Source: an optimization exercise on an open RTL-to-GDS flow (aim: small area and a short achievable clock period). Production flows keep margins and buffers that such runs may drop. Where RTL was checked, it was by simulation tests only, not by an equivalence proof against the original. Some runs may be left out. An edit can pass the tests and still lose a function that they never use. Function not checked in runs 13 to 15: the RTL went through the layout flow alone.

==> run_1/critical_path.png <==
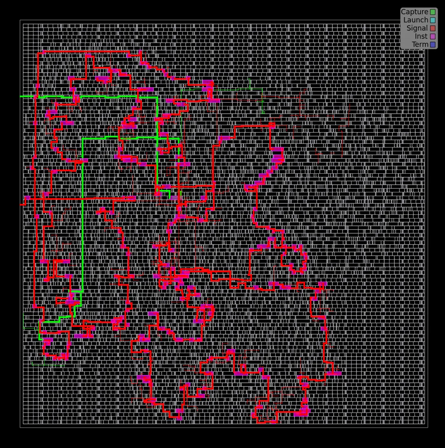
==> run_1/m3.png <==
Drawn at 1.5 px/um. Cells faint in the background.
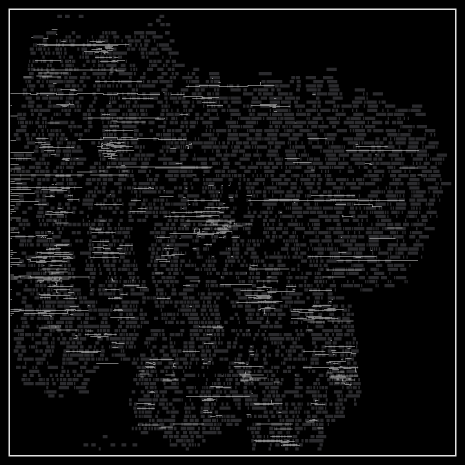
==> run_1/route_heat.png <==
Drawn at 1 px/um. 30 x 30 tiles, from black (low) to pale yellow (high), scaled to the fullest tile. Values are wire area over tile area, all layers added.
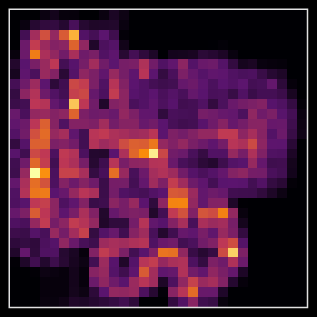
$ cat design/flow/design.v
module Top(
	input clk,
	input reset,
	input signed [31:0] n,
	output reg signed [31:0] c
);
	reg signed [31:0] x;
	wire [31:0] absn;
	wire signed [31:0] n1;
	wire signed [31:0] n2;
	wire dir;
	wire signed [31:0] dirval;
	wire zerox;
	wire signed [31:0] zeroval;
	wire signed [31:0] moveval;
	wire signed [31:0] xnext;
	wire gth;
	wire ltz;
	wire crossed;
	wire signed [31:0] xmod;
	absval a0(n, absn);
	assign n1 = absn / 100;
	assign n2 = absn % 100;
	assign dir = ~n[31];
	assign dirval = dir ? 32'sd1 : -32'sd1;
	iszero z0(x, zerox);
	assign zeroval = dir ? n2 : (32'sd100 - n2);
	assign moveval = x + dirval * n2;
	mux2 m0(moveval, zeroval, zerox, xnext);
	gthundred g0(xnext, gth);
	ltzero l0(xnext, ltz);
	assign crossed = (~zerox) & (gth | ltz);
	assign xmod = (xnext % 100 + 100) % 100;
	always @(posedge clk) begin
		if (reset) begin
			x <= 32'sd50;
			c <= 32'sd0;
		end else begin
			x <= xmod;
			c <= c + n1 + crossed + (xmod == 0);
		end
	end
endmodule
module mux2(
	input [31:0] a,
	input [31:0] b,
	input sel,
	output [31:0] y
);
	assign y = sel ? b : a;
endmodule
module absval(
	input signed [31:0] a,
	output [31:0] y
);
	assign y = a[31] ? -a : a;
endmodule
module iszero(
	input signed [31:0] a,
	output z
);
	assign z = (a == 0);
endmodule
module gthundred(
	input signed [31:0] a,
	output y
);
	assign y = (a > 100);
endmodule
module ltzero(
	input signed [31:0] a,
	output y
);
	assign y = (a < 0);
endmodule
$ cat design/flow/constraint.sdc
create_clock -name core_clock -period 76.0 [get_ports {clk}]
set_input_delay 15.2000 -clock core_clock [delete_from_list [all_inputs] [get_ports {clk}]]
set_output_delay 15.2000 -clock core_clock [all_outputs]
set_load 0.01 [all_outputs]
$ cat design/flow/run.sh
#!/bin/bash
# synth_recipe.tcl (not shown) runs the flow's synth.tcl, then flattens the netlist and writes it again
# the make line also repeats each setting of config.mk as NAME=value (left out here)
make -C /OpenROAD-flow-scripts/flow DESIGN_CONFIG=/design/flow/config.mk WORK_HOME=/design/flow/orfs CLKGATE_MAP_FILE= SYNTH_SCRIPT=/design/flow/synth_recipe.tcl finish
$ cat design/flow/config.mk
export PLATFORM = sky130hd
export DESIGN_NAME = Top
export DESIGN_NICKNAME = Top
export VERILOG_FILES = /design/flow/design.v
export SDC_FILE = /design/flow/constraint.sdc
export NUM_CORES = 4
export LEC_CHECK = 0
export CAP_MARGIN = 20
export CORE_MARGIN = 2
export CORE_UTILIZATION = 40
export SLEW_MARGIN = 20
==> run_results.csv, run 1 <==
group,metric,value,unit
status,status,"finished clean",
final_layout,nonClkBufAreaFrac,4.04,%
clocking,clkLatencyLatePin,390,ps
final_layout,syn2layout_area_growth,6.94,%
worst_setup_path,rr_endpoint,"c[31]",
clocking,cts_buffers,9,
final_layout,drive_gt1_share,20.0,%
sta,setup_viol,0,
clocking,cts.sink_count,64,
worst_setup_path,path_common_cell,"a21oi_1",
sta,relSlewSlack,26.3,%
synthesis,synth_fa_ha_area_share,23.0,%
worst_setup_path,critPathLaunch,"n[1]",
worst_hold_path,hp-class,"register to register",
synthesis,ys_types,210,
synthesis,synthesis.nets,4557,
die,coreArea,0.0850,mm^2
clocking,clockBufferDepth,2,
worst_hold_path,hold_depth,2,
worst_setup_path,worstSetupEndpoint,"c[31]",
die,dieHeight,297,um
route,routedWlPerCell,18.9,um
final_layout,dominant-cell-class,"multi-input combinational cells",
die,io_pins,66,
route,wl_met1,43800,um
placed_design,port_buffers,65,
synthesis,synth_compound_area_share,31.9,%
Notes on critical_path.png above:
post-route setup slack: 3640 ps
final core utilization: 43.1%
post-route setup TNS: 0 ps
Tmin final: 72360 ps
Final Non-Filler Cells: 5223

Notes on m3.png above:
main direction	horizontal
longest straight run	104 um
nets with wire on the layer	439

Notes on route_heat.png above:
emptiest ninth of the die	top right
mean over tiles	0.18
fullest tile	0.78
nearly empty tiles	23%
tiles over half the peak	7.8%

run 1: through the flow:
step                      std cells  util, %  cell area, um^2
after CTS                      5172     41.7            35500
final                          5223     43.1            36600
after detailed placement       5156     41.3            35200
after global routing           5223     43.1            36600
after floorplan                4058        -            34300
after global placement         5156     41.3            35200
run 1: what timing repair did:
item / CTS / global route
hold buffers: 0 / 0
endpoints found under the setup margin: 0 / 28
resized for setup: 0 / 130
buffers inserted: 0 / 49
run 1: state kept, by name, indices dropped and copies added (netlist names):
name  count
c        32
x        32
run 1: critical path: cells and delay by family:
kind / cells / cell delay, ps
AO/OA/AOI/OAI: 124 / 29230
XOR/XNOR: 9 / 1950
adder cells (fa/ha/maj): 18 / 6960
buffers and inverters: 27 / 4560
multiplexers: 6 / 1900
AND/OR/NAND/NOR: 54 / 12610
==> run_1/port_trees.png <==
Drawn at 2 px/um.
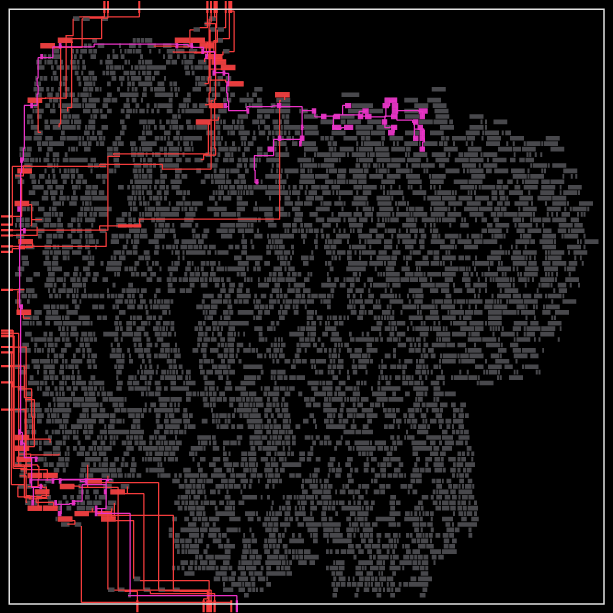

==> run 1 -> run 2 <==
==> design/flow/design.v (replaced) <==
module Top(
	input clk,
	input reset,
	input signed [31:0] n,
	output reg signed [31:0] c
);
	reg [6:0] x;
	wire s = n[31];
	wire [30:0] np = n[30:0] ^ {31{s}};    
	wire [4:0] rem [0:29];
	wire [28:0] q;
	assign rem[0] = 5'd0;
	genvar i;
	generate
		for (i = 0; i < 29; i = i + 1) begin : div
			wire [5:0] v = {rem[i], np[30-i]};
			wire ge = (v >= 6'd25);
			assign q[28-i] = ge;
			assign rem[i+1] = ge ? (v - 6'd25) : v[4:0];
		end
	endgenerate
	wire [6:0] r = {rem[29], np[1:0]};    
	wire xz = (x == 7'd0);
	wire [6:0] m = s ? (xz ? 7'd1 : 7'd101 - x) : x;
	wire [7:0] t = r + m;
	wire w = (t >= 8'd100);
	wire [6:0] rr = w ? (t - 8'd100) : t[6:0];
	wire rz = (rr == 7'd0);
	wire quirk = xz & rz;
	wire [6:0] xn = (s & ~rz) ? (7'd100 - rr) : rr;
	always @(posedge clk) begin
		if (reset) begin
			x <= 7'd50;
			c <= 32'sd0;
		end else begin
			x <= xn;
			c <= c + q + w + quirk;
		end
	end
endmodule
--- a/design/flow/config.mk
+++ b/design/flow/config.mk
@@ -6,4 +6,5 @@
 export NUM_CORES = 4
 export LEC_CHECK = 0
+export ABC_AREA = 1
 export CAP_MARGIN = 20
 export CORE_MARGIN = 2
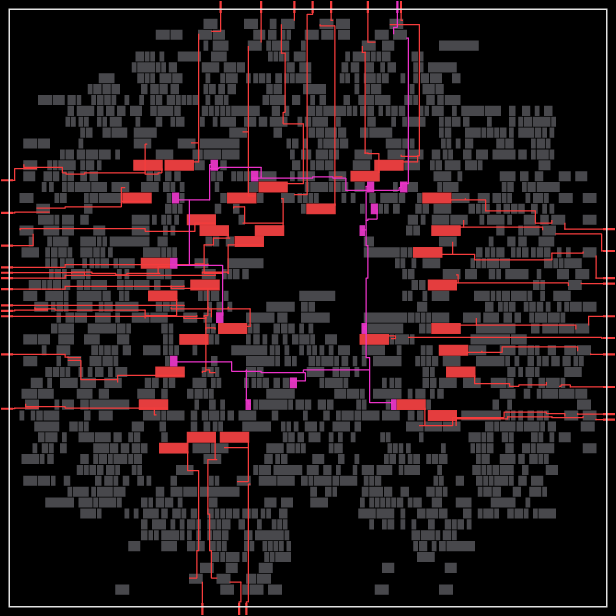
(run_2/port_trees.png)
Drawn at 4 px/um.
color	port	bits	direction	edge	end cells	buffers	wire
red	c	32	output	12 left, 10 right, 7 top, 3 bottom	32	32	1640 um
magenta	reset	1	input	top	14	1	299 um

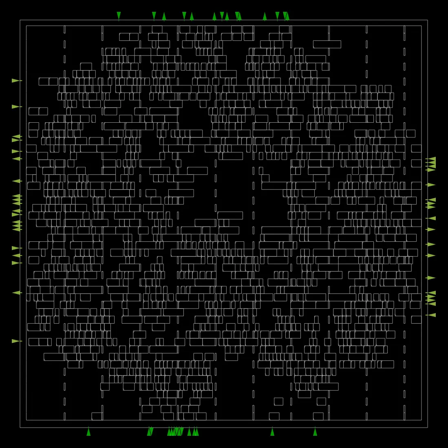
(run_2/placed.png)
FF+latch count: 39
sequential share of cell area: 8.21%
Cell Rows: 53
tapcell count: 275
Core ar.: 0.0208 mm^2

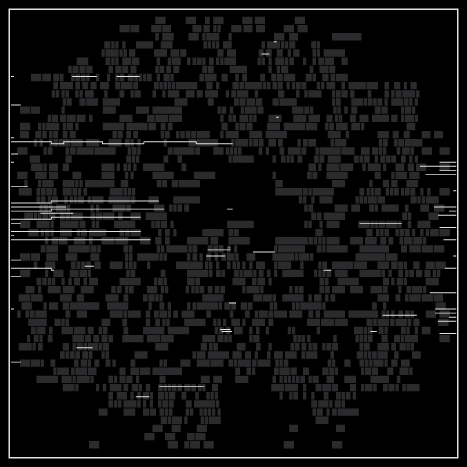
(run_2/m3.png)
Drawn at 3 px/um. Cells faint in the background.
wire length on this layer	582 um
longest straight run	46.2 um
main direction	horizontal
nets with wire on the layer	57

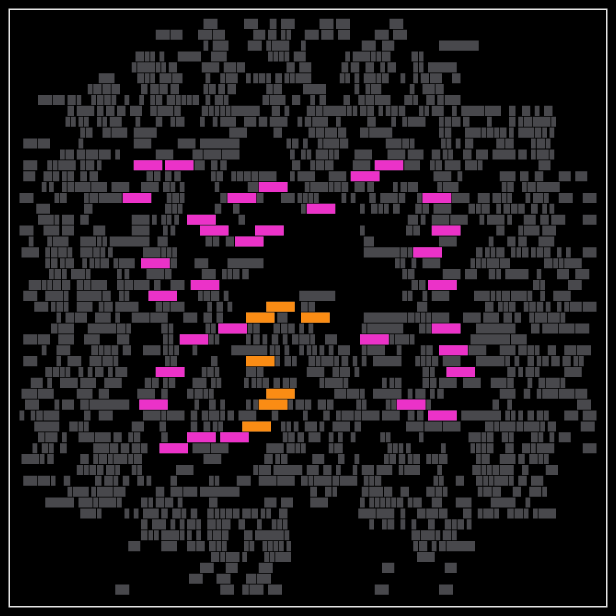
(run_2/ff_map.png)
Drawn at 4 px/um. Other cells in gray.
color	name in the netlist	placed flops
magenta	c	32
orange	x	7

==> run_results.csv, run 2 <==
group,metric,value,unit
worst_setup_path,rr_endpoint,"c[30]",
final_layout,drive_gt1_share,21.2,%
sta,worstMarginPinSlew,787,ps
die,dieHeight,149,um
sta,relSlewSlack,47.5,%
clocking,clockBufferDepth,2,
clocking,cts_buffers,5,
final_layout,largest_registers,"c: 32 flops, x: 7 flops",
sta,fin_crit,43500,ps
worst_hold_path,hp-class,"register to register",
die,io_pins,66,
final_layout,mostFrequentLayoutCells,"238 x nand2_1, 191 x inv_1, 132 x nand3_1, 93 x nand2_2, 86 x ha_1",
global_routing,grt_busiest_layer,"met2",
global_routing,grt_pass1_vias,6857,
worst_setup_path,worstSetupEndpoint,"c[30]",
final_layout,nFillCells,2140,
clocking,cts-root-buf,"clkbuf_16",
final_layout,largest_reg_flops,32,
status,status,"finished clean",
synthesis,synthesis.nets,1372,
worst_setup_path,critPathLaunch,"n[31]",
worst_setup_path,cp_data_arrival_time,43660,ps
clocking,clkLatencyLatePin,280,ps
clocking,cts.sink_count,39,
clocking,postCtsSetupBuffers,0,
worst_hold_path,hold_depth,1,
worst_setup_path,crit_cells,269,
placed_design,port_buffers,65,
clocking,ctsHoldBuffers,0,
worst_setup_path,crit_buf_inv,56,
sta,rsz0062_at_grt,"false",
route,wl_met1,8400,um
clocking,post_cts_resized,0,
sta,setup_viol,0,
route,routedWlPerCell,10.6,um
die,start_util,40.4,%
worst_setup_path,cpLargestDelayFamily,"simple AND/OR/NAND/NOR gates",
final_layout,regMostFlops,"c",
final_layout,syn2layout_area_growth,13.1,%
sta,setup_tns,0,ps
worst_setup_path,setup.worst_path.class,"primary input to register",
worst_setup_path,path_common_cell,"nand2_1",
synthesis,async_flop_share,0,%
[run 2: changes by cell type in the layout (fill, tap and decap cells not counted), sizes merged, moves of 107 or more]
cell	delta
nor3	-107
o21ai	-117
nor2	-196
inv	-268
xnor2	-180
ha	-129
nand2	+112
fa	-247
a21oi	-184
[run 2: cell families after synthesis]
| group | count (synthesis) | share of synthesized area (%) |
|---|---|---|
| and+or+nand+nor | 690 | 46.5 |
| buffers and inverters | 213 | 9.96 |
| AOI/OAI and AO/OA | 135 | 9.36 |
| adders and majority gates | 89 | 13.5 |
| xor gates and xnor gates | 83 | 11.4 |
| DFF | 39 | 9.29 |
[run 2: area by class of cell]
class	count	area, um^2	area share, %
multi-input combinational	997	6790	71.4
sequential	39	781	8.21
clock inverter	2	37.5	0.395
inverter	205	774	8.15
timing repair buffer	66	653	6.87
clock buffer	5	125	1.32
tap	275	344	3.62
[run 2: stage by stage]
step	utilization (%)	instance area (um^2)	std cells	setup WS (ps)	hold slack, ps
final	45.6	9510	1589	32500	476
after global routing	45.6	9510	1589	28640	518
after CTS	45.6	9510	1589	32390	481
after detailed placement	44.9	9340	1582	32190	469
after global placement	44.9	9340	1582	32660	448
after floorplan	-	8410	1249	36400	473
==> run_2/util_map.png <==
Drawn at 2 px/um. 15 x 15 tiles, from black (low) to pale yellow (high), 0 to 100% covered.
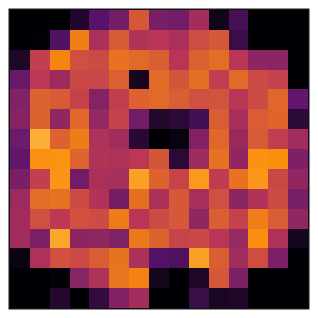

==> run 2 -> run 3 <==
==> design/flow/design.v (replaced) <==
module Top(
	input clk,
	input reset,
	input signed [31:0] n,
	output reg signed [31:0] c
);
	reg [6:0] x;
	wire s = n[31];
	wire [30:0] np = n[30:0] ^ {31{s}};
	wire [4:0] rem [0:29];
	wire [28:0] q;
	assign rem[0] = 5'd0;
	genvar i;
	generate
		for (i = 0; i < 29; i = i + 1) begin : div
			wire [4:0] r = rem[i];
			wire b = np[30-i];
			wire o = r[1] | r[0] | b;
			wire ge = r[4] | (r[3] & r[2] & o);    
			assign q[28-i] = ge;
			assign rem[i+1] = {r[3] ^ (ge & r[2] & o), r[2] ^ (ge & o),
			                   r[1] ^ (ge & ~r[0] & ~b), r[0] ^ (ge & ~b), b ^ ge};
		end
	endgenerate
	wire [6:0] r = {rem[29], np[1:0]};    
	wire [7:0] sm = {1'b0, x} + {1'b0, r ^ {7{s}}};
	wire ge100 = (sm >= 8'd100);
	wire le128 = (sm <= 8'd128);
	wire [6:0] xn = s ? (sm[7] ? sm[6:0] : sm[6:0] - 7'd28)
	                  : (ge100 ? sm[6:0] - 7'd100 : sm[6:0]);
	wire xz = (x == 7'd0);
	wire k0 = xz ? (~s & (r == 7'd0)) : (s ? le128 : ge100);
	wire k1 = xz & s & (r == 7'd99);
	always @(posedge clk) begin
		if (reset) begin
			x <= 7'd50;
			c <= 32'sd0;
		end else begin
			x <= xn;
			c <= c + q[24:0] + {k1, k0};
		end
	end
endmodule
==> design/flow/flow/run.sh (new file) <==
#!/bin/bash
# Standard ORFS layout, except that synthesis maps the logic with an
# area-oriented ABC script and without Yosys's full-adder extraction.
set -euo pipefail
W=$(pwd)
rm -rf "$W/scripts_area"
cp -r "$FLOW_HOME/scripts" "$W/scripts_area"
cp "$W/flow/abc_area.script" "$W/scripts_area/abc_area.script"
SCRIPTS_DIR="$W/scripts_area" ADDER_MAP_FILE= bash standard.sh synth > "$W/synth.log" 2>&1
bash standard.sh > "$W/layout.log" 2>&1
==> design/flow/flow/abc_area.script (new file) <==
strash
dc2
dch -f
map -a
topo
dnsize
stime -c
==> design/flow/standard.sh (new file) <==
#!/bin/bash
# synth_recipe.tcl (not shown) runs the flow's synth.tcl, then flattens the netlist and writes it again
# the make line also repeats each setting of config.mk as NAME=value (left out here)
make -C /OpenROAD-flow-scripts/flow DESIGN_CONFIG=/design/flow/config.mk WORK_HOME=/design/flow/orfs CLKGATE_MAP_FILE= SYNTH_SCRIPT=/design/flow/synth_recipe.tcl "${@:-finish}"
removed: design/flow/run.sh
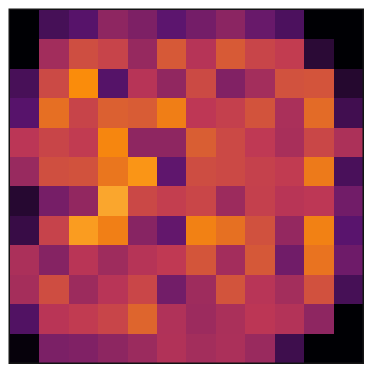
(run_3/util_map.png)
Drawn at 3 px/um. 12 x 12 tiles, from black (low) to pale yellow (high), 0 to 100% covered.
fullest tile	81%
nearly empty tiles	6.2%
mean over tiles	43%
tiles over 75% full	2.8%

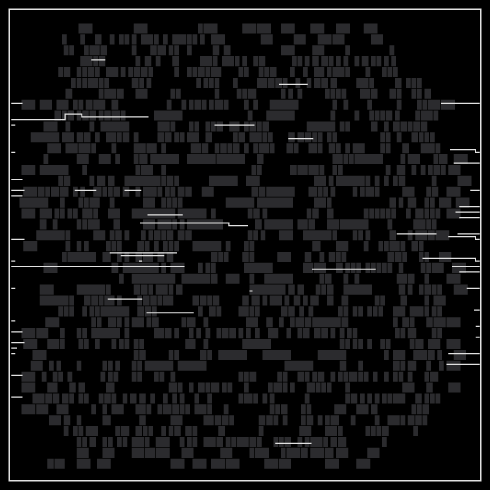
(run_3/m3.png)
Drawn at 4 px/um. Cells faint in the background.
wire length on this layer	362 um
nets with wire on the layer	49
grt met3 use: 1.99%
routed vias: 5682
WL final: 12400 um

==> run_results.csv, run 3 <==
group,metric,value,unit
status,status,"finished clean",
final_layout,final_cell_area,0.00621,mm^2
clocking,cts.sink_count,39,
clocking,cts_buffers,5,
synthesis,synthesis.nets,992,
worst_setup_path,setup.worst_path.class,"primary input to register",
sta,worstMarginPinSlew,815,ps
final_layout,largest_registers,"c: 32 flops, x: 7 flops",
clocking,postCtsSetupBuffers,0,
die,row_count,41,
worst_setup_path,cp_data_arrival_time,45750,ps
worst_hold_path,hold_depth,2,
worst_hold_path,hp-class,"register to register",
worst_setup_path,crit_buf_inv,48,
sta,hold_ws,511,ps
sta,relSlewSlack,45.5,%
clocking,clockBufferDepth,2,
sta,setup_tns,0,ps
clocking,post_cts_resized,0,
clocking,clkLatencyLatePin,280,ps
final_layout,largest_reg_flops,32,
die,start_util,40.8,%
sta,rsz0062_at_grt,"false",
route,routedWlPerCell,10.3,um
worst_setup_path,critPathLaunch,"n[31]",
worst_setup_path,crit_cells,217,
die,dieHeight,118,um
worst_hold_path,holdPathEnd,"c[29]",
worst_setup_path,cpLargestDelayFamily,"simple AND/OR/NAND/NOR gates",
final_layout,regMostFlops,"c",
sta,clock_skew,4.12,ps
final_layout,finalCoreUtilization,49.2,%
final_layout,mostFrequentLayoutCells,"275 x nor2_1, 157 x clkinv_1, 132 x nand2_1, 72 x xor2_1, 71 x o21ai_0",
global_routing,grt_pass1_vias,4960,
worst_setup_path,worstSetupEndpoint,"c[31]",
placed_design,dp.cells,1196,
sta,setup_viol,0,
placed_design,dpl-instance-area,0.00602,mm^2
worst_setup_path,cpPeakStageDelay,470,ps
final_layout,syn2layout_area_growth,20.5,%
synthesis,synth.area.top_cells,"nor2_1 20%, dfxtp_1 15%, xor2_1 12%",
synthesis,async_flop_share,0,%
synthesis,ys_types,31,
final_layout,fin_nets,1065,
clocking,ctsHoldBuffers,0,
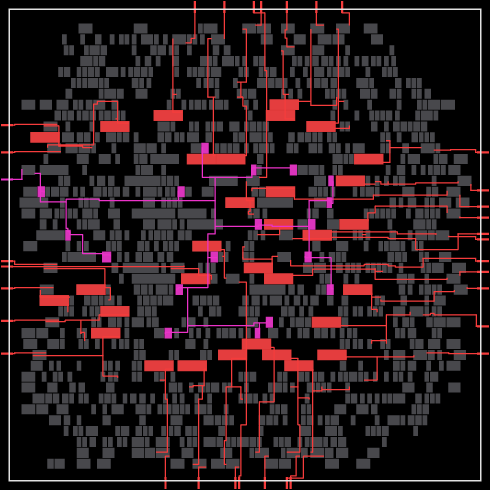
(run_3/port_trees.png)
Drawn at 4 px/um.
color	port	bits	direction	edge	end cells	buffers	wire
magenta	reset	1	input	left	18	1	265 um
red	c	32	output	11 right, 7 left, 7 bottom, 7 top	32	32	1340 um
I/O Buffers: 65
Top Ports: 66

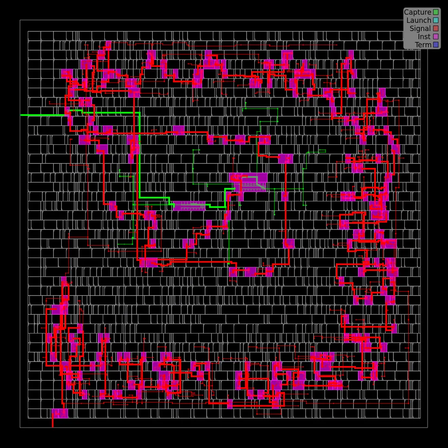
(run_3/critical_path.png)
Tmin final: 45590 ps
Final Non-Filler Cells: 1204

==> run 3: cell families (layout without fill, tap and decap cells) <==
logic type / Yosys count / in the layout / share of synthesized area, %
compound gates: 162 / 162 / 17.5
xor+xnor: 84 / 84 / 14.3
buf+inv: 157 / 231 / 11.4
simple gates: 516 / 516 / 41.6
flops: 39 / 39 / 15.1
==> run 3: cell type report <==
class / instances / area, um^2
Inverter: 157 / 589
Clock buffer: 6 / 129
Fill cell: 1438 / 6410
Multi-Input combinational cell: 762 / 3780
Tap cell: 172 / 215
Sequential cell: 39 / 781
Timing Repair Buffer: 66 / 653
Clock inverter: 2 / 60.1
==> run 3: worst register-to-register path, delay by kind of cell (launching register included) <==
family          cells  cell delay [ps]
simple gates       22             2640
compound gates     13             2470
buf+inv             7              660
xor+xnor            2              480
flops               1              320
==> run 3: routing by layer <==
layer / global-route usage, % / share of wire [%]
met4: 2.26 / 0.48
met2: 28.3 / 41
met1: 25.9 / 56
met5: 0 / 0
met3: 1.99 / 2.9
==> run 3: through the flow <==
step	setup slack (ps)
2_1_floorplan	35430
3_5_place_dp	30200
5_1_grt	25320
3_3_place_gp	30550
4_1_cts	30270
6_report	30410
==> run_3/placed.png <==
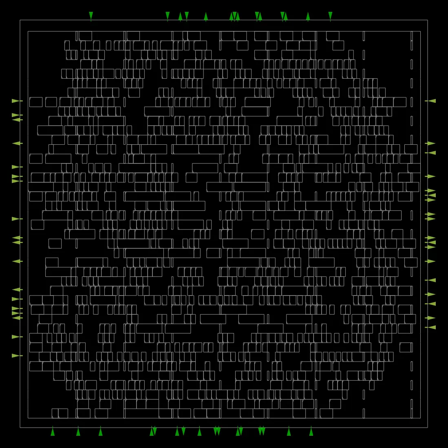

==> run 3 -> run 4 <==
==> design/flow/flow/run.sh (replaced) <==
#!/bin/bash
# Standard ORFS layout, except that synthesis maps the logic with an
# area-oriented ABC script and without Yosys's full-adder extraction, and
# the port buffers are the smallest buffer cell.
set -euo pipefail
W=$(pwd)
rm -rf "$W/scripts_area"
cp -r "$FLOW_HOME/scripts" "$W/scripts_area"
cp "$W/flow/abc_area.script" "$W/scripts_area/abc_area.script"
SCRIPTS_DIR="$W/scripts_area" ADDER_MAP_FILE= bash standard.sh synth > "$W/synth.log" 2>&1
export BUFFER_PORTS_ARGS="-buffer_cell sky130_fd_sc_hd__buf_1"
bash standard.sh > "$W/layout.log" 2>&1
--- a/design/flow/config.mk
+++ b/design/flow/config.mk
@@ -9,4 +9,5 @@
 export CAP_MARGIN = 20
 export CORE_MARGIN = 2
-export CORE_UTILIZATION = 40
+export CORE_UTILIZATION = 70
+export CTS_BUF_LIST = sky130_fd_sc_hd__clkbuf_8
 export SLEW_MARGIN = 20
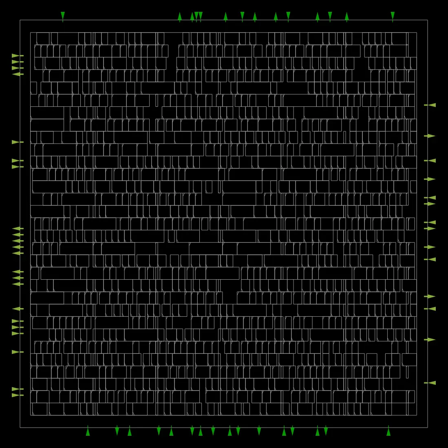
(run_4/placed.png)
Final Non-Filler Cells: 1130
filler instances: 652

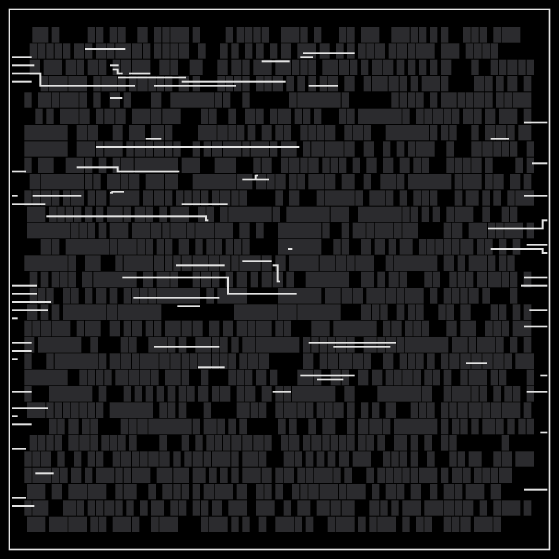
(run_4/m3.png)
Drawn at 6 px/um. Cells faint in the background.
main direction	horizontal
share of all routed wire	3.9%

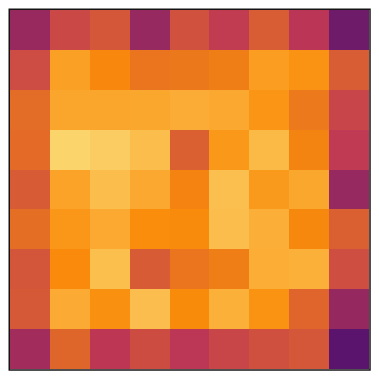
(run_4/util_map.png)
Drawn at 4 px/um. 9 x 9 tiles, from black (low) to pale yellow (high), 0 to 100% covered.
fullest tile	91%
tiles over 75% full	41%
mean over tiles	68%

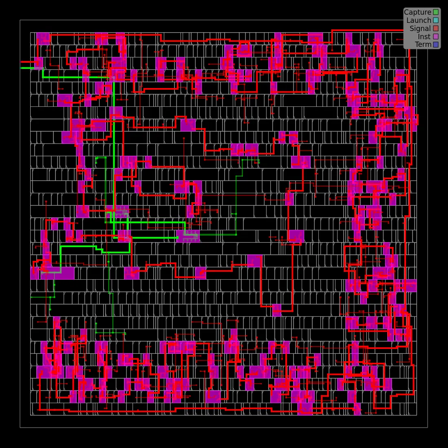
(run_4/critical_path.png)
final core utilization: 78.2%
post-route setup slack: 30450 ps
Tmin final: 45550 ps

==> run_results.csv, run 4 <==
group,metric,value,unit
placed_design,dp.cells,1124,
synthesis,synth_top_family_by_area,"simple AND/OR/NAND/NOR gates",
synthesis,synth_fa_ha_area_share,0,%
sta,rsz0062_at_grt,"false",
route,vias,5876,
synthesis,synth_compound_area_share,17.5,%
sta,worstMarginPinSlew,611,ps
final_layout,regMostFlops,"c",
clocking,cts-root-buf,"clkbuf_8",
final_layout,mostFrequentLayoutCells,"275 x nor2_1, 157 x clkinv_1, 132 x nand2_1, 72 x xor2_1, 71 x o21ai_0",
sta,setup_viol,0,
sta,relSlewSlack,59.0,%
clocking,clockBufferDepth,2,
die,io_pins,66,
status,status,"finished clean",
global_routing,met3_usage,3.60,%
worst_setup_path,rr_endpoint,"c[31]",
clocking,cts_buffers,5,
worst_setup_path,crit_cells,217,
die,coreArea,0.00718,mm^2
sta,clock_skew,4.46,ps
sta,setup_tns,0,ps
final_layout,drive_gt1_share,2.52,%
worst_setup_path,setup.worst_path.class,"primary input to register",
placed_design,dpl-instance-area,0.00554,mm^2
synthesis,synth_simple_gate_area_share,41.6,%
global_routing,grt_busiest_layer,"met2",
synthesis,ys_types,31,
worst_hold_path,hp-class,"register to register",
clocking,postCtsSetupBuffers,0,
final_layout,largest_reg_flops,32,
worst_setup_path,cpLargestDelayFamily,"simple AND/OR/NAND/NOR gates",
synthesis,synth-xor-area-share,14.3,%
## run 4: cell counts after synthesis
Identical to the previous run, type by type.
## run 4: worst min-delay path by stage
stage           from     to  slack [ps]  cells after the start
2_1_floorplan  c[31]  c[31]         470                      1
3_3_place_gp   c[31]  c[31]         440                      1
3_5_place_dp   c[31]  c[31]         440                      1
4_1_cts        c[31]  c[31]         460                      1
5_1_grt        c[31]  c[31]         500                      1
6_report       c[31]  c[31]         460                      1
## run 4: area by class of cell
class                   instances  area [um^2]  share of cell area [%]
multi-input cells             762         3780                    67.4
flip-flops and latches         39          781                    13.9
inverters                     157          589                    10.5
repair buffers                 67          260                    4.64
well taps                      99          124                    2.21
clock buffers                   5         68.8                    1.23
clock inverters                 1         3.75                  0.0669
==> run_4/ff_map.png <==
Drawn at 6 px/um. Other cells in gray.
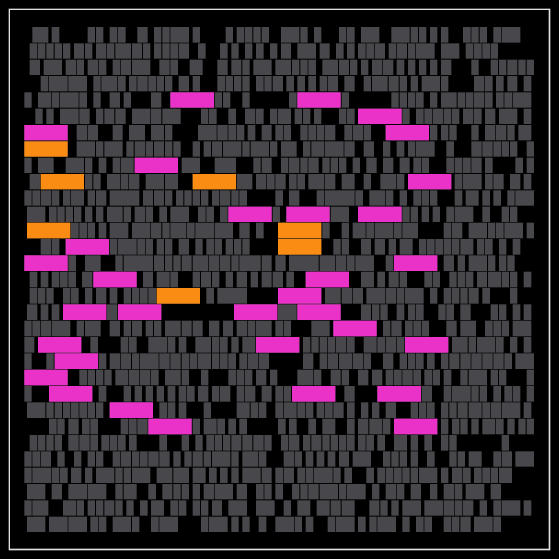

==> run 4 -> run 5 <==
--- a/design/flow/config.mk
+++ b/design/flow/config.mk
@@ -9,5 +9,5 @@
 export CAP_MARGIN = 20
 export CORE_MARGIN = 2
-export CORE_UTILIZATION = 70
+export CORE_UTILIZATION = 40
 export CTS_BUF_LIST = sky130_fd_sc_hd__clkbuf_8
 export SLEW_MARGIN = 20
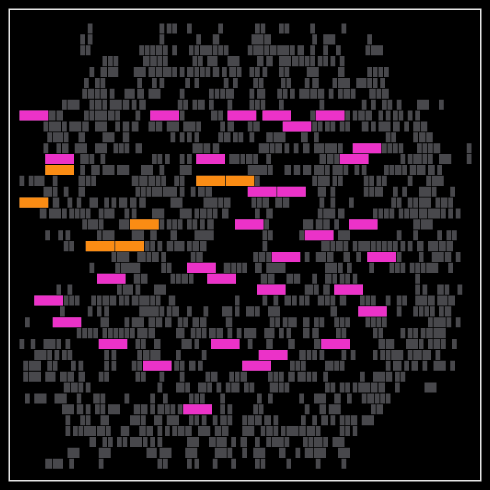
(run_5/ff_map.png)
Drawn at 4 px/um. Other cells in gray.
color	name in the netlist	placed flops
magenta	c	32
orange	x	7

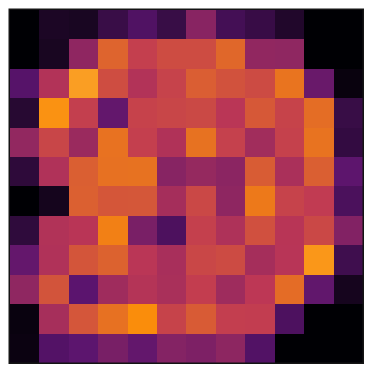
(run_5/util_map.png)
Drawn at 3 px/um. 12 x 12 tiles, from black (low) to pale yellow (high), 0 to 100% covered.
tiles over 75% full	2.8%
fullest tile	79%
nearly empty tiles	8.3%
mean over tiles	40%
Core ar.: 0.0126 mm^2
final core utilization: 45.3%

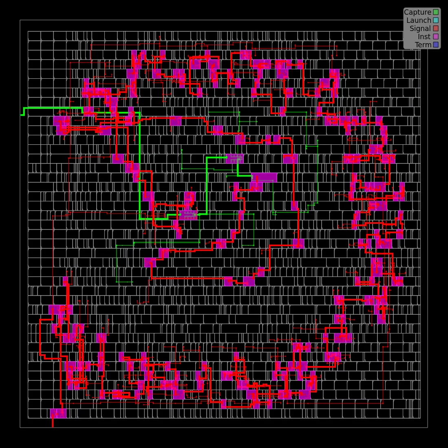
(run_5/critical_path.png)
Tmin final: 45310 ps
Final Non-Filler Cells: 1205

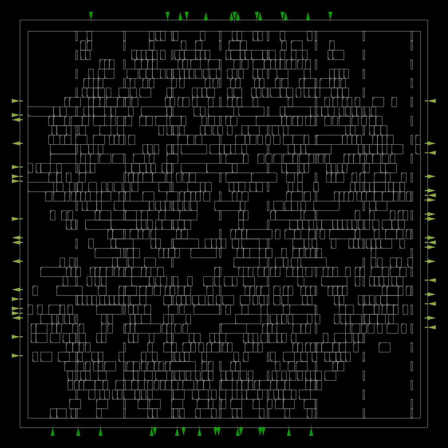
(run_5/placed.png)
Cell Rows: 41
filler instances: 1481
sequential share of cell area: 13.7%
tapcell count: 172

==> run_results.csv, run 5 <==
group,metric,value,unit
status,status,"finished clean",
worst_setup_path,cpPeakStageDelay,470,ps
final_layout,clock_area_share,1.55,%
final_layout,seqCellArea,781,um^2
route,vias,5686,
worst_setup_path,critPathLaunch,"n[31]",
worst_setup_path,path_common_cell,"nand2_1",
clocking,clockBufferDepth,2,
sta,setup_viol,0,
final_layout,final_cell_area,0.00572,mm^2
sta,relSlewSlack,59.2,%
placed_design,place_ws,30450,ps
final_layout,drive_gt1_share,2.81,%
final_layout,fin_nets,1066,
die,dieHeight,118,um
final_layout,nNonClkBuffers,67,
synthesis,synth_simple_gate_area_share,41.6,%
worst_setup_path,setup.worst_path.class,"primary input to register",
final_layout,multiInputGateArea,0.00378,mm^2
final_layout,multi_input_cells,762,
worst_setup_path,worstSetupEndpoint,"c[31]",
final_layout,regMostFlops,"c",
worst_hold_path,hold_depth,1,
sta,clock_skew,6.01,ps
final_layout,largest_reg_flops,32,
synthesis,synth_fa_ha_area_share,0,%
placed_design,dp.cells,1197,
==> run 5: changes by cell type in the layout (fill, tap and decap cells not counted), sizes merged <==
cell      previous run  this run
inv                  1         0
clkinvlp             0         2
clkinv             157       158
==> run 5: worst min path at each step <==
| stage | end | slack (ps) | from |
|---|---|---|---|
| floorplan | c[31] | 470 | c[31] |
| CTS | c[31] | 470 | c[31] |
| global route | c[31] | 520 | c[31] |
| finish | c[31] | 470 | c[31] |
| global placement | c[31] | 430 | c[31] |
| detailed placement | c[31] | 460 | c[31] |
==> run 5: critical path, delay by kind of cell <==
kind                   cells  cell delay [ps]
AND/OR/NAND/NOR          126            16770
buffers and inverters     48             5540
XOR/XNOR                  20             3960
AO/OA/AOI/OAI             23             3940
==> run 5: layer usage <==
layer	track usage, %	vias to the layer above	routed length, um
met1	25.1	2372	6680
met4	2.41	0	46
met5	0	-	0
met3	2.28	4	330
li1	-	3251	-
met2	28.3	59	5000
==> run 5: cell families (layout without fill, tap and decap cells) <==
family / Yosys count / in the layout
AO/OA/AOI/OAI: 162 / 162
buffers and inverters: 157 / 232
XOR/XNOR: 84 / 84
AND/OR/NAND/NOR: 516 / 516
flip-flops: 39 / 39
==> run_5/port_trees.png <==
Drawn at 4 px/um.
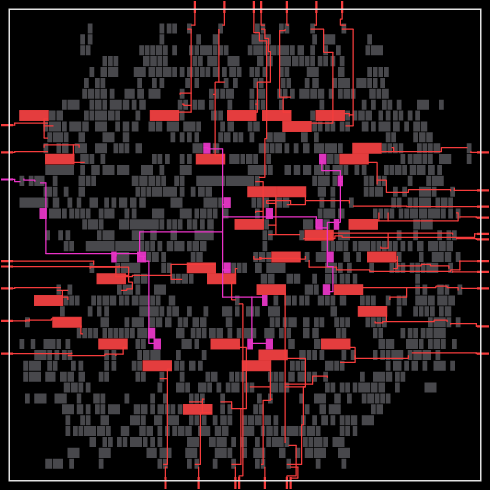

==> run 5 -> run 6 <==
--- a/design/flow/flow/run.sh
+++ b/design/flow/flow/run.sh
@@ -10,3 +10,3 @@
 SCRIPTS_DIR="$W/scripts_area" ADDER_MAP_FILE= bash standard.sh synth > "$W/synth.log" 2>&1
 export BUFFER_PORTS_ARGS="-buffer_cell sky130_fd_sc_hd__buf_1"
-bash standard.sh > "$W/layout.log" 2>&1
+SETUP_SLACK_MARGIN=34 bash standard.sh > "$W/layout.log" 2>&1
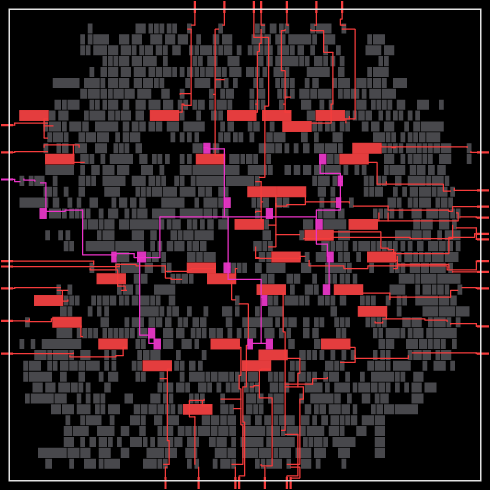
(run_6/port_trees.png)
Drawn at 4 px/um.
color	port	bits	direction	edge	end cells	buffers	wire
magenta	reset	1	input	left	18	2	245 um
red	c	32	output	11 right, 7 left, 7 bottom, 7 top	32	32	1260 um

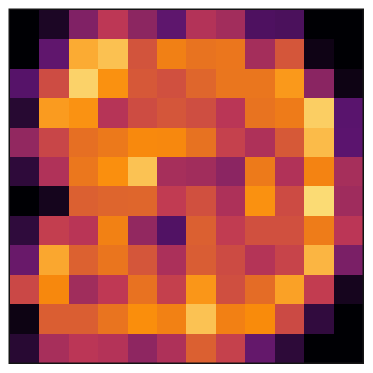
(run_6/util_map.png)
Drawn at 3 px/um. 12 x 12 tiles, from black (low) to pale yellow (high), 0 to 100% covered.
mean over tiles	50%
tiles over 75% full	13%
fullest tile	92%
nearly empty tiles	6.2%

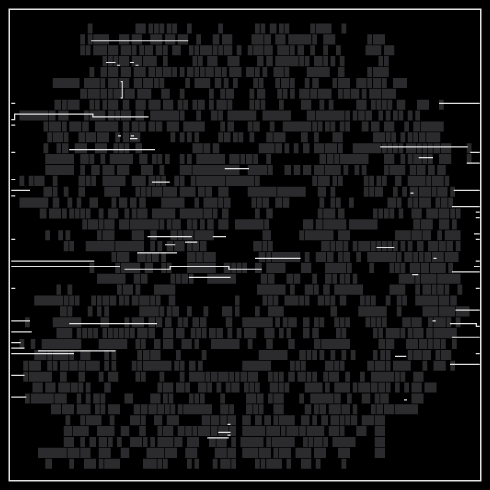
(run_6/m3.png)
Drawn at 4 px/um. Cells faint in the background.
nets with wire on the layer	59
longest straight run	26.9 um
routed vias: 6229
WL final: 14300 um
grt met3 use: 2.37%

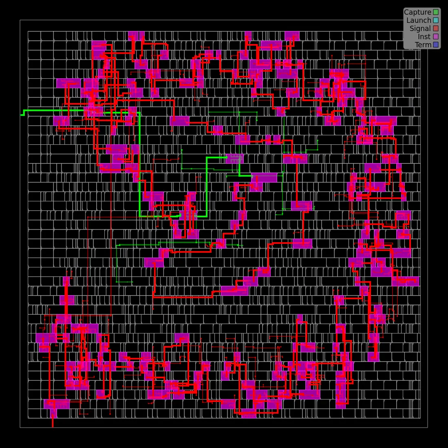
(run_6/critical_path.png)
final core utilization: 56.3%
post-route setup slack: 35900 ps
Tmin final: 40100 ps

==> run_results.csv, run 6 <==
group,metric,value,unit
status,status,"finished clean",
final_layout,regMostFlops,"c",
clocking,cts.sink_count,39,
clocking,clkLatencyLatePin,300,ps
die,coreArea,0.0126,mm^2
final_layout,nNonClkBuffers,145,
synthesis,synthesis.nets,992,
final_layout,dominant-cell-class,"multi-input combinational cells",
global_routing,grt_pass1_vias,5248,
clocking,clk_pin_slew,90,ps
sta,setup_tns,0,ps
clocking,clockBufferDepth,2,
sta,setup_viol,0,
worst_setup_path,setup.worst_path.class,"primary input to register",
worst_setup_path,cpPeakStageDelay,390,ps
sta,worstMarginPinSlew,617,ps
die,dieWidth,118,um
die,dieHeight,118,um
run,drv_cap,0,
final_layout,num-nonclk-inverters,157,
clocking,cts-root-buf,"clkbuf_8",
synthesis,async_flop_share,0,%
final_layout,final_cell_area,0.00711,mm^2
placed_design,port_buffers,65,
final_layout,multiInputGateArea,0.00454,mm^2
die,io_pins,66,
sta,clock_skew,5.53,ps
final_layout,largest_registers,"c: 32 flops, x: 7 flops",
synthesis,synth.area.top_cells,"nor2_1 20%, dfxtp_1 15%, xor2_1 12%",
final_layout,mostFrequentLayoutCells,"224 x nor2_1, 114 x clkinv_1, 105 x nand2_1, 78 x buf_4",
sta,max_clock_freq,0.0249,GHz
final_layout,drive_gt1_share,25.9,%
final_layout,largest_reg_flops,32,
final_layout,nFillCells,1309,
final_layout,seqCellArea,781,um^2
die,start_util,40.8,%
final_layout,flops_and_latches,39,
clocking,ctsHoldBuffers,0,
final_layout,seq_share,11.0,%
worst_setup_path,crit_buf_inv,50,
die,taps,172,
synthesis,ys_types,31,
worst_setup_path,cpLargestDelayFamily,"simple AND/OR/NAND/NOR gates",
placed_design,place_ws,30450,ps
die,row_count,41,
sta,relSlewSlack,58.6,%
final_layout,finalNonFillerCells,1283,
worst_hold_path,hp-class,"register to register",
final_layout,clock_area_share,1.25,%
worst_setup_path,cp_data_arrival_time,40300,ps
sta,rsz0062_at_grt,"false",
clocking,cts_buffers,5,
final_layout,fin_nets,1144,
final_layout,nClkBuffers,5,
final_layout,multi_input_area_share,63.8,%
route,routedWlPerCell,11.1,um
final_layout,syn2layout_area_growth,38.0,%
[run 6: cell families after synthesis]
group,count (synthesis),share of synthesized area [%]
buffers and inverters,157,11.4
DFF,39,15.1
and+or+nand+nor,516,41.6
xor gates and xnor gates,84,14.3
AOI/OAI and AO/OA,162,17.5
[run 6: path summary, 6_finish.rpt]
check | start | to | slack [ps] | cells past startpoint
setup / recovery | n[31] | c[31] | 35900 | 214
hold / removal | c[31] | c[31] | 470 | 1
setup reg to reg | x[1] | c[31] | 70380 | 44
hold reg to reg | c[31] | c[31] | 470 | 1
[run 6: what timing repair did]
item / CTS / global route
resized for setup: 76 / 158
cloned: 1 / 0
setup endpoints to repair: 31 / 37
setup buffers: 29 / 48
pin swaps: 11 / 63
[run 6: layer usage]
layer  up-vias  share of wire (%)  wire length, um  track usage (%)
met4         0                1.6              223             3.92
met5         -                  0                0                0
met2        88                 47             6680             31.2
met1      2736                 49             6950             25.5
met3        20                3.0              429             2.37
li1       3385                  -                -                -
==> run_6/ff_map.png <==
Drawn at 4 px/um. Other cells in gray.
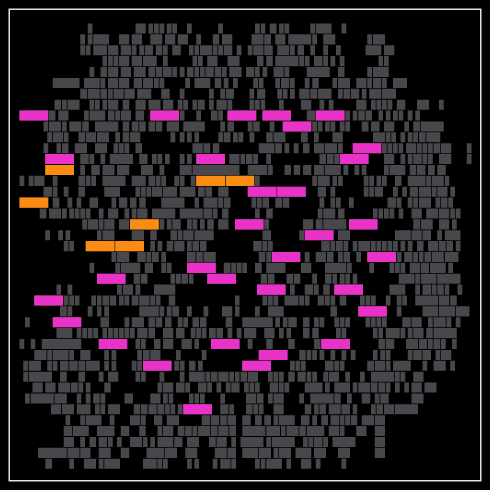

==> run 6 -> run 7 <==
==> design/flow/design.v (replaced) <==
module Top(
	input clk,
	input reset,
	input signed [31:0] n,
	output reg signed [31:0] c
);
	reg [6:0] x;
	wire s = n[31];
	wire [4:0] rem [0:29];
	wire [28:0] q;
	assign rem[0] = {s, s, 3'b000};    
	genvar i;
	generate
		for (i = 0; i < 29; i = i + 1) begin : div
			wire [4:0] r = rem[i];
			wire b = n[30-i];
			wire o = r[1] | r[0] | b;
			wire ge = r[4] | (r[3] & r[2] & o);    
			assign q[28-i] = ge;
			assign rem[i+1] = {r[3] ^ (ge & r[2] & o), r[2] ^ (ge & o),
			                   r[1] ^ (ge & ~r[0] & ~b), r[0] ^ (ge & ~b), b ^ ge};
		end
	endgenerate
	wire [6:0] rr = {rem[29], n[1:0]};    
	wire [7:0] sm = {1'b0, x} + {1'b0, rr};
	wire ge100 = (sm >= 8'd100);
	wire le100 = (sm <= 8'd100);
	wire [6:0] xn = ge100 ? sm[6:0] - 7'd100 : sm[6:0];
	wire xz = (x == 7'd0);
	wire rz = (rr == 7'd0);
	wire k0 = s ? (~xz & le100) : (ge100 | (xz & rz));
	wire k1 = s & xz & rz;
	always @(posedge clk) begin
		if (reset) begin
			x <= 7'd50;
			c <= 32'sd0;
		end else begin
			x <= xn;
			c <= c + (q[24:0] ^ {25{s}}) + {k1, k0};
		end
	end
endmodule
--- a/design/flow/flow/run.sh
+++ b/design/flow/flow/run.sh
@@ -10,3 +10,3 @@
 SCRIPTS_DIR="$W/scripts_area" ADDER_MAP_FILE= bash standard.sh synth > "$W/synth.log" 2>&1
 export BUFFER_PORTS_ARGS="-buffer_cell sky130_fd_sc_hd__buf_1"
-SETUP_SLACK_MARGIN=34 bash standard.sh > "$W/layout.log" 2>&1
+bash standard.sh > "$W/layout.log" 2>&1
==> design/flow/flow/abc_area.script (replaced) <==
strash
dc2
dch -f
amap -x
topo
stime -c
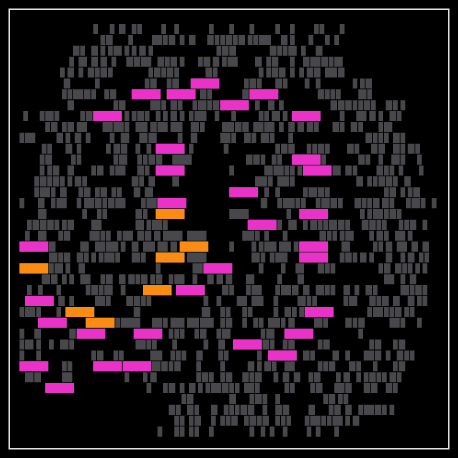
(run_7/ff_map.png)
Drawn at 4 px/um. Other cells in gray.
color	name in the netlist	placed flops
orange	x	7
magenta	c	32
FF/Latch Area: 781 um^2

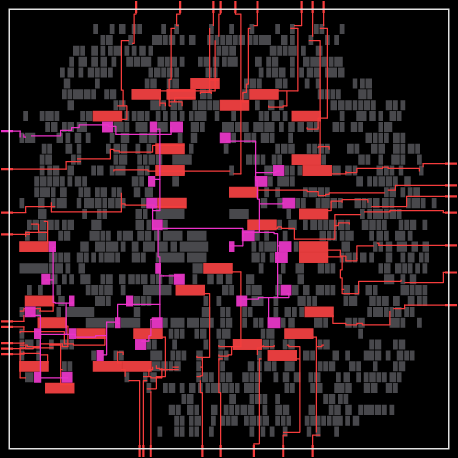
(run_7/port_trees.png)
Drawn at 4 px/um.
color	port	bits	direction	edge	end cells	buffers	wire
red	c	32	output	9 top, 8 left, 8 bottom, 7 right	32	32	1180 um
magenta	reset	1	input	left	32	2	335 um

==> run_results.csv, run 7 <==
group,metric,value,unit
worst_setup_path,cpPeakStageDelay,550,ps
synthesis,synth.area.top_cells,"dfxtp_1 18%, nor2_1 17%, a21oi_1 13%",
placed_design,dp.cells,1025,
clocking,post_cts_resized,0,
sta,fin_crit,47770,ps
sta,rsz0062_at_grt,"false",
sta,setup_tns,0,ps
worst_setup_path,r2r_cells,42,
worst_setup_path,cp_data_arrival_time,47980,ps
sta,layout_setup_ws,28230,ps
route,vias,5152,
run,drv_cap,0,
global_routing,grt_pass1_vias,4376,
clocking,ctsHoldBuffers,0,
final_layout,largest_registers,"c: 32 flops, x: 7 flops",
synthesis,ys_types,33,
clocking,cts.sink_count,39,
sta,max_clock_freq,0.0209,GHz
status,status,"finished clean",
sta,clock_skew,5.19,ps
clocking,clockBufferDepth,2,
worst_hold_path,hp-class,"register to register",
die,dieHeight,109,um
final_layout,flops_and_latches,39,
final_layout,dominant-cell-class,"multi-input combinational cells",
final_layout,nonClkBufAreaFrac,5.21,%
final_layout,regMostFlops,"c",
die,io_pins,66,
worst_setup_path,path_common_cell,"nor2_1",
route,drt_wl_total,10400,um
die,dieWidth,109,um
final_layout,fin_nets,926,
final_layout,mostFrequentLayoutCells,"196 x nor2_1, 136 x nand2_1, 114 x a21oi_1, 87 x o21ai_0, 70 x clkinv_1",
final_layout,multi_input_area_share,68.5,%
sta,relSlewSlack,59.5,%
sta,worstMarginPinSlew,599,ps
final_layout,nClkBuffers,6,
final_layout,largest_reg_flops,32,
final_layout,nFillCells,1229,
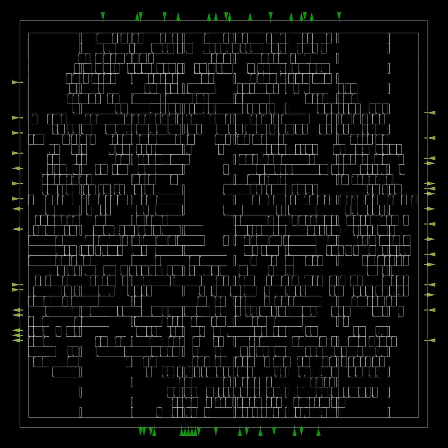
(run_7/placed.png)
Core ar.: 0.0108 mm^2
Final Non-Filler Cells: 1032
sequential share of cell area: 15.7%
tapcell count: 140

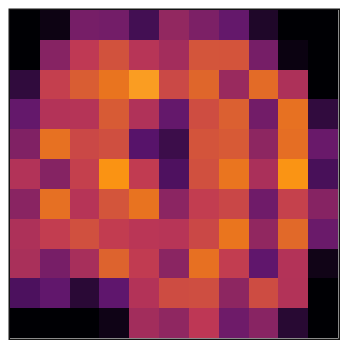
(run_7/util_map.png)
Drawn at 3 px/um. 11 x 11 tiles, from black (low) to pale yellow (high), 0 to 100% covered.
nearly empty tiles	9.1%
tiles over 75% full	2.5%
fullest tile	79%
mean over tiles	40%
effective utilization at floorplan: 41.1%
final core utilization: 45.9%

## run 7: cell count changes in the layout (fill, tap and decap cells not counted), sizes merged, moves of 16 or more
cell,change
nor3,+30
o21ai,+16
buf,-76
inv,-35
nor2,-79
nand3,-41
a21oi,+58
clkinv,-51
xor2,-72
## run 7: cell families (layout without fill, tap and decap cells)
kind of cell           after synthesis  after routing  synth area share (%)
buffers and inverters               70            144                  5.90
AO/OA/AOI/OAI                      269            269                  34.4
flip-flops                          39             39                  17.5
AND/OR/NAND/NOR                    440            440                  42.2
## run 7: critical path: cells and delay by family
family	cells	cell delay, ps
buf+inv	17	2480
simple gates	129	21390
compound gates	43	8860
## run 7: path summary, 6_finish.rpt
path	slack (ps)	endpoint
worst min register to register	460	c[31]
worst min-delay path	460	c[31]
worst max-delay path	28230	c[31]
worst max register to register	68410	c[31]
## run 7: per-layer routing
metal  GRT usage (%)  part of all wire (%)  vias to the layer above
li1                -                     -                     3011
met1            26.4                    56                     2087
met2            28.7                    41                       48
met3            1.84                   2.8                        6
met4            3.35                  0.69                        0
met5               0                     0                        -
==> run_7/m3.png <==
Drawn at 4 px/um. Cells faint in the background.
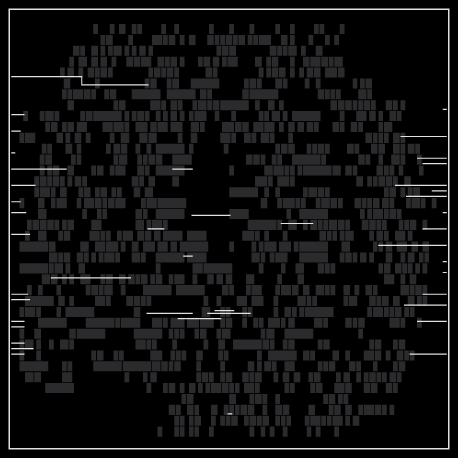

==> run 7 -> run 8 <==
--- a/design/flow/design.v
+++ b/design/flow/design.v
@@ -7,10 +7,10 @@
 	reg [6:0] x;
 	wire s = n[31];
-	wire [4:0] rem [0:29];
-	wire [28:0] q;
-	assign rem[0] = {s, s, 3'b000};    
+	wire [4:0] rem [4:29];
+	wire [24:0] q;
+	assign rem[4] = {1'b0, n[30:27]} + {1'b0, s, 2'b00, s};    
 	genvar i;
 	generate
-		for (i = 0; i < 29; i = i + 1) begin : div
+		for (i = 4; i < 29; i = i + 1) begin : div
 			wire [4:0] r = rem[i];
 			wire b = n[30-i];
--- a/design/flow/config.mk
+++ b/design/flow/config.mk
@@ -11,3 +11,4 @@
 export CORE_UTILIZATION = 40
 export CTS_BUF_LIST = sky130_fd_sc_hd__clkbuf_8
+export PLACE_DENSITY = 0.9
 export SLEW_MARGIN = 20
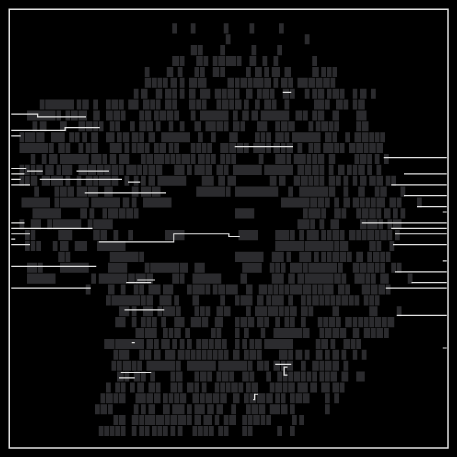
(run_8/m3.png)
Drawn at 4 px/um. Cells faint in the background.
wire length on this layer	446 um
nets with wire on the layer	44
share of all routed wire	4.1%

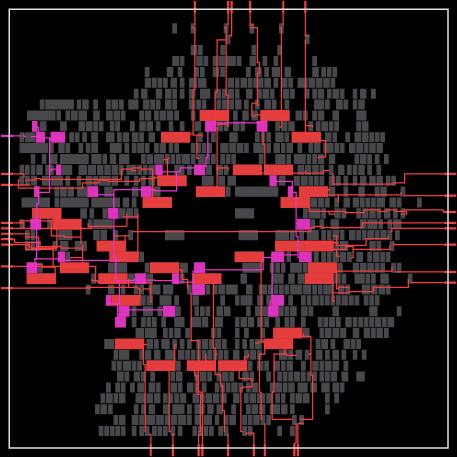
(run_8/port_trees.png)
Drawn at 4 px/um.
color	port	bits	direction	edge	end cells	buffers	wire
magenta	reset	1	input	left	30	2	291 um
red	c	32	output	9 left, 9 bottom, 8 right, 6 top	32	32	1300 um

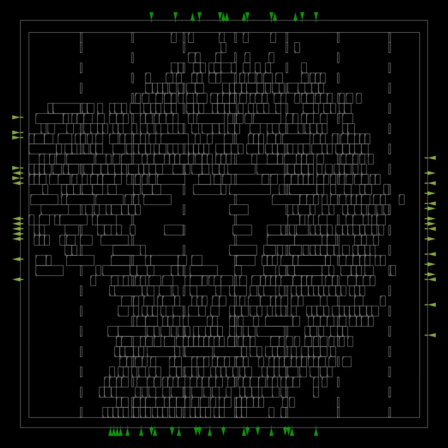
(run_8/placed.png)
filler instances: 1152
sequential share of cell area: 15.7%

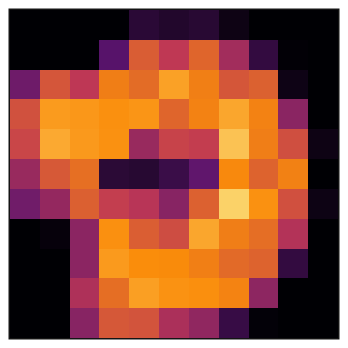
(run_8/util_map.png)
Drawn at 3 px/um. 11 x 11 tiles, from black (low) to pale yellow (high), 0 to 100% covered.
densest ninth of the die	bottom middle
mean over tiles	40%
nearly empty tiles	25%
tiles over 75% full	16%

==> run_results.csv, run 8 <==
group,metric,value,unit
synthesis,synthesis.nets,853,
clocking,clockBufferDepth,2,
final_layout,fin_nets,927,
worst_hold_path,min_from,"c[31]",
die,coreArea,0.0108,mm^2
synthesis,ys_types,35,
clocking,clk_pin_slew,70,ps
worst_setup_path,r2r-start,"x[1]",
sta,layout_setup_ws,28660,ps
worst_setup_path,worstSetupEndpoint,"c[30]",
sta,relSlewSlack,52.7,%
placed_design,port_buffers,65,
sta,worstMarginPinSlew,710,ps
worst_setup_path,rr_endpoint,"c[30]",
final_layout,syn2layout_area_growth,12.4,%
synthesis,synth_top_family_by_area,"simple AND/OR/NAND/NOR gates",
sta,rsz0062_at_grt,"false",
sta,setup_tns,0,ps
final_layout,drive_gt1_share,1.12,%
final_layout,final_cell_area,0.00499,mm^2
sta,clock_skew,8.54,ps
synthesis,synth_simple_gate_area_share,41.2,%
die,row_count,38,
clocking,postCtsSetupBuffers,0,
final_layout,largest_reg_flops,32,
status,status,"finished clean",
## run 8: final cells by class
cell class	count	area, um^2
clock buffers	6	82.6
clock inverters	2	35.0
fillers	1152	5850
inverters	76	285
multi-input cells	704	3370
flip-flops and latches	39	781
well taps	140	175
repair buffers	67	259
## run 8: per-layer routing
| layer | up-vias | part of all wire (%) | GRT usage (%) |
|---|---|---|---|
| li1 | 3019 | - | - |
| met1 | 2323 | 48 | 23.3 |
| met3 | 4 | 4.1 | 2.85 |
| met4 | 0 | 0.55 | 2.89 |
| met5 | - | 0 | 0 |
| met2 | 63 | 47 | 32.7 |
## run 8: worst reg2reg max path, delay by kind of cell, from the launching register on
kind | cells | cell delay (ps)
AOI/OAI and AO/OA | 17 | 2860
DFF | 1 | 350
buffers and inverters | 4 | 400
and+or+nand+nor | 23 | 3210
==> run_8/critical_path.png <==
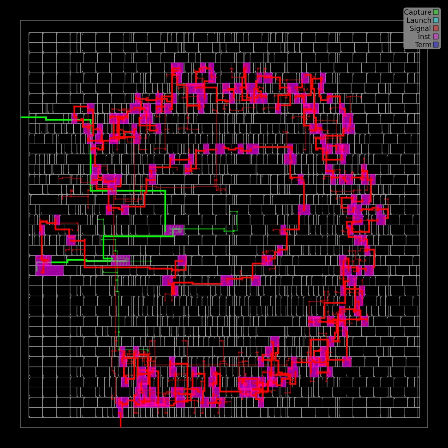

==> run 8 -> run 9 <==
--- a/design/flow/config.mk
+++ b/design/flow/config.mk
@@ -11,4 +11,3 @@
 export CORE_UTILIZATION = 40
 export CTS_BUF_LIST = sky130_fd_sc_hd__clkbuf_8
-export PLACE_DENSITY = 0.9
 export SLEW_MARGIN = 20
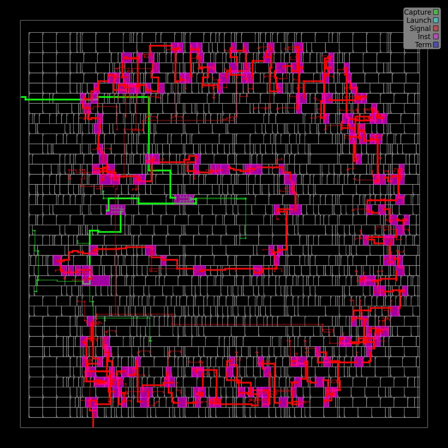
(run_9/critical_path.png)
final core utilization: 45.6%
Tmin final: 46730 ps
post-route setup slack: 29270 ps

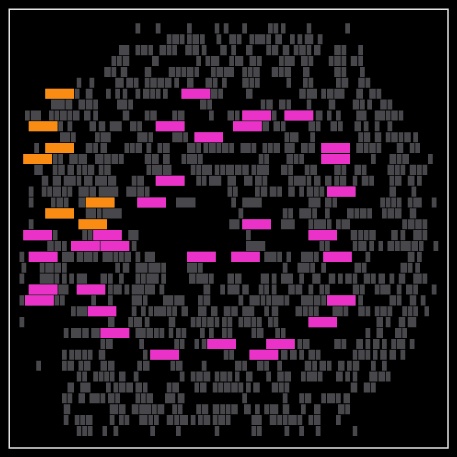
(run_9/ff_map.png)
Drawn at 4 px/um. Other cells in gray.
color	name in the netlist	placed flops
magenta	c	32
orange	x	7

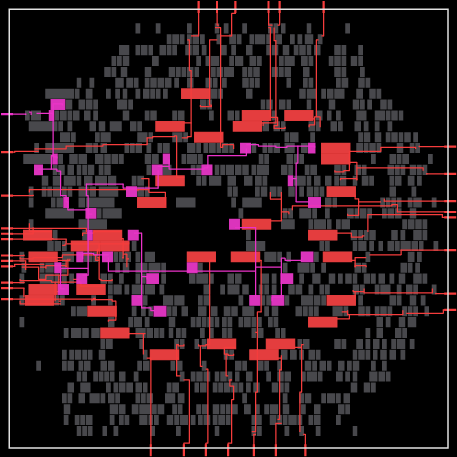
(run_9/port_trees.png)
Drawn at 4 px/um.
color	port	bits	direction	edge	end cells	buffers	wire
red	c	32	output	11 left, 8 right, 7 bottom, 6 top	32	32	1110 um
magenta	reset	1	input	left	30	2	305 um

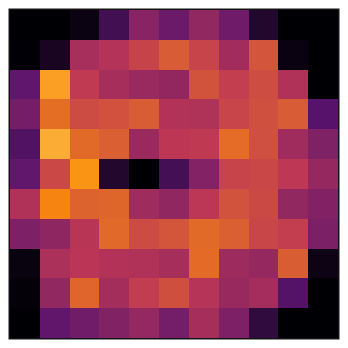
(run_9/util_map.png)
Drawn at 3 px/um. 11 x 11 tiles, from black (low) to pale yellow (high), 0 to 100% covered.
tiles over 75% full	2.5%
fullest tile	82%
mean over tiles	40%
effective utilization at floorplan: 40.9%

==> run_results.csv, run 9 <==
group,metric,value,unit
sta,setup_viol,0,
worst_setup_path,path_common_cell,"nor2_1",
final_layout,mostFrequentLayoutCells,"194 x nor2_1, 141 x nand2_1, 117 x a21oi_1, 87 x o21ai_0, 76 x clkinv_1",
clocking,clk_pin_slew,70,ps
synthesis,synth_fa_ha_area_share,0,%
final_layout,largest_registers,"c: 32 flops, x: 7 flops",
clocking,clockBufferDepth,2,
synthesis,synth_simple_gate_area_share,41.2,%
die,row_count,38,
synthesis,synth_compound_area_share,34.8,%
run,drv_cap,0,
route,vias,5104,
placed_design,port_buffers,65,
route,routedWlPerCell,9.67,um
synthesis,synth_mux_area_share,0,%
final_layout,finalNonFillerCells,1032,
clocking,ctsHoldBuffers,0,
sta,worstMarginPinSlew,701,ps
clocking,cts-root-buf,"clkbuf_8",
placed_design,dpl-instance-area,0.00487,mm^2
synthesis,async_flop_share,0,%
worst_setup_path,cp_data_arrival_time,46930,ps
worst_setup_path,cpPeakStageDelay,520,ps
final_layout,final_cell_area,0.00494,mm^2
final_layout,largest_reg_flops,32,
worst_setup_path,setup.worst_path.class,"primary input to register",
final_layout,drive_gt1_share,0.785,%
sta,rsz0062_at_grt,"false",
synthesis,synthesis.nets,853,
synthesis,synth-xor-area-share,0,%
sta,hold_ws,456,ps
clocking,cts.sink_count,39,
final_layout,nFillCells,1248,
status,status,"finished clean",
synthesis,synth_top_family_by_area,"simple AND/OR/NAND/NOR gates",
global_routing,grt_pass1_vias,4374,
placed_design,place_ws,29130,ps
==> run 9: worst max-delay path: cells and delay by family <==
kind                   cells  cell delay, ps
AND/OR/NAND/NOR          134           21990
AO/OA/AOI/OAI             44            8050
buffers and inverters     10            1670
==> run 9: layout make-up <==
class                      instances  area (um^2)  share of cell area (%)
clock buffer                       5         68.8                    1.39
clock inverter                     1         3.75                  0.0759
inverter                          76          285                    5.77
multi-input combinational        704         3370                    68.2
sequential                        39          781                    15.8
tap                              140          175                    3.54
timing repair buffer              67          259                    5.24
==> run 9: path summary, 6_finish.rpt <==
| kind | to | depth (start not counted) |
|---|---|---|
| worst max-delay path | c[30] | 188 |
| worst min-delay path | c[31] | 2 |
| worst max register to register | c[30] | 44 |
| worst min register to register | c[31] | 2 |
==> run 9: routing by layer <==
layer / up-vias / GRT usage, % / part of all wire [%]
li1: 3026 / - / -
met1: 2017 / 24.9 / 53
met2: 59 / 29.1 / 43
met3: 2 / 2.67 / 3.4
met4: 0 / 1.90 / 0.19
met5: - / 0 / 0
==> run_9/placed.png <==
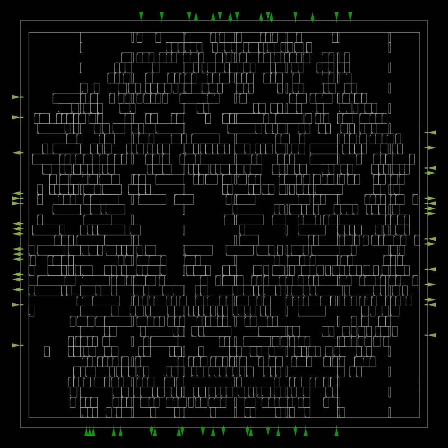

==> run 9 -> run 10 <==
--- a/design/flow/config.mk
+++ b/design/flow/config.mk
@@ -9,5 +9,6 @@
 export CAP_MARGIN = 20
 export CORE_MARGIN = 2
-export CORE_UTILIZATION = 40
+export CORE_UTILIZATION = 60
 export CTS_BUF_LIST = sky130_fd_sc_hd__clkbuf_8
+export PLACE_DENSITY = 0.85
 export SLEW_MARGIN = 20
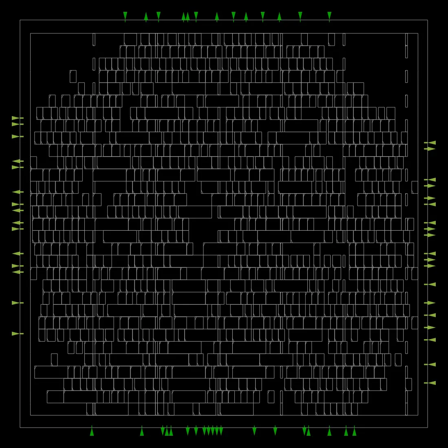
(run_10/placed.png)
Final Non-Filler Cells: 993
Core ar.: 0.00721 mm^2
Cell Rows: 31
final core utilization: 67.9%

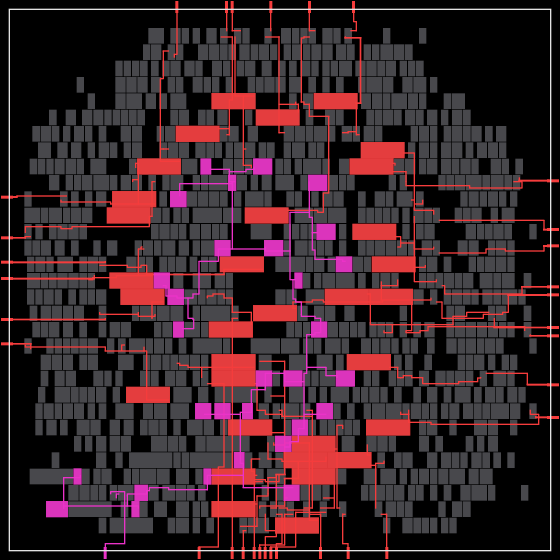
(run_10/port_trees.png)
Drawn at 6 px/um.
color	port	bits	direction	edge	end cells	buffers	wire
magenta	reset	1	input	bottom	30	2	266 um
red	c	32	output	11 bottom, 9 right, 6 top, 6 left	32	32	1110 um

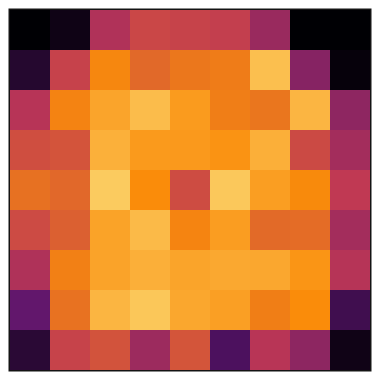
(run_10/util_map.png)
Drawn at 4 px/um. 9 x 9 tiles, from black (low) to pale yellow (high), 0 to 100% covered.
mean over tiles	59%
nearly empty tiles	4.9%
tiles over 75% full	32%
fullest tile	89%
effective utilization at floorplan: 61.5%

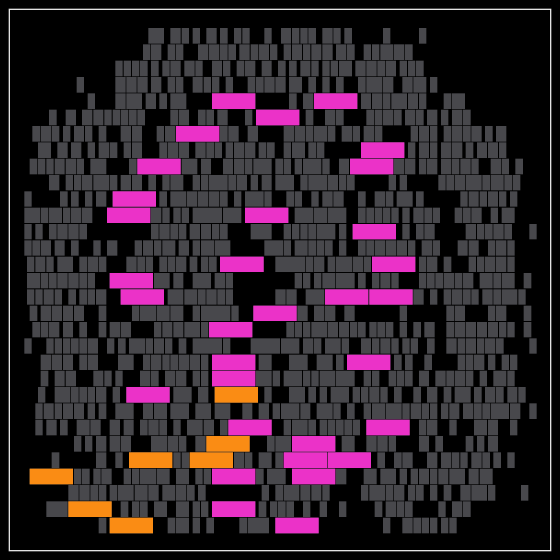
(run_10/ff_map.png)
Drawn at 6 px/um. Other cells in gray.
color	name in the netlist	placed flops
orange	x	7
magenta	c	32
sequential share of cell area: 15.9%

==> run_results.csv, run 10 <==
group,metric,value,unit
status,status,"finished clean",
sta,worstMarginPinSlew,700,ps
worst_setup_path,r2r-start,"x[1]",
worst_hold_path,hp-class,"register to register",
clocking,cts.sink_count,39,
worst_setup_path,critPathLaunch,"n[31]",
clocking,ctsHoldBuffers,0,
sta,setup_viol,0,
clocking,clk_pin_slew,80,ps
final_layout,largest_reg_flops,32,
placed_design,port_buffers,65,
global_routing,grt_pass1_vias,4875,
sta,hold_ws,456,ps
final_layout,multiInputGateArea,0.00337,mm^2
final_layout,multi_input_area_share,68.8,%
final_layout,nNonClkBuffers,67,
run,drv_cap,0,
synthesis,ys_types,35,
synthesis,async_flop_share,0,%
worst_setup_path,crit_cells,189,
final_layout,nonClkBufAreaFrac,5.28,%
clocking,clockBufferDepth,2,
worst_setup_path,r2r_slack,69060,ps
final_layout,nClkBuffers,5,
sta,max_clock_freq,0.0209,GHz
die,dieWidth,90.0,um
synthesis,synthesis.nets,853,
clocking,post_cts_resized,0,
worst_setup_path,cpLargestDelayFamily,"simple AND/OR/NAND/NOR gates",
placed_design,dpl-instance-area,0.00482,mm^2
final_layout,num-nonclk-inverters,76,
worst_setup_path,path_common_cell,"nor2_1",
route,routedWlPerCell,10.8,um
worst_setup_path,r2r_cells,44,
worst_hold_path,min_from,"c[31]",
final_layout,regMostFlops,"c",
clocking,postCtsSetupBuffers,0,
final_layout,clock_area_share,1.66,%
die,dieHeight,90.0,um
sta,setup_tns,0,ps
final_layout,multi_input_cells,704,
placed_design,dp.cells,985,
final_layout,mostFrequentLayoutCells,"194 x nor2_1, 141 x nand2_1, 117 x a21oi_1, 87 x o21ai_0, 76 x clkinv_1",
sta,clock_skew,14.3,ps
route,vias,5558,
final_layout,nFillCells,698,
final_layout,syn2layout_area_growth,10.5,%
die,io_pins,66,
worst_setup_path,cpPeakStageDelay,520,ps
placed_design,place_ws,28550,ps
run 10: kinds of logic (layout without fill, tap and decap cells):
kind of cell | count (synthesis) | after routing | share of synthesized area [%]
AND/OR/NAND/NOR | 434 | 434 | 41.2
AO/OA/AOI/OAI | 270 | 270 | 34.8
flip-flops | 39 | 39 | 17.6
buffers and inverters | 76 | 151 | 6.43
run 10: per-layer routing:
| layer | vias to the layer above | GRT usage (%) | share of wire (%) |
|---|---|---|---|
| met5 | - | 0 | 0 |
| met4 | 0 | 5.90 | 0.92 |
| met3 | 16 | 3.10 | 3.3 |
| met2 | 108 | 48.1 | 49 |
| met1 | 2435 | 32.3 | 47 |
| li1 | 2999 | - | - |
run 10: worst paths after layout:
kind	to
worst min register to register	c[31]
worst max register to register	c[30]
worst min-delay path	c[31]
worst max-delay path	c[30]
==> run_10/m3.png <==
Drawn at 6 px/um. Cells faint in the background.
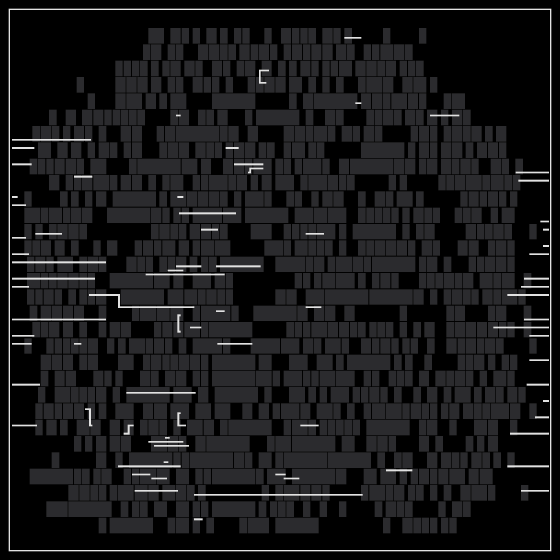

==> run 10 -> run 11 <==
--- a/design/flow/flow/run.sh
+++ b/design/flow/flow/run.sh
@@ -10,3 +10,3 @@
 SCRIPTS_DIR="$W/scripts_area" ADDER_MAP_FILE= bash standard.sh synth > "$W/synth.log" 2>&1
 export BUFFER_PORTS_ARGS="-buffer_cell sky130_fd_sc_hd__buf_1"
-bash standard.sh > "$W/layout.log" 2>&1
+SETUP_SLACK_MARGIN=30 bash standard.sh > "$W/layout.log" 2>&1
--- a/design/flow/config.mk
+++ b/design/flow/config.mk
@@ -9,6 +9,5 @@
 export CAP_MARGIN = 20
 export CORE_MARGIN = 2
-export CORE_UTILIZATION = 60
+export CORE_UTILIZATION = 40
 export CTS_BUF_LIST = sky130_fd_sc_hd__clkbuf_8
-export PLACE_DENSITY = 0.85
 export SLEW_MARGIN = 20
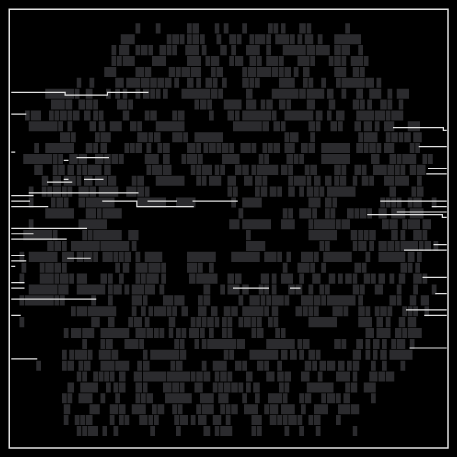
(run_11/m3.png)
Drawn at 4 px/um. Cells faint in the background.
longest straight run	27.1 um
nets with wire on the layer	42
wire length on this layer	372 um
main direction	horizontal
routed vias: 5282
WL final: 11000 um

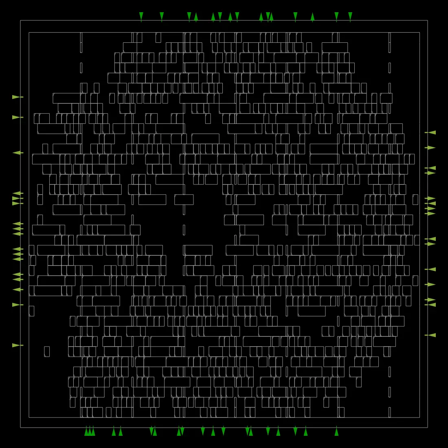
(run_11/placed.png)
final core utilization: 50.6%
Core ar.: 0.0108 mm^2
Final Non-Filler Cells: 1039
filler instances: 1180

==> run_results.csv, run 11 <==
group,metric,value,unit
synthesis,async_flop_share,0,%
global_routing,use_met1,24.9,%
worst_hold_path,min_from,"c[31]",
worst_setup_path,setup.worst_path.class,"primary input to register",
final_layout,final_cell_area,0.00549,mm^2
route,met3_length,371,um
sta,setup_tns,0,ps
die,start_util,40.9,%
clocking,postCtsSetupBuffers,0,
final_layout,syn2layout_area_growth,23.7,%
final_layout,largest_registers,"c: 32 flops, x: 7 flops",
route,dr_wl_met2,5140,um
die,io_pins,66,
worst_setup_path,r2r-start,"x[1]",
clocking,cts-root-buf,"clkbuf_8",
synthesis,synth_fa_ha_area_share,0,%
placed_design,place_ws,29130,ps
final_layout,regMostFlops,"c",
sta,max_clock_freq,0.0234,GHz
clocking,clkLatencyLatePin,280,ps
route,topRoutingLayerUsed,"met4",
status,status,"finished clean",
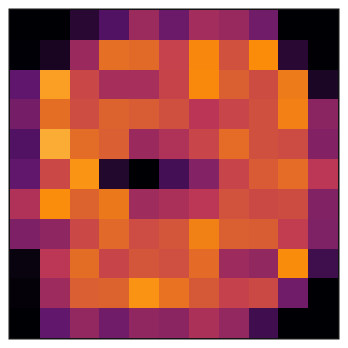
(run_11/util_map.png)
Drawn at 3 px/um. 11 x 11 tiles, from black (low) to pale yellow (high), 0 to 100% covered.
tiles over 75% full	5.0%
nearly empty tiles	9.9%
fullest tile	82%
mean over tiles	45%

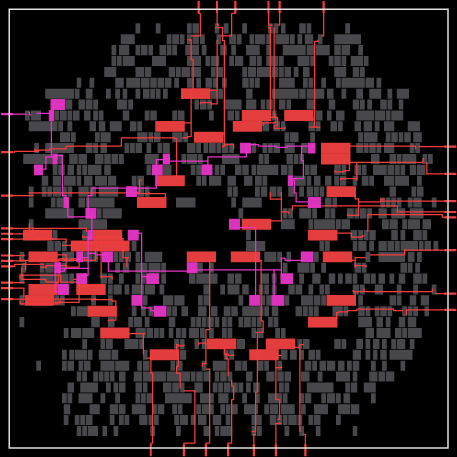
(run_11/port_trees.png)
Drawn at 4 px/um.
color	port	bits	direction	edge	end cells	buffers	wire
magenta	reset	1	input	left	30	2	315 um
red	c	32	output	11 left, 8 right, 7 bottom, 6 top	32	32	1130 um

run 11: cell type report:
type | count | share of cell area [%]
clock buffer | 5 | 1.25
timing repair buffer | 74 | 5.75
sequential | 39 | 14.2
tap | 140 | 3.19
multi-input combinational | 704 | 70.3
clock inverter | 1 | 0.0684
inverter | 76 | 5.20
run 11: how the worst max path moves through the flow:
| stage | end | slack, ps | cells past startpoint |
|---|---|---|---|
| global placement | c[30] | 29410 | 189 |
| finish | c[25] | 33310 | 182 |
| CTS | c[30] | 30030 | 189 |
| detailed placement | c[30] | 29130 | 188 |
| floorplan | c[30] | 33190 | 184 |
| global route | c[30] | 29580 | 195 |
run 11: critical path, delay by kind of cell:
family	cells	cell delay (ps)
AOI/OAI and AO/OA	44	7990
buffers and inverters	12	1520
and+or+nand+nor	126	18180
==> run_11/ff_map.png <==
Drawn at 4 px/um. Other cells in gray.
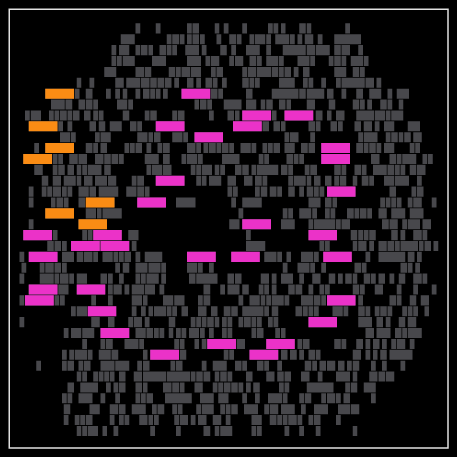

==> run 11 -> run 12 <==
--- a/design/flow/flow/run.sh
+++ b/design/flow/flow/run.sh
@@ -10,3 +10,3 @@
 SCRIPTS_DIR="$W/scripts_area" ADDER_MAP_FILE= bash standard.sh synth > "$W/synth.log" 2>&1
 export BUFFER_PORTS_ARGS="-buffer_cell sky130_fd_sc_hd__buf_1"
-SETUP_SLACK_MARGIN=30 bash standard.sh > "$W/layout.log" 2>&1
+SETUP_SLACK_MARGIN=29 bash standard.sh > "$W/layout.log" 2>&1
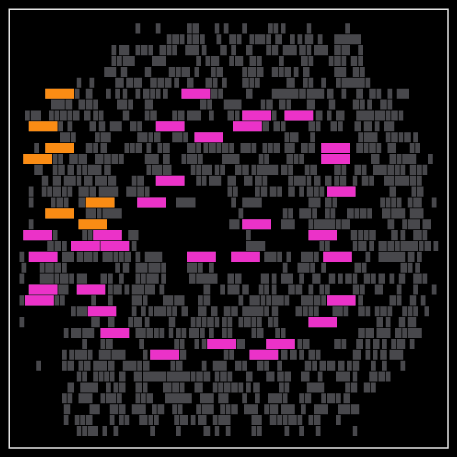
(run_12/ff_map.png)
Drawn at 4 px/um. Other cells in gray.
color	name in the netlist	placed flops
magenta	c	32
orange	x	7

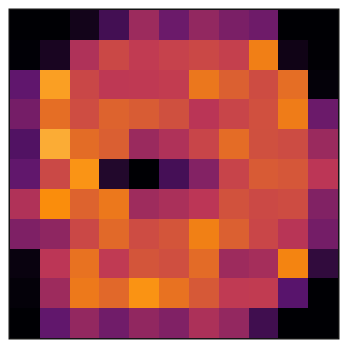
(run_12/util_map.png)
Drawn at 3 px/um. 11 x 11 tiles, from black (low) to pale yellow (high), 0 to 100% covered.
mean over tiles	44%
tiles over 75% full	4.1%
fullest tile	82%
nearly empty tiles	11%
effective utilization at floorplan: 40.9%
final core utilization: 49.6%

==> run_results.csv, run 12 <==
group,metric,value,unit
worst_setup_path,path_common_cell,"nor2_1",
sta,max_clock_freq,0.0231,GHz
final_layout,drive_gt1_share,11.3,%
final_layout,largest_reg_flops,32,
placed_design,port_buffers,65,
worst_setup_path,cpLargestDelayFamily,"simple AND/OR/NAND/NOR gates",
worst_setup_path,setup.worst_path.class,"primary input to register",
status,status,"finished clean",
worst_hold_path,hp-class,"register to register",
worst_setup_path,crit_cells,179,
sta,clock_skew,3.30,ps
die,dieWidth,109,um
sta,rsz0062_at_grt,"false",
global_routing,met3_usage,2.67,%
clocking,clockBufferDepth,2,
worst_setup_path,crit_buf_inv,12,
synthesis,synth_simple_gate_area_share,41.2,%
route,drt_wl_total,10800,um
synthesis,ys_types,35,
final_layout,fin_nets,932,
final_layout,regMostFlops,"c",
worst_hold_path,hold_depth,2,
synthesis,synth_compound_area_share,34.8,%
synthesis,synth_mux_area_share,0,%
synthesis,synthesis.nets,853,
sta,setup_tns,0,ps
sta,fin_crit,43370,ps
worst_setup_path,cp_data_arrival_time,43560,ps
clocking,clk_pin_slew,70,ps
sta,setup_viol,0,
final_layout,syn2layout_area_growth,21.2,%
route,wl_met1,5450,um
synthesis,synth_top_family_by_area,"simple AND/OR/NAND/NOR gates",
clocking,clkLatencyLatePin,280,ps
run,drv_cap,0,
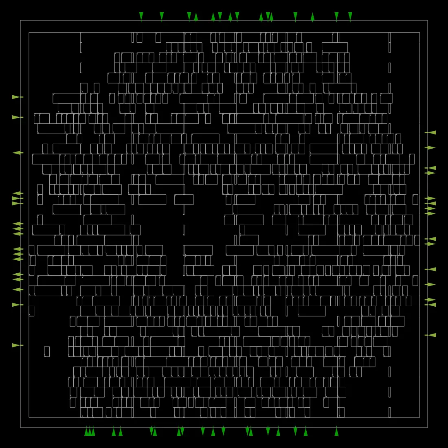
(run_12/placed.png)
Cell Rows: 38
sequential share of cell area: 14.5%
filler instances: 1201
Final Non-Filler Cells: 1037

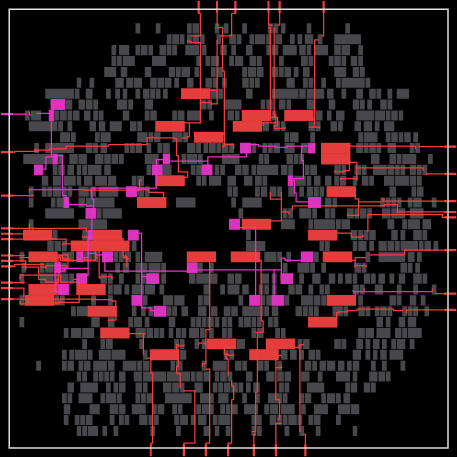
(run_12/port_trees.png)
Drawn at 4 px/um.
color	port	bits	direction	edge	end cells	buffers	wire
magenta	reset	1	input	left	30	2	314 um
red	c	32	output	11 left, 8 right, 7 bottom, 6 top	32	32	1130 um

[run 12: cell counts after synthesis]
No cell type changed its count.
[run 12: cells by family after synthesis]
kind of cell | count (synthesis)
and+or+nand+nor | 434
buffers and inverters | 76
DFF | 39
AOI/OAI and AO/OA | 270
[run 12: final timing paths]
check | startpoint | endpoint | slack [ps]
setup / recovery | n[31] | c[25] | 32630
hold / removal | c[31] | c[31] | 460
setup reg to reg | x[1] | c[25] | 69550
hold reg to reg | c[31] | c[31] | 460
[run 12: metrics by stage]
step           hold slack, ps  setup slack, ps  cells  instance area, um^2
6_report                  457            32630   1037                 5380
5_1_grt                   478            28740   1037                 5380
4_1_cts                   462            29250   1032                 4940
3_5_place_dp              447            29130   1026                 4870
3_3_place_gp              449            29410   1026                 4870
2_1_floorplan             474            33190    819                 4440
[run 12: area by class of cell]
| cell class | instances | area (um^2) |
|---|---|---|
| clock buffer | 5 | 68.8 |
| timing repair buffer | 72 | 300 |
| tap | 140 | 175 |
| clock inverter | 1 | 3.75 |
| inverter | 76 | 285 |
| sequential | 39 | 781 |
| multi-input combinational | 704 | 3760 |
| fill | 1201 | 5470 |
==> run_12/m3.png <==
Drawn at 4 px/um. Cells faint in the background.
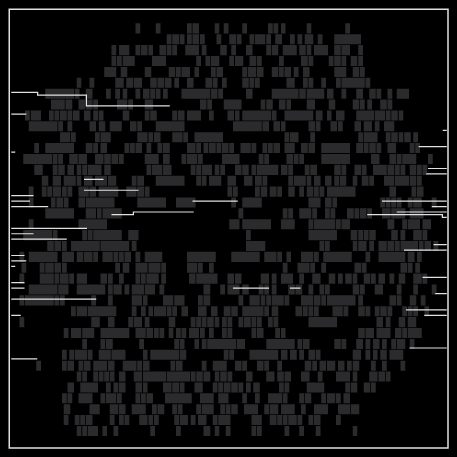

==> run 12 -> run 13 <==
--- a/design/flow/design.v
+++ b/design/flow/design.v
@@ -31,4 +31,42 @@
 	wire k0 = s ? (~xz & le100) : (ge100 | (xz & rz));
 	wire k1 = s & xz & rz;
+	wire [24:0] b = q[24:0] ^ {25{s}};
+	wire [25:0] ic;
+	wire [24:0] bk;
+	assign ic[0] = 1'b0;
+	assign ic[1] = k1;
+	assign bk[0] = b[0];
+	generate
+		for (i = 1; i < 25; i = i + 1) begin : inc
+			assign bk[i] = b[i] ^ ic[i];
+			assign ic[i+1] = b[i] & ic[i];
+		end
+	endgenerate
+	wire [31:0] bv = {6'd0, ic[25], bk};
+	wire [31:0] pp = c ^ bv;
+	wire [31:0] gg = c & bv;
+	wire [32:0] lc, lp, cy;
+	wire bcin [6:31];
+	wire [31:0] sum;
+	assign cy[0] = k0;
+	generate
+		for (i = 0; i < 32; i = i + 1) begin : add
+			localparam START = (i == 6) || (i == 13) || (i == 20) || (i == 26);
+			if (i < 6) begin : rip
+				assign cy[i+1] = gg[i] | (pp[i] & cy[i]);
+			end else begin : blk
+				wire lci = START ? 1'b0 : lc[i];
+				wire lpi = START ? 1'b1 : lp[i];
+				wire cin = START ? cy[i] : bcin[i-1];
+				assign bcin[i] = cin;
+				assign lc[i+1] = gg[i] | (pp[i] & lci);
+				assign lp[i+1] = pp[i] & lpi;
+				assign cy[i+1] = lc[i+1] | (lp[i+1] & cin);
+			end
+			assign sum[i] = pp[i] ^ cy[i];
+		end
+	endgenerate
+	assign lc[6:0] = 7'd0;
+	assign lp[6:0] = 7'd0;
 	always @(posedge clk) begin
 		if (reset) begin
@@ -37,5 +75,5 @@
 		end else begin
 			x <= xn;
-			c <= c + (q[24:0] ^ {25{s}}) + {k1, k0};
+			c <= sum;
 		end
 	end
--- a/design/flow/flow/run.sh
+++ b/design/flow/flow/run.sh
@@ -10,3 +10,3 @@
 SCRIPTS_DIR="$W/scripts_area" ADDER_MAP_FILE= bash standard.sh synth > "$W/synth.log" 2>&1
 export BUFFER_PORTS_ARGS="-buffer_cell sky130_fd_sc_hd__buf_1"
-SETUP_SLACK_MARGIN=29 bash standard.sh > "$W/layout.log" 2>&1
+bash standard.sh > "$W/layout.log" 2>&1
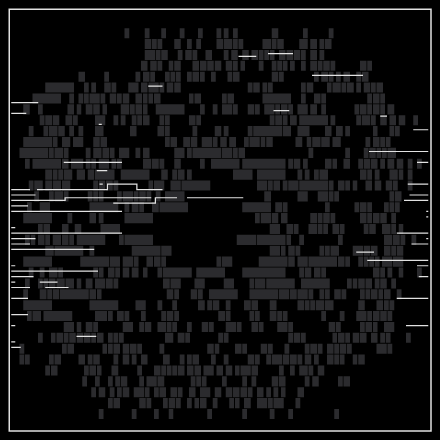
(run_13/m3.png)
Drawn at 4 px/um. Cells faint in the background.
longest straight run	27.4 um
share of all routed wire	4.3%
nets with wire on the layer	52
wire length on this layer	400 um
routed vias: 4818
grt met3 use: 3.12%
WL final: 9370 um

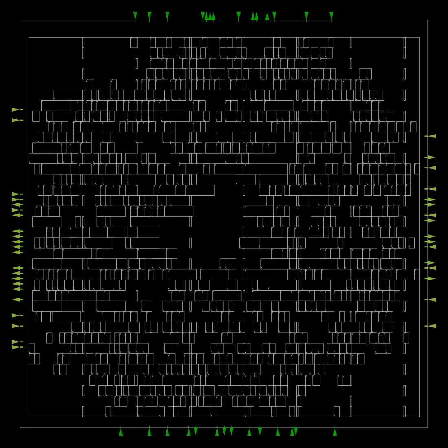
(run_13/placed.png)
Final Non-Filler Cells: 955
Core ar.: 0.00986 mm^2
filler instances: 1086
sequential share of cell area: 16.8%
Cell Rows: 36

==> run_results.csv, run 13 <==
group,metric,value,unit
worst_setup_path,path_common_cell,"nor2_1",
clocking,clkLatencyLatePin,290,ps
global_routing,grt_pass1_vias,4140,
status,status,"finished clean",
sta,relSlewSlack,47.9,%
final_layout,syn2layout_area_growth,13.6,%
placed_design,dpl-instance-area,0.00451,mm^2
clocking,postCtsSetupBuffers,0,
synthesis,synthesis.nets,782,
final_layout,fin_nets,855,
clocking,cts_buffers,5,
clocking,ctsHoldBuffers,0,
global_routing,gr-usage-met2,29.2,%
sta,setup_viol,0,
worst_setup_path,cpPeakStageDelay,510,ps
synthesis,synth.area.top_cells,"dfxtp_1 19%, nor2_1 18%, a21oi_1 16%",
sta,layout_setup_ws,26640,ps
placed_design,port_buffers,65,
final_layout,final_cell_area,0.00464,mm^2
final_layout,regMostFlops,"c",
clocking,cts.sink_count,39,
synthesis,async_flop_share,0,%
sta,clock_skew,7.10,ps
clocking,post_cts_resized,0,
route,met3_length,399,um
worst_setup_path,setup.worst_path.class,"primary input to register",
sta,max_clock_freq,0.0203,GHz
final_layout,largest_registers,"c: 32 flops, x: 7 flops",
sta,setup_tns,0,ps
synthesis,ys_types,25,
sta,hold_ws,464,ps
final_layout,largest_reg_flops,32,
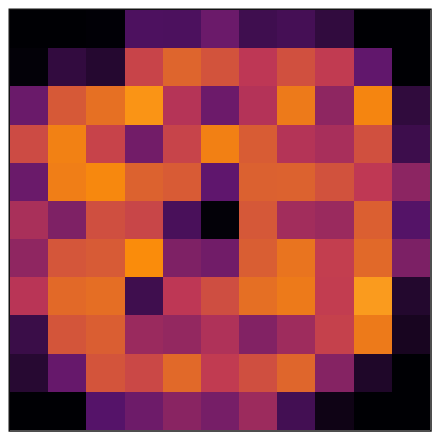
(run_13/util_map.png)
Drawn at 4 px/um. 11 x 11 tiles, from black (low) to pale yellow (high), 0 to 100% covered.
tiles over 75% full	2.5%
densest ninth of the die	left middle
fullest tile	78%
mean over tiles	41%

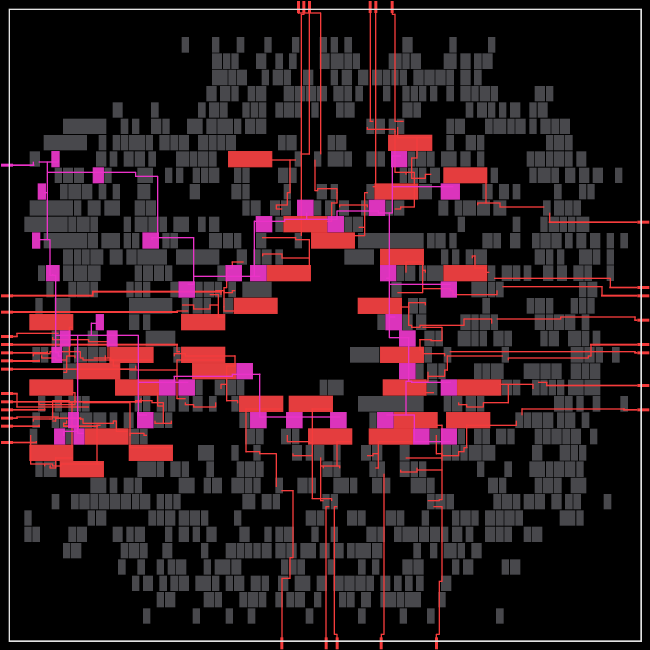
(run_13/port_trees.png)
Drawn at 6 px/um.
color	port	bits	direction	edge	end cells	buffers	wire
red	c	32	output	13 left, 8 right, 6 top, 5 bottom	32	32	1310 um
magenta	reset	1	input	left	38	1	324 um

run 13: cell types whose count changed after synthesis, sizes merged, moves of 7 or more:
cell	previous run	this run
o21ai	87	76
clkinv	76	47
a21oi	117	130
a211oi	13	27
nand2	141	112
and3	1	8
run 13: area by class of cell:
class	count	area [um^2]
Clock buffer	5	68.8
Tap cell	133	166
Sequential cell	39	781
Multi-Input combinational cell	661	3120
Inverter	47	176
Clock inverter	3	67.6
Timing Repair Buffer	67	260
Fill cell	1086	5220
run 13: worst max-delay path, delay by kind of cell:
kind	cells	cell delay, ps
compound gates	53	10130
buf+inv	13	1740
simple gates	146	22470
run 13: path summary, 6_finish.rpt:
path | cells after the start | start | endpoint | slack, ps
setup / recovery | 212 | n[31] | c[31] | 26640
hold / removal | 1 | c[31] | c[31] | 460
setup reg to reg | 69 | x[1] | c[31] | 66660
hold reg to reg | 1 | c[31] | c[31] | 460
run 13: kinds of logic after synthesis:
logic type,after synthesis,synth area share [%]
simple gates,401,41.2
buf+inv,48,4.50
compound gates,260,35.1
flops,39,19.1
==> run_13/ff_map.png <==
Drawn at 6 px/um. Other cells in gray.
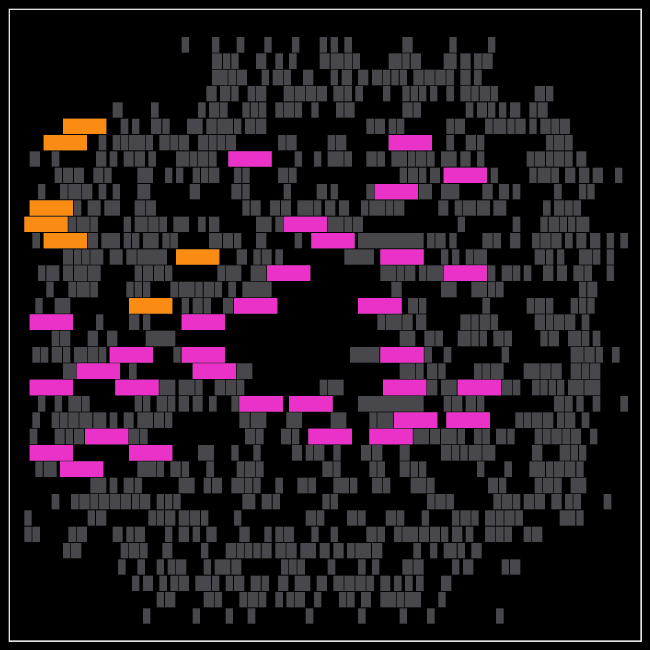

==> run 13 -> run 14 <==
--- a/design/flow/design.v
+++ b/design/flow/design.v
@@ -32,13 +32,34 @@
 	wire k1 = s & xz & rz;
 	wire [24:0] b = q[24:0] ^ {25{s}};
+	wire [29:0] n4 = n[31:2];
 	wire [25:0] ic;
 	wire [24:0] bk;
+	wire [25:0] z;    
+	wire [25:5] u;    
+	assign z[0] = 1'b1;
+	assign u[5] = 1'b1;
 	assign ic[0] = 1'b0;
 	assign ic[1] = k1;
 	assign bk[0] = b[0];
 	generate
+		for (i = 0; i < 25; i = i + 1) begin : zp
+			assign z[i+1] = z[i] & ~n4[i];
+			if (i >= 5) begin : up
+				assign u[i+1] = u[i] & ~n4[i];
+			end
+		end
 		for (i = 1; i < 25; i = i + 1) begin : inc
 			assign bk[i] = b[i] ^ ic[i];
-			assign ic[i+1] = b[i] & ic[i];
+		end
+		for (i = 2; i < 26; i = i + 1) begin : cj
+			wire w;
+			if (i <= 3) begin : lo
+				assign w = n4[0] & (n4[i-1:1] == 0);
+			end else if (i == 4) begin : m4
+				assign w = (n4[3:0] == 4'd9);
+			end else begin : hi
+				assign w = (n4[4:0] == 5'd25) & u[i];
+			end
+			assign ic[i] = k1 & (z[i] | w);
 		end
 	endgenerate
==> design/flow/flow/abc_area.script (replaced) <==
strash
dc2
amap -x
topo
stime -c
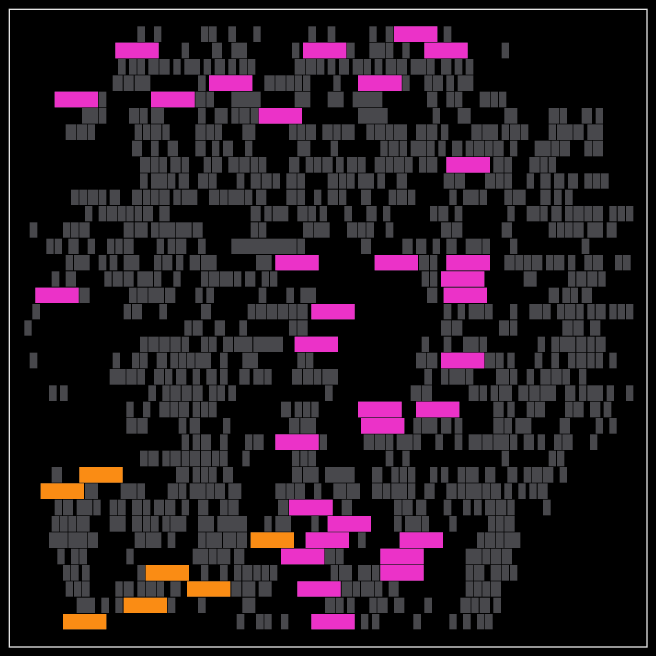
(run_14/ff_map.png)
Drawn at 6 px/um. Other cells in gray.
color	name in the netlist	placed flops
magenta	c	32
orange	x	7
sequential share of cell area: 16.7%
final core utilization: 45.8%

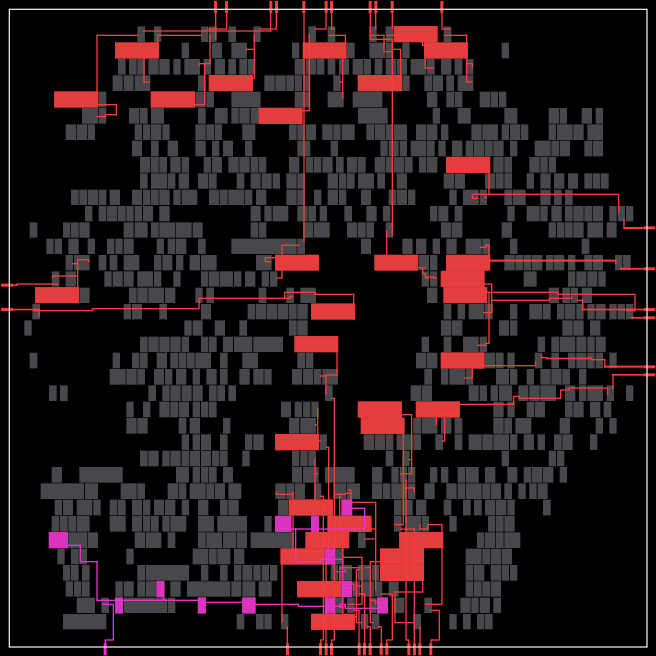
(run_14/port_trees.png)
Drawn at 6 px/um.
color	port	bits	direction	edge	end cells	buffers	wire
magenta	reset	1	input	bottom	12	1	124 um
red	c	32	output	13 bottom, 11 top, 6 right, 2 left	32	32	1050 um

==> run_results.csv, run 14 <==
group,metric,value,unit
final_layout,regMostFlops,"c",
die,dieWidth,106,um
clocking,postCtsSetupBuffers,0,
clocking,clk_pin_slew,70,ps
synthesis,synthesis.nets,799,
route,wl_met1,5140,um
sta,max_clock_freq,0.0204,GHz
status,status,"finished clean",
synthesis,synth_fa_ha_area_share,0,%
sta,worstMarginPinSlew,835,ps
final_layout,mostFrequentLayoutCells,"177 x nand2_1, 139 x nor2_1, 121 x o21ai_0, 93 x a21oi_1, 65 x buf_1",
synthesis,synth.area.top_cells,"dfxtp_1 19%, nand2_1 16%, o21ai_0 15%",
synthesis,synth_compound_area_share,34.5,%
die,start_util,40.7,%
placed_design,dpl-instance-area,0.00457,mm^2
global_routing,grt_pass1_vias,4377,
final_layout,largest_reg_flops,32,
run,drv_cap,0,
die,row_count,37,
die,coreArea,0.0102,mm^2
final_layout,fin_nets,870,
clocking,cts-root-buf,"clkbuf_8",
clocking,clkLatencyLatePin,300,ps
synthesis,synth_simple_gate_area_share,41.5,%
route,met3_length,282,um
final_layout,largest_registers,"c: 32 flops, x: 7 flops",
placed_design,dp.cells,965,
worst_setup_path,cp_data_arrival_time,49310,ps
clocking,clockBufferDepth,2,
worst_hold_path,hp-class,"register to register",
route,routedWlPerCell,10.6,um
clocking,ctsHoldBuffers,0,
sta,layout_setup_ws,26920,ps
placed_design,place_ws,27110,ps
synthesis,synth_top_family_by_area,"simple AND/OR/NAND/NOR gates",
worst_setup_path,path_common_cell,"nand2_1",
clocking,cts.sink_count,39,
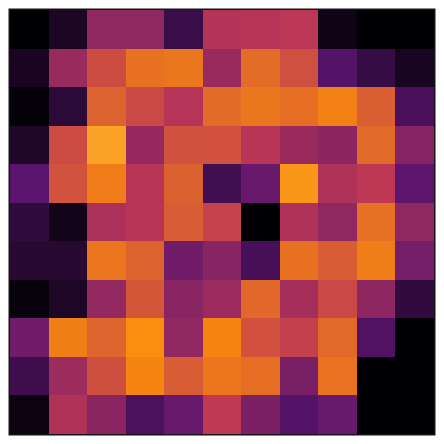
(run_14/util_map.png)
Drawn at 4 px/um. 11 x 11 tiles, from black (low) to pale yellow (high), 0 to 100% covered.
nearly empty tiles	9.1%
fullest tile	80%
tiles over 75% full	2.5%

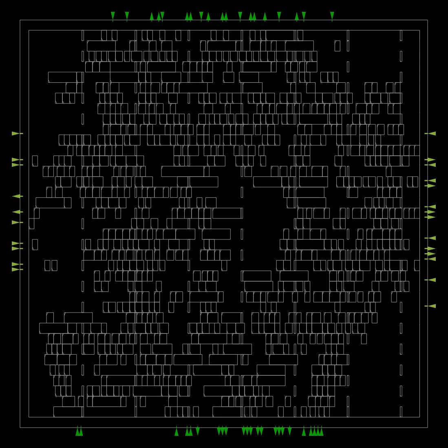
(run_14/placed.png)
tapcell count: 136
Final Non-Filler Cells: 973
filler instances: 1141

-- run 14: cell count changes after synthesis, sizes merged, moves of 5 or more --
cell / change
a211oi: -25
a21oi: -37
and2: -5
and3: -5
clkinv: +9
nand2: +65
nor2: -55
nor2b: +14
nor3: -14
nor3b: +17
o21a: +18
o21ai: +45
or2: -13
-- run 14: layout make-up --
type	count	area (um^2)	area share, %
clock buffer	6	82.6	1.76
clock inverter	2	35.0	0.747
inverter	56	210	4.48
multi-input combinational	669	3170	67.5
sequential	39	781	16.7
tap	136	170	3.63
timing repair buffer	65	244	5.20
-- run 14: worst max-delay path, delay by kind of cell --
| kind | cells | cell delay (ps) |
|---|---|---|
| buffers and inverters | 24 | 3180 |
| AO/OA/AOI/OAI | 38 | 7980 |
| AND/OR/NAND/NOR | 164 | 22910 |
-- run 14: worst paths after layout --
path                            startpoint  cells past startpoint    end  slack [ps]
worst max register to register        x[1]                     75  c[31]       68030
worst max-delay path                 n[31]                    226  c[31]       26920
worst min-delay path                 c[31]                      1  c[31]         460
worst min register to register       c[31]                      1  c[31]         460
==> run_14/m3.png <==
Drawn at 4 px/um. Cells faint in the background.
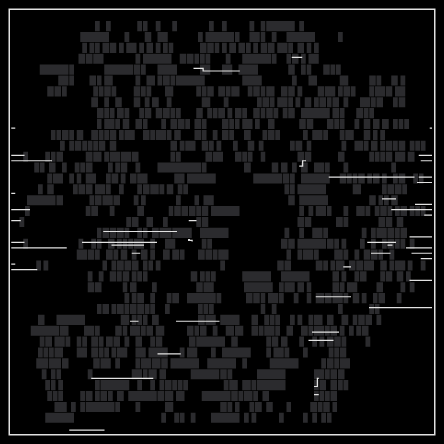

==> run 14 -> run 15 <==
==> design/flow/flow/abc_area.script (replaced) <==
strash
dc2
dch -f
amap -x
topo
stime -c
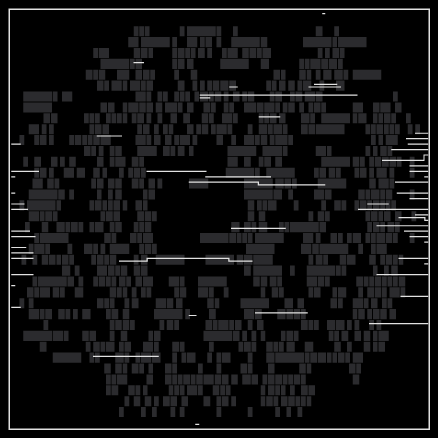
(run_15/m3.png)
Drawn at 4 px/um. Cells faint in the background.
wire length on this layer	426 um
longest straight run	39.1 um
nets with wire on the layer	50
share of all routed wire	4.3%
routed vias: 4879
grt met3 use: 3.24%
WL final: 10000 um

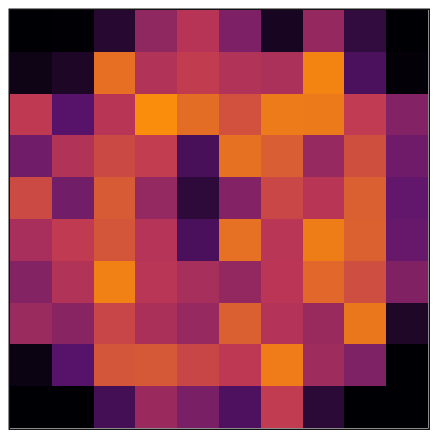
(run_15/util_map.png)
Drawn at 4 px/um. 10 x 10 tiles, from black (low) to pale yellow (high), 0 to 100% covered.
mean over tiles	40%
tiles over 75% full	1.0%
nearly empty tiles	9.0%
fullest tile	75%

==> run_results.csv, run 15 <==
group,metric,value,unit
worst_setup_path,cp_data_arrival_time,51500,ps
clocking,cts_buffers,5,
final_layout,syn2layout_area_growth,12.3,%
placed_design,port_buffers,65,
worst_setup_path,path_common_cell,"nor2_1",
final_layout,mostFrequentLayoutCells,"162 x nor2_1, 115 x nand2_1, 103 x a21oi_1, 101 x o21ai_0, 64 x buf_1",
final_layout,nFillCells,1111,
die,start_util,41.2,%
route,wl_met1,5060,um
clocking,clockBufferDepth,2,
route,topRoutingLayerUsed,"met4",
die,dieHeight,105,um
die,coreArea,0.00982,mm^2
final_layout,drive_gt1_share,1.12,%
status,status,"finished clean",
synthesis,synthesis.nets,767,
worst_setup_path,r2r_slack,65740,ps
die,dieWidth,105,um
synthesis,synth.area.top_cells,"dfxtp_1 19%, nor2_1 15%, a21oi_1 13%",
global_routing,gr-usage-met2,31.2,%
worst_hold_path,hp-class,"register to register",
sta,clock_skew,5.97,ps
sta,setup_tns,0,ps
sta,worstMarginPinSlew,1070,ps
synthesis,async_flop_share,0,%
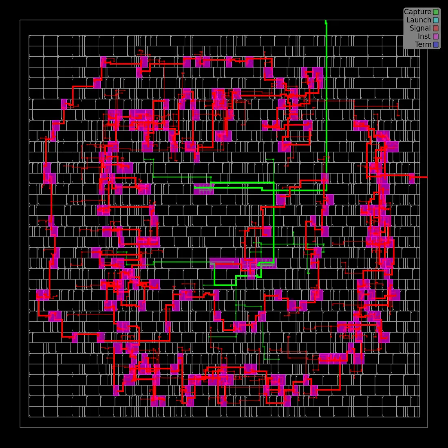
(run_15/critical_path.png)
Final Non-Filler Cells: 939
Tmin final: 51300 ps

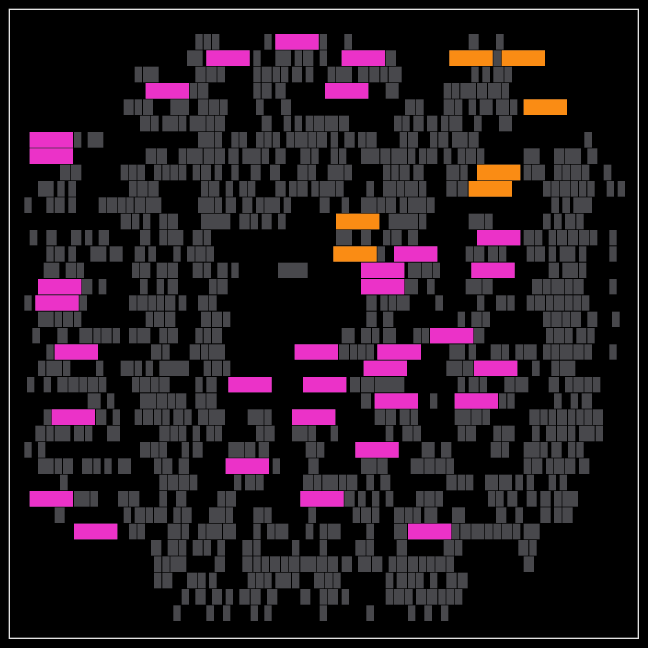
(run_15/ff_map.png)
Drawn at 6 px/um. Other cells in gray.
color	name in the netlist	placed flops	where
orange	x	7	top right
magenta	c	32	all over the die

## run 15: final cells by class
cell class | count | area, um^2 | area share, %
inverter | 56 | 210 | 4.63
timing repair buffer | 66 | 253 | 5.56
sequential | 39 | 781 | 17.2
clock buffer | 5 | 68.8 | 1.51
clock inverter | 3 | 16.3 | 0.358
multi-input combinational | 637 | 3050 | 67.1
tap | 133 | 166 | 3.66
## run 15: kinds of logic after synthesis
family | share of synthesized area (%)
AND/OR/NAND/NOR | 40.4
AO/OA/AOI/OAI | 35.0
flip-flops | 19.3
buffers and inverters | 5.38
## run 15: through the flow
step	std cells	setup slack [ps]
CTS	939	24890
global placement	931	25780
detailed placement	931	24760
finish	939	24700
floorplan	733	30260
global route	939	18890
## run 15: path summary, 6_finish.rpt
kind / startpoint / endpoint / cells past startpoint
hold reg to reg: c[31] / c[31] / 1
setup / recovery: n[31] / c[31] / 220
setup reg to reg: x[1] / c[31] / 67
hold / removal: c[31] / c[31] / 1
==> run_15/port_trees.png <==
Drawn at 6 px/um.
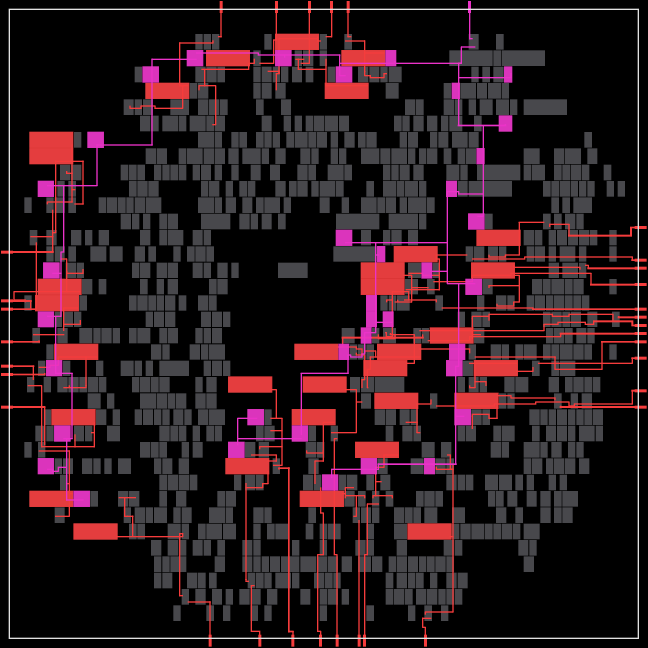

==> run 15 -> run 16 <==
==> design/flow/design.v (replaced) <==
module Top(
	input clk,
	input reset,
	input signed [31:0] n,
	output reg signed [31:0] c
);
	reg [6:0] x;
	wire s = n[31];
	wire [4:0] rem [4:29];
	wire [24:0] q;
	assign rem[4] = {1'b0, n[30:27]} + {1'b0, s, 2'b00, s};    
	genvar i;
	generate
		for (i = 4; i < 29; i = i + 1) begin : div
			wire [4:0] r = rem[i];
			wire b = n[30-i];
			wire o = r[1] | r[0] | b;
			wire ge = r[4] | (r[3] & r[2] & o);    
			assign q[28-i] = ge;
			assign rem[i+1] = {r[3] ^ (ge & r[2] & o), r[2] ^ (ge & o),
			                   r[1] ^ (ge & ~r[0] & ~b), r[0] ^ (ge & ~b), b ^ ge};
		end
	endgenerate
	wire [6:0] rr = {rem[29], n[1:0]};    
	wire [7:0] sm = {1'b0, x} + {1'b0, rr};
	wire ge100 = (sm >= 8'd100);
	wire le100 = (sm <= 8'd100);
	wire [6:0] xn = ge100 ? sm[6:0] - 7'd100 : sm[6:0];
	wire xz = (x == 7'd0);
	wire rz = (rr == 7'd0);
	wire k0 = s ? (~xz & le100) : (ge100 | (xz & rz));
	wire k1 = s & xz & rz;
	wire [24:0] b = q[24:0] ^ {25{s}};
	wire [25:0] ic;
	wire [24:0] bk;
	assign ic[0] = 1'b0;
	assign ic[1] = k1;
	assign bk[0] = b[0];
	wire [32:0] cy;
	wire [31:0] sum;
	assign cy[0] = k0;
	generate
		for (i = 1; i < 25; i = i + 1) begin : inc
			assign bk[i] = b[i] ^ ic[i];
			assign ic[i+1] = b[i] & ic[i];
		end
		for (i = 0; i < 32; i = i + 1) begin : add
			wire bb = (i < 25) ? bk[i] : (i == 25) ? ic[25] : 1'b0;
			assign sum[i] = c[i] ^ bb ^ cy[i];
			assign cy[i+1] = (c[i] & bb) | (cy[i] & (c[i] ^ bb));
		end
	endgenerate
	always @(posedge clk) begin
		if (reset) begin
			x <= 7'd50;
			c <= 32'sd0;
		end else begin
			x <= xn;
			c <= sum;
		end
	end
endmodule
--- a/design/flow/config.mk
+++ b/design/flow/config.mk
@@ -10,4 +10,6 @@
 export CORE_MARGIN = 2
 export CORE_UTILIZATION = 40
-export CTS_BUF_LIST = sky130_fd_sc_hd__clkbuf_8
+export CTS_BUF_LIST = sky130_fd_sc_hd__clkbuf_4
+export CTS_CLUSTER_DIAMETER = 30
+export CTS_CLUSTER_SIZE = 6
 export SLEW_MARGIN = 20
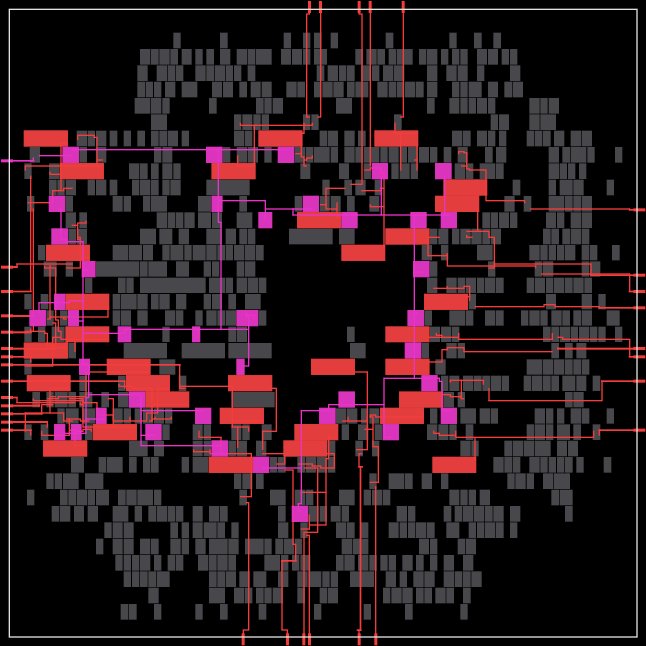
(run_16/port_trees.png)
Drawn at 6 px/um.
color	port	bits	direction	edge	end cells	buffers	wire
red	c	32	output	13 left, 8 right, 6 bottom, 5 top	32	32	1270 um
magenta	reset	1	input	left	39	1	377 um

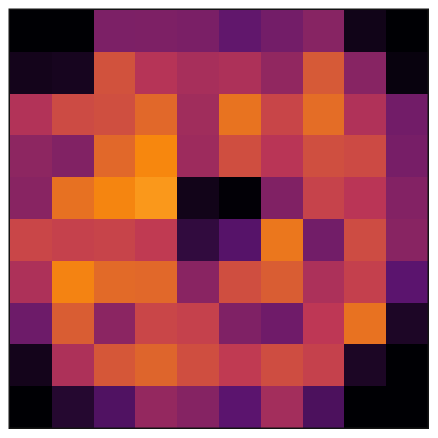
(run_16/util_map.png)
Drawn at 4 px/um. 10 x 10 tiles, from black (low) to pale yellow (high), 0 to 100% covered.
fullest tile	78%
emptiest ninth of the die	bottom right
densest ninth of the die	left middle
nearly empty tiles	8.0%
mean over tiles	40%

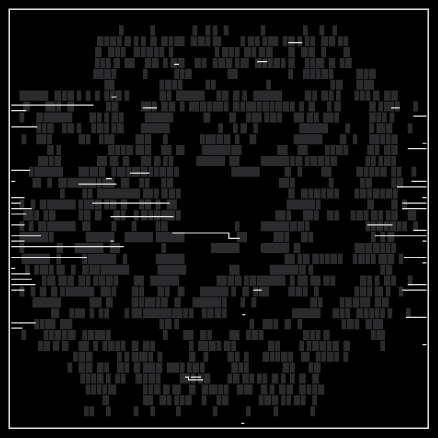
(run_16/m3.png)
Drawn at 4 px/um. Cells faint in the background.
longest straight run	27.8 um
main direction	horizontal
wire length on this layer	299 um
nets with wire on the layer	52
share of all routed wire	3.2%
routed vias: 4815
WL final: 9490 um
grt met3 use: 2.44%

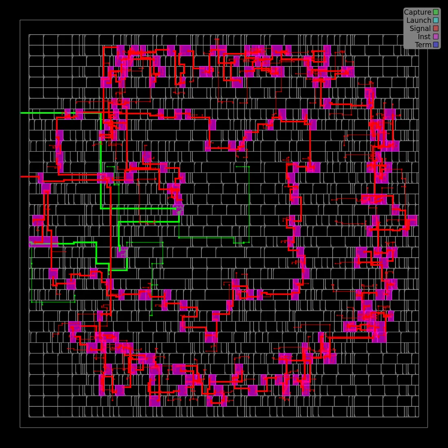
(run_16/critical_path.png)
Final Non-Filler Cells: 937
final core utilization: 46.3%
Tmin final: 49750 ps
post-route setup slack: 26250 ps

==> run_results.csv, run 16 <==
group,metric,value,unit
global_routing,use_met1,22.5,%
final_layout,dominant-cell-class,"multi-input combinational cells",
die,taps,133,
global_routing,grt_pass1_vias,4077,
status,status,"finished clean",
clocking,post_cts_resized,0,
sta,clock_skew,5.78,ps
run,drv_cap,0,
final_layout,seq_share,17.3,%
synthesis,synth-xor-area-share,0,%
die,start_util,41.2,%
sta,hold_ws,475,ps
final_layout,flops_and_latches,39,
clocking,ctsHoldBuffers,0,
route,dr_wl_met2,4160,um
worst_setup_path,setup.worst_path.class,"primary input to register",
final_layout,drive_gt1_share,1.12,%
final_layout,nClkBuffers,5,
synthesis,synth_compound_area_share,36.1,%
clocking,cts.sink_count,39,
final_layout,clock_area_share,1.69,%
route,routedWlPerCell,10.1,um
final_layout,fin_nets,837,
sta,max_clock_freq,0.0201,GHz
clocking,clkLatencyLatePin,350,ps
[run 16: critical path, delay by kind of cell]
kind,cells,cell delay (ps)
compound gates,56,10490
simple gates,143,22890
buf+inv,8,1310
[run 16: metrics by stage]
step / worst slack [ps] / cell area (um^2) / cells / util [%]
CTS: 26490 / 4530 / 937 / 46.3
floorplan: 30900 / 4030 / 730 / -
global placement: 27200 / 4450 / 929 / 45.5
finish: 26250 / 4530 / 937 / 46.3
detailed placement: 26240 / 4450 / 929 / 45.5
global route: 20560 / 4530 / 937 / 46.3
[run 16: path summary, 6_finish.rpt]
check / from / endpoint / slack [ps] / cells past startpoint
worst max-delay path: n[31] / c[31] / 26250 / 207
worst min-delay path: c[31] / c[31] / 470 / 1
worst max register to register: x[1] / c[31] / 66370 / 69
worst min register to register: c[31] / c[31] / 470 / 1

==> screenshots <==
Cell outlines without signal wires.
(a)
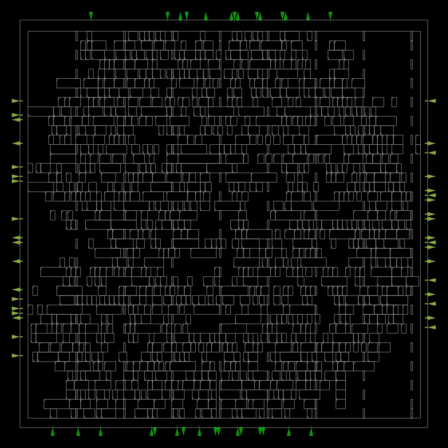
(b)
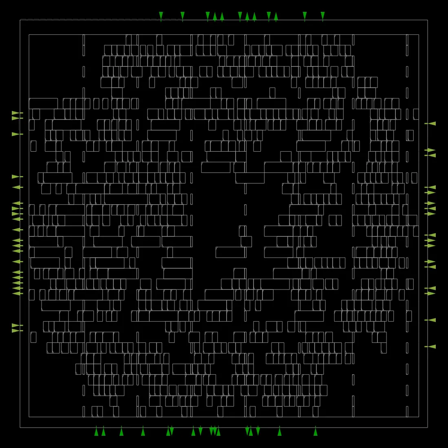
(c)
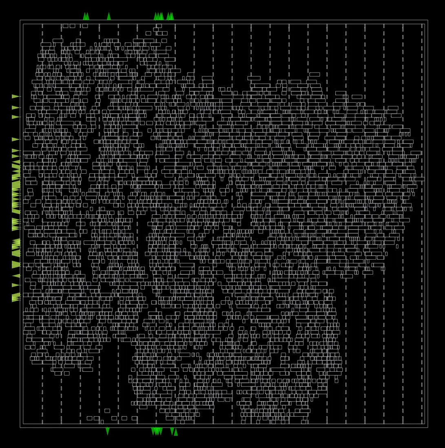
(d)
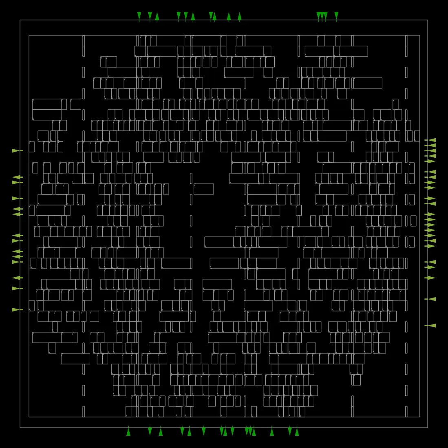
- most cells: (c)
- highest utilization: (a)
run 15: (d)
run 1: (c)
run 6: (a)
run 16: (b)


==> layout pictures side by side <==
Sequential cells grouped by signal name.
image #1
Drawn at 4 px/um. Other cells in gray.
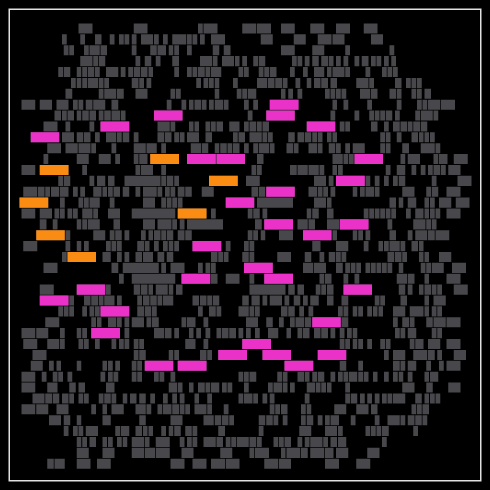
image #2
Drawn at 6 px/um. Other cells in gray.
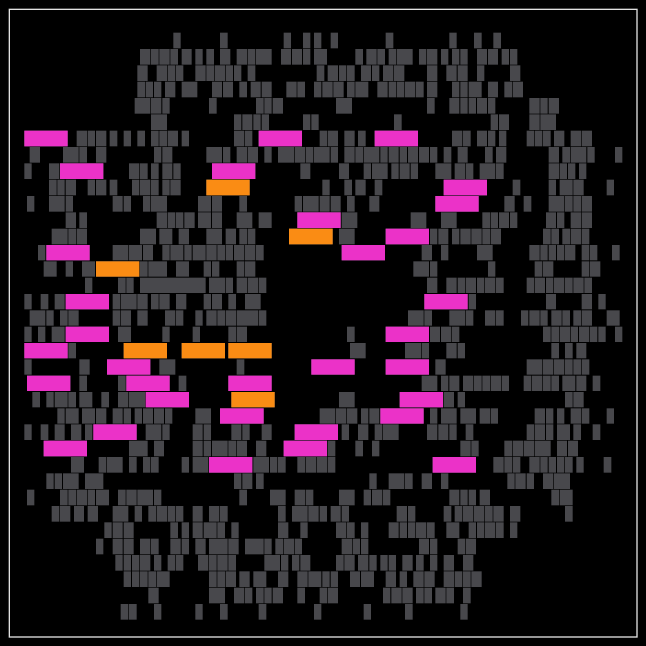
image #3
Drawn at 4 px/um. Other cells in gray.
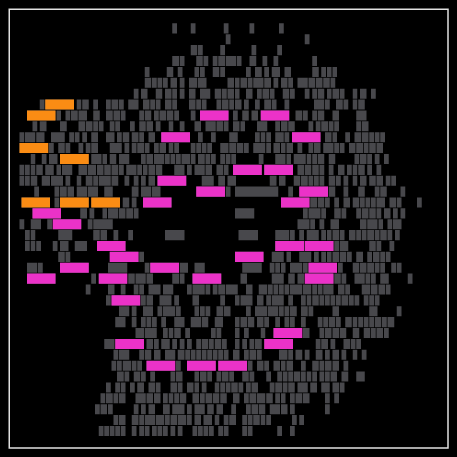
Image #2 comes from run 16.
Image #3 comes from run 8.
Image #1 comes from run 3.

Key to image #3:
color	name in the netlist	placed flops
orange	x	7
magenta	c	32

what the ideal ports hide:
No port has a modelled driver above. Below, the same layouts with a new extraction and two added sets of constraints.
Step 1, drivers: a clkbuf_16 drives clk and a buf_2 each remaining input, both assumed.
Step 2 moves the port delays by t, midway between the first and last clock arrival at a register: inputs arrive t later, outputs are due t later. That takes back most of the time a late clock gives input paths.
Slacks: ideal / step 1 / step 2; pairs: ideal / step 1.
| run | t, ns | setup WS [ns] | latest minus earliest clock arrival (ns) | worst register clock-pin slew, ns | pins driven straight from the clock port |
|---|---|---|---|---|---|
| run 1 | 0.433 | 3.641 / 3.673 / 3.240 | 0.016 / 0.016 | 0.08 / 0.08 | 1 |
| run 2 | 0.315 | 32.505 / 32.523 / 32.209 | 0.007 / 0.007 | 0.06 / 0.06 | 1 |
| run 3 | 0.314 | 30.414 / 30.430 / 30.116 | 0.004 / 0.004 | 0.06 / 0.06 | 1 |
| run 4 | 0.314 | 30.452 / 30.460 / 30.146 | 0.005 / 0.004 | 0.07 / 0.07 | 1 |
| run 5 | 0.328 | 30.694 / 30.704 / 30.376 | 0.006 / 0.006 | 0.09 / 0.09 | 1 |
| run 6 | 0.328 | 35.897 / 35.909 / 35.581 | 0.006 / 0.006 | 0.09 / 0.09 | 1 |
| run 7 | 0.317 | 28.233 / 28.241 / 27.925 | 0.005 / 0.005 | 0.08 / 0.08 | 1 |
| run 8 | 0.310 | 28.660 / 28.665 / 28.355 | 0.009 / 0.009 | 0.08 / 0.08 | 1 |
| run 9 | 0.307 | 29.270 / 29.276 / 28.969 | 0.004 / 0.004 | 0.07 / 0.07 | 1 |
| run 10 | 0.306 | 28.188 / 28.187 / 27.881 | 0.014 / 0.014 | 0.08 / 0.08 | 1 |
| run 11 | 0.306 | 33.305 / 33.312 / 33.006 | 0.003 / 0.004 | 0.07 / 0.07 | 1 |
| run 12 | 0.303 | 32.630 / 32.635 / 32.331 | 0.003 / 0.003 | 0.07 / 0.07 | 1 |
| run 13 | 0.315 | 26.635 / 26.644 / 26.330 | 0.007 / 0.007 | 0.08 / 0.08 | 1 |
| run 14 | 0.330 | 26.921 / 26.929 / 26.599 | 0.010 / 0.010 | 0.09 / 0.09 | 1 |
| run 15 | 0.330 | 24.696 / 24.702 / 24.372 | 0.006 / 0.006 | 0.09 / 0.09 | 1 |
| run 16 | 0.371 | 26.250 / 26.255 / 25.884 | 0.006 / 0.006 | 0.12 / 0.12 | 1 |
After both steps every run listed still meets setup and hold. The setup slack of run 1, which loses most, moves by +0.032 ns with the drivers and by -0.401 ns with both steps.
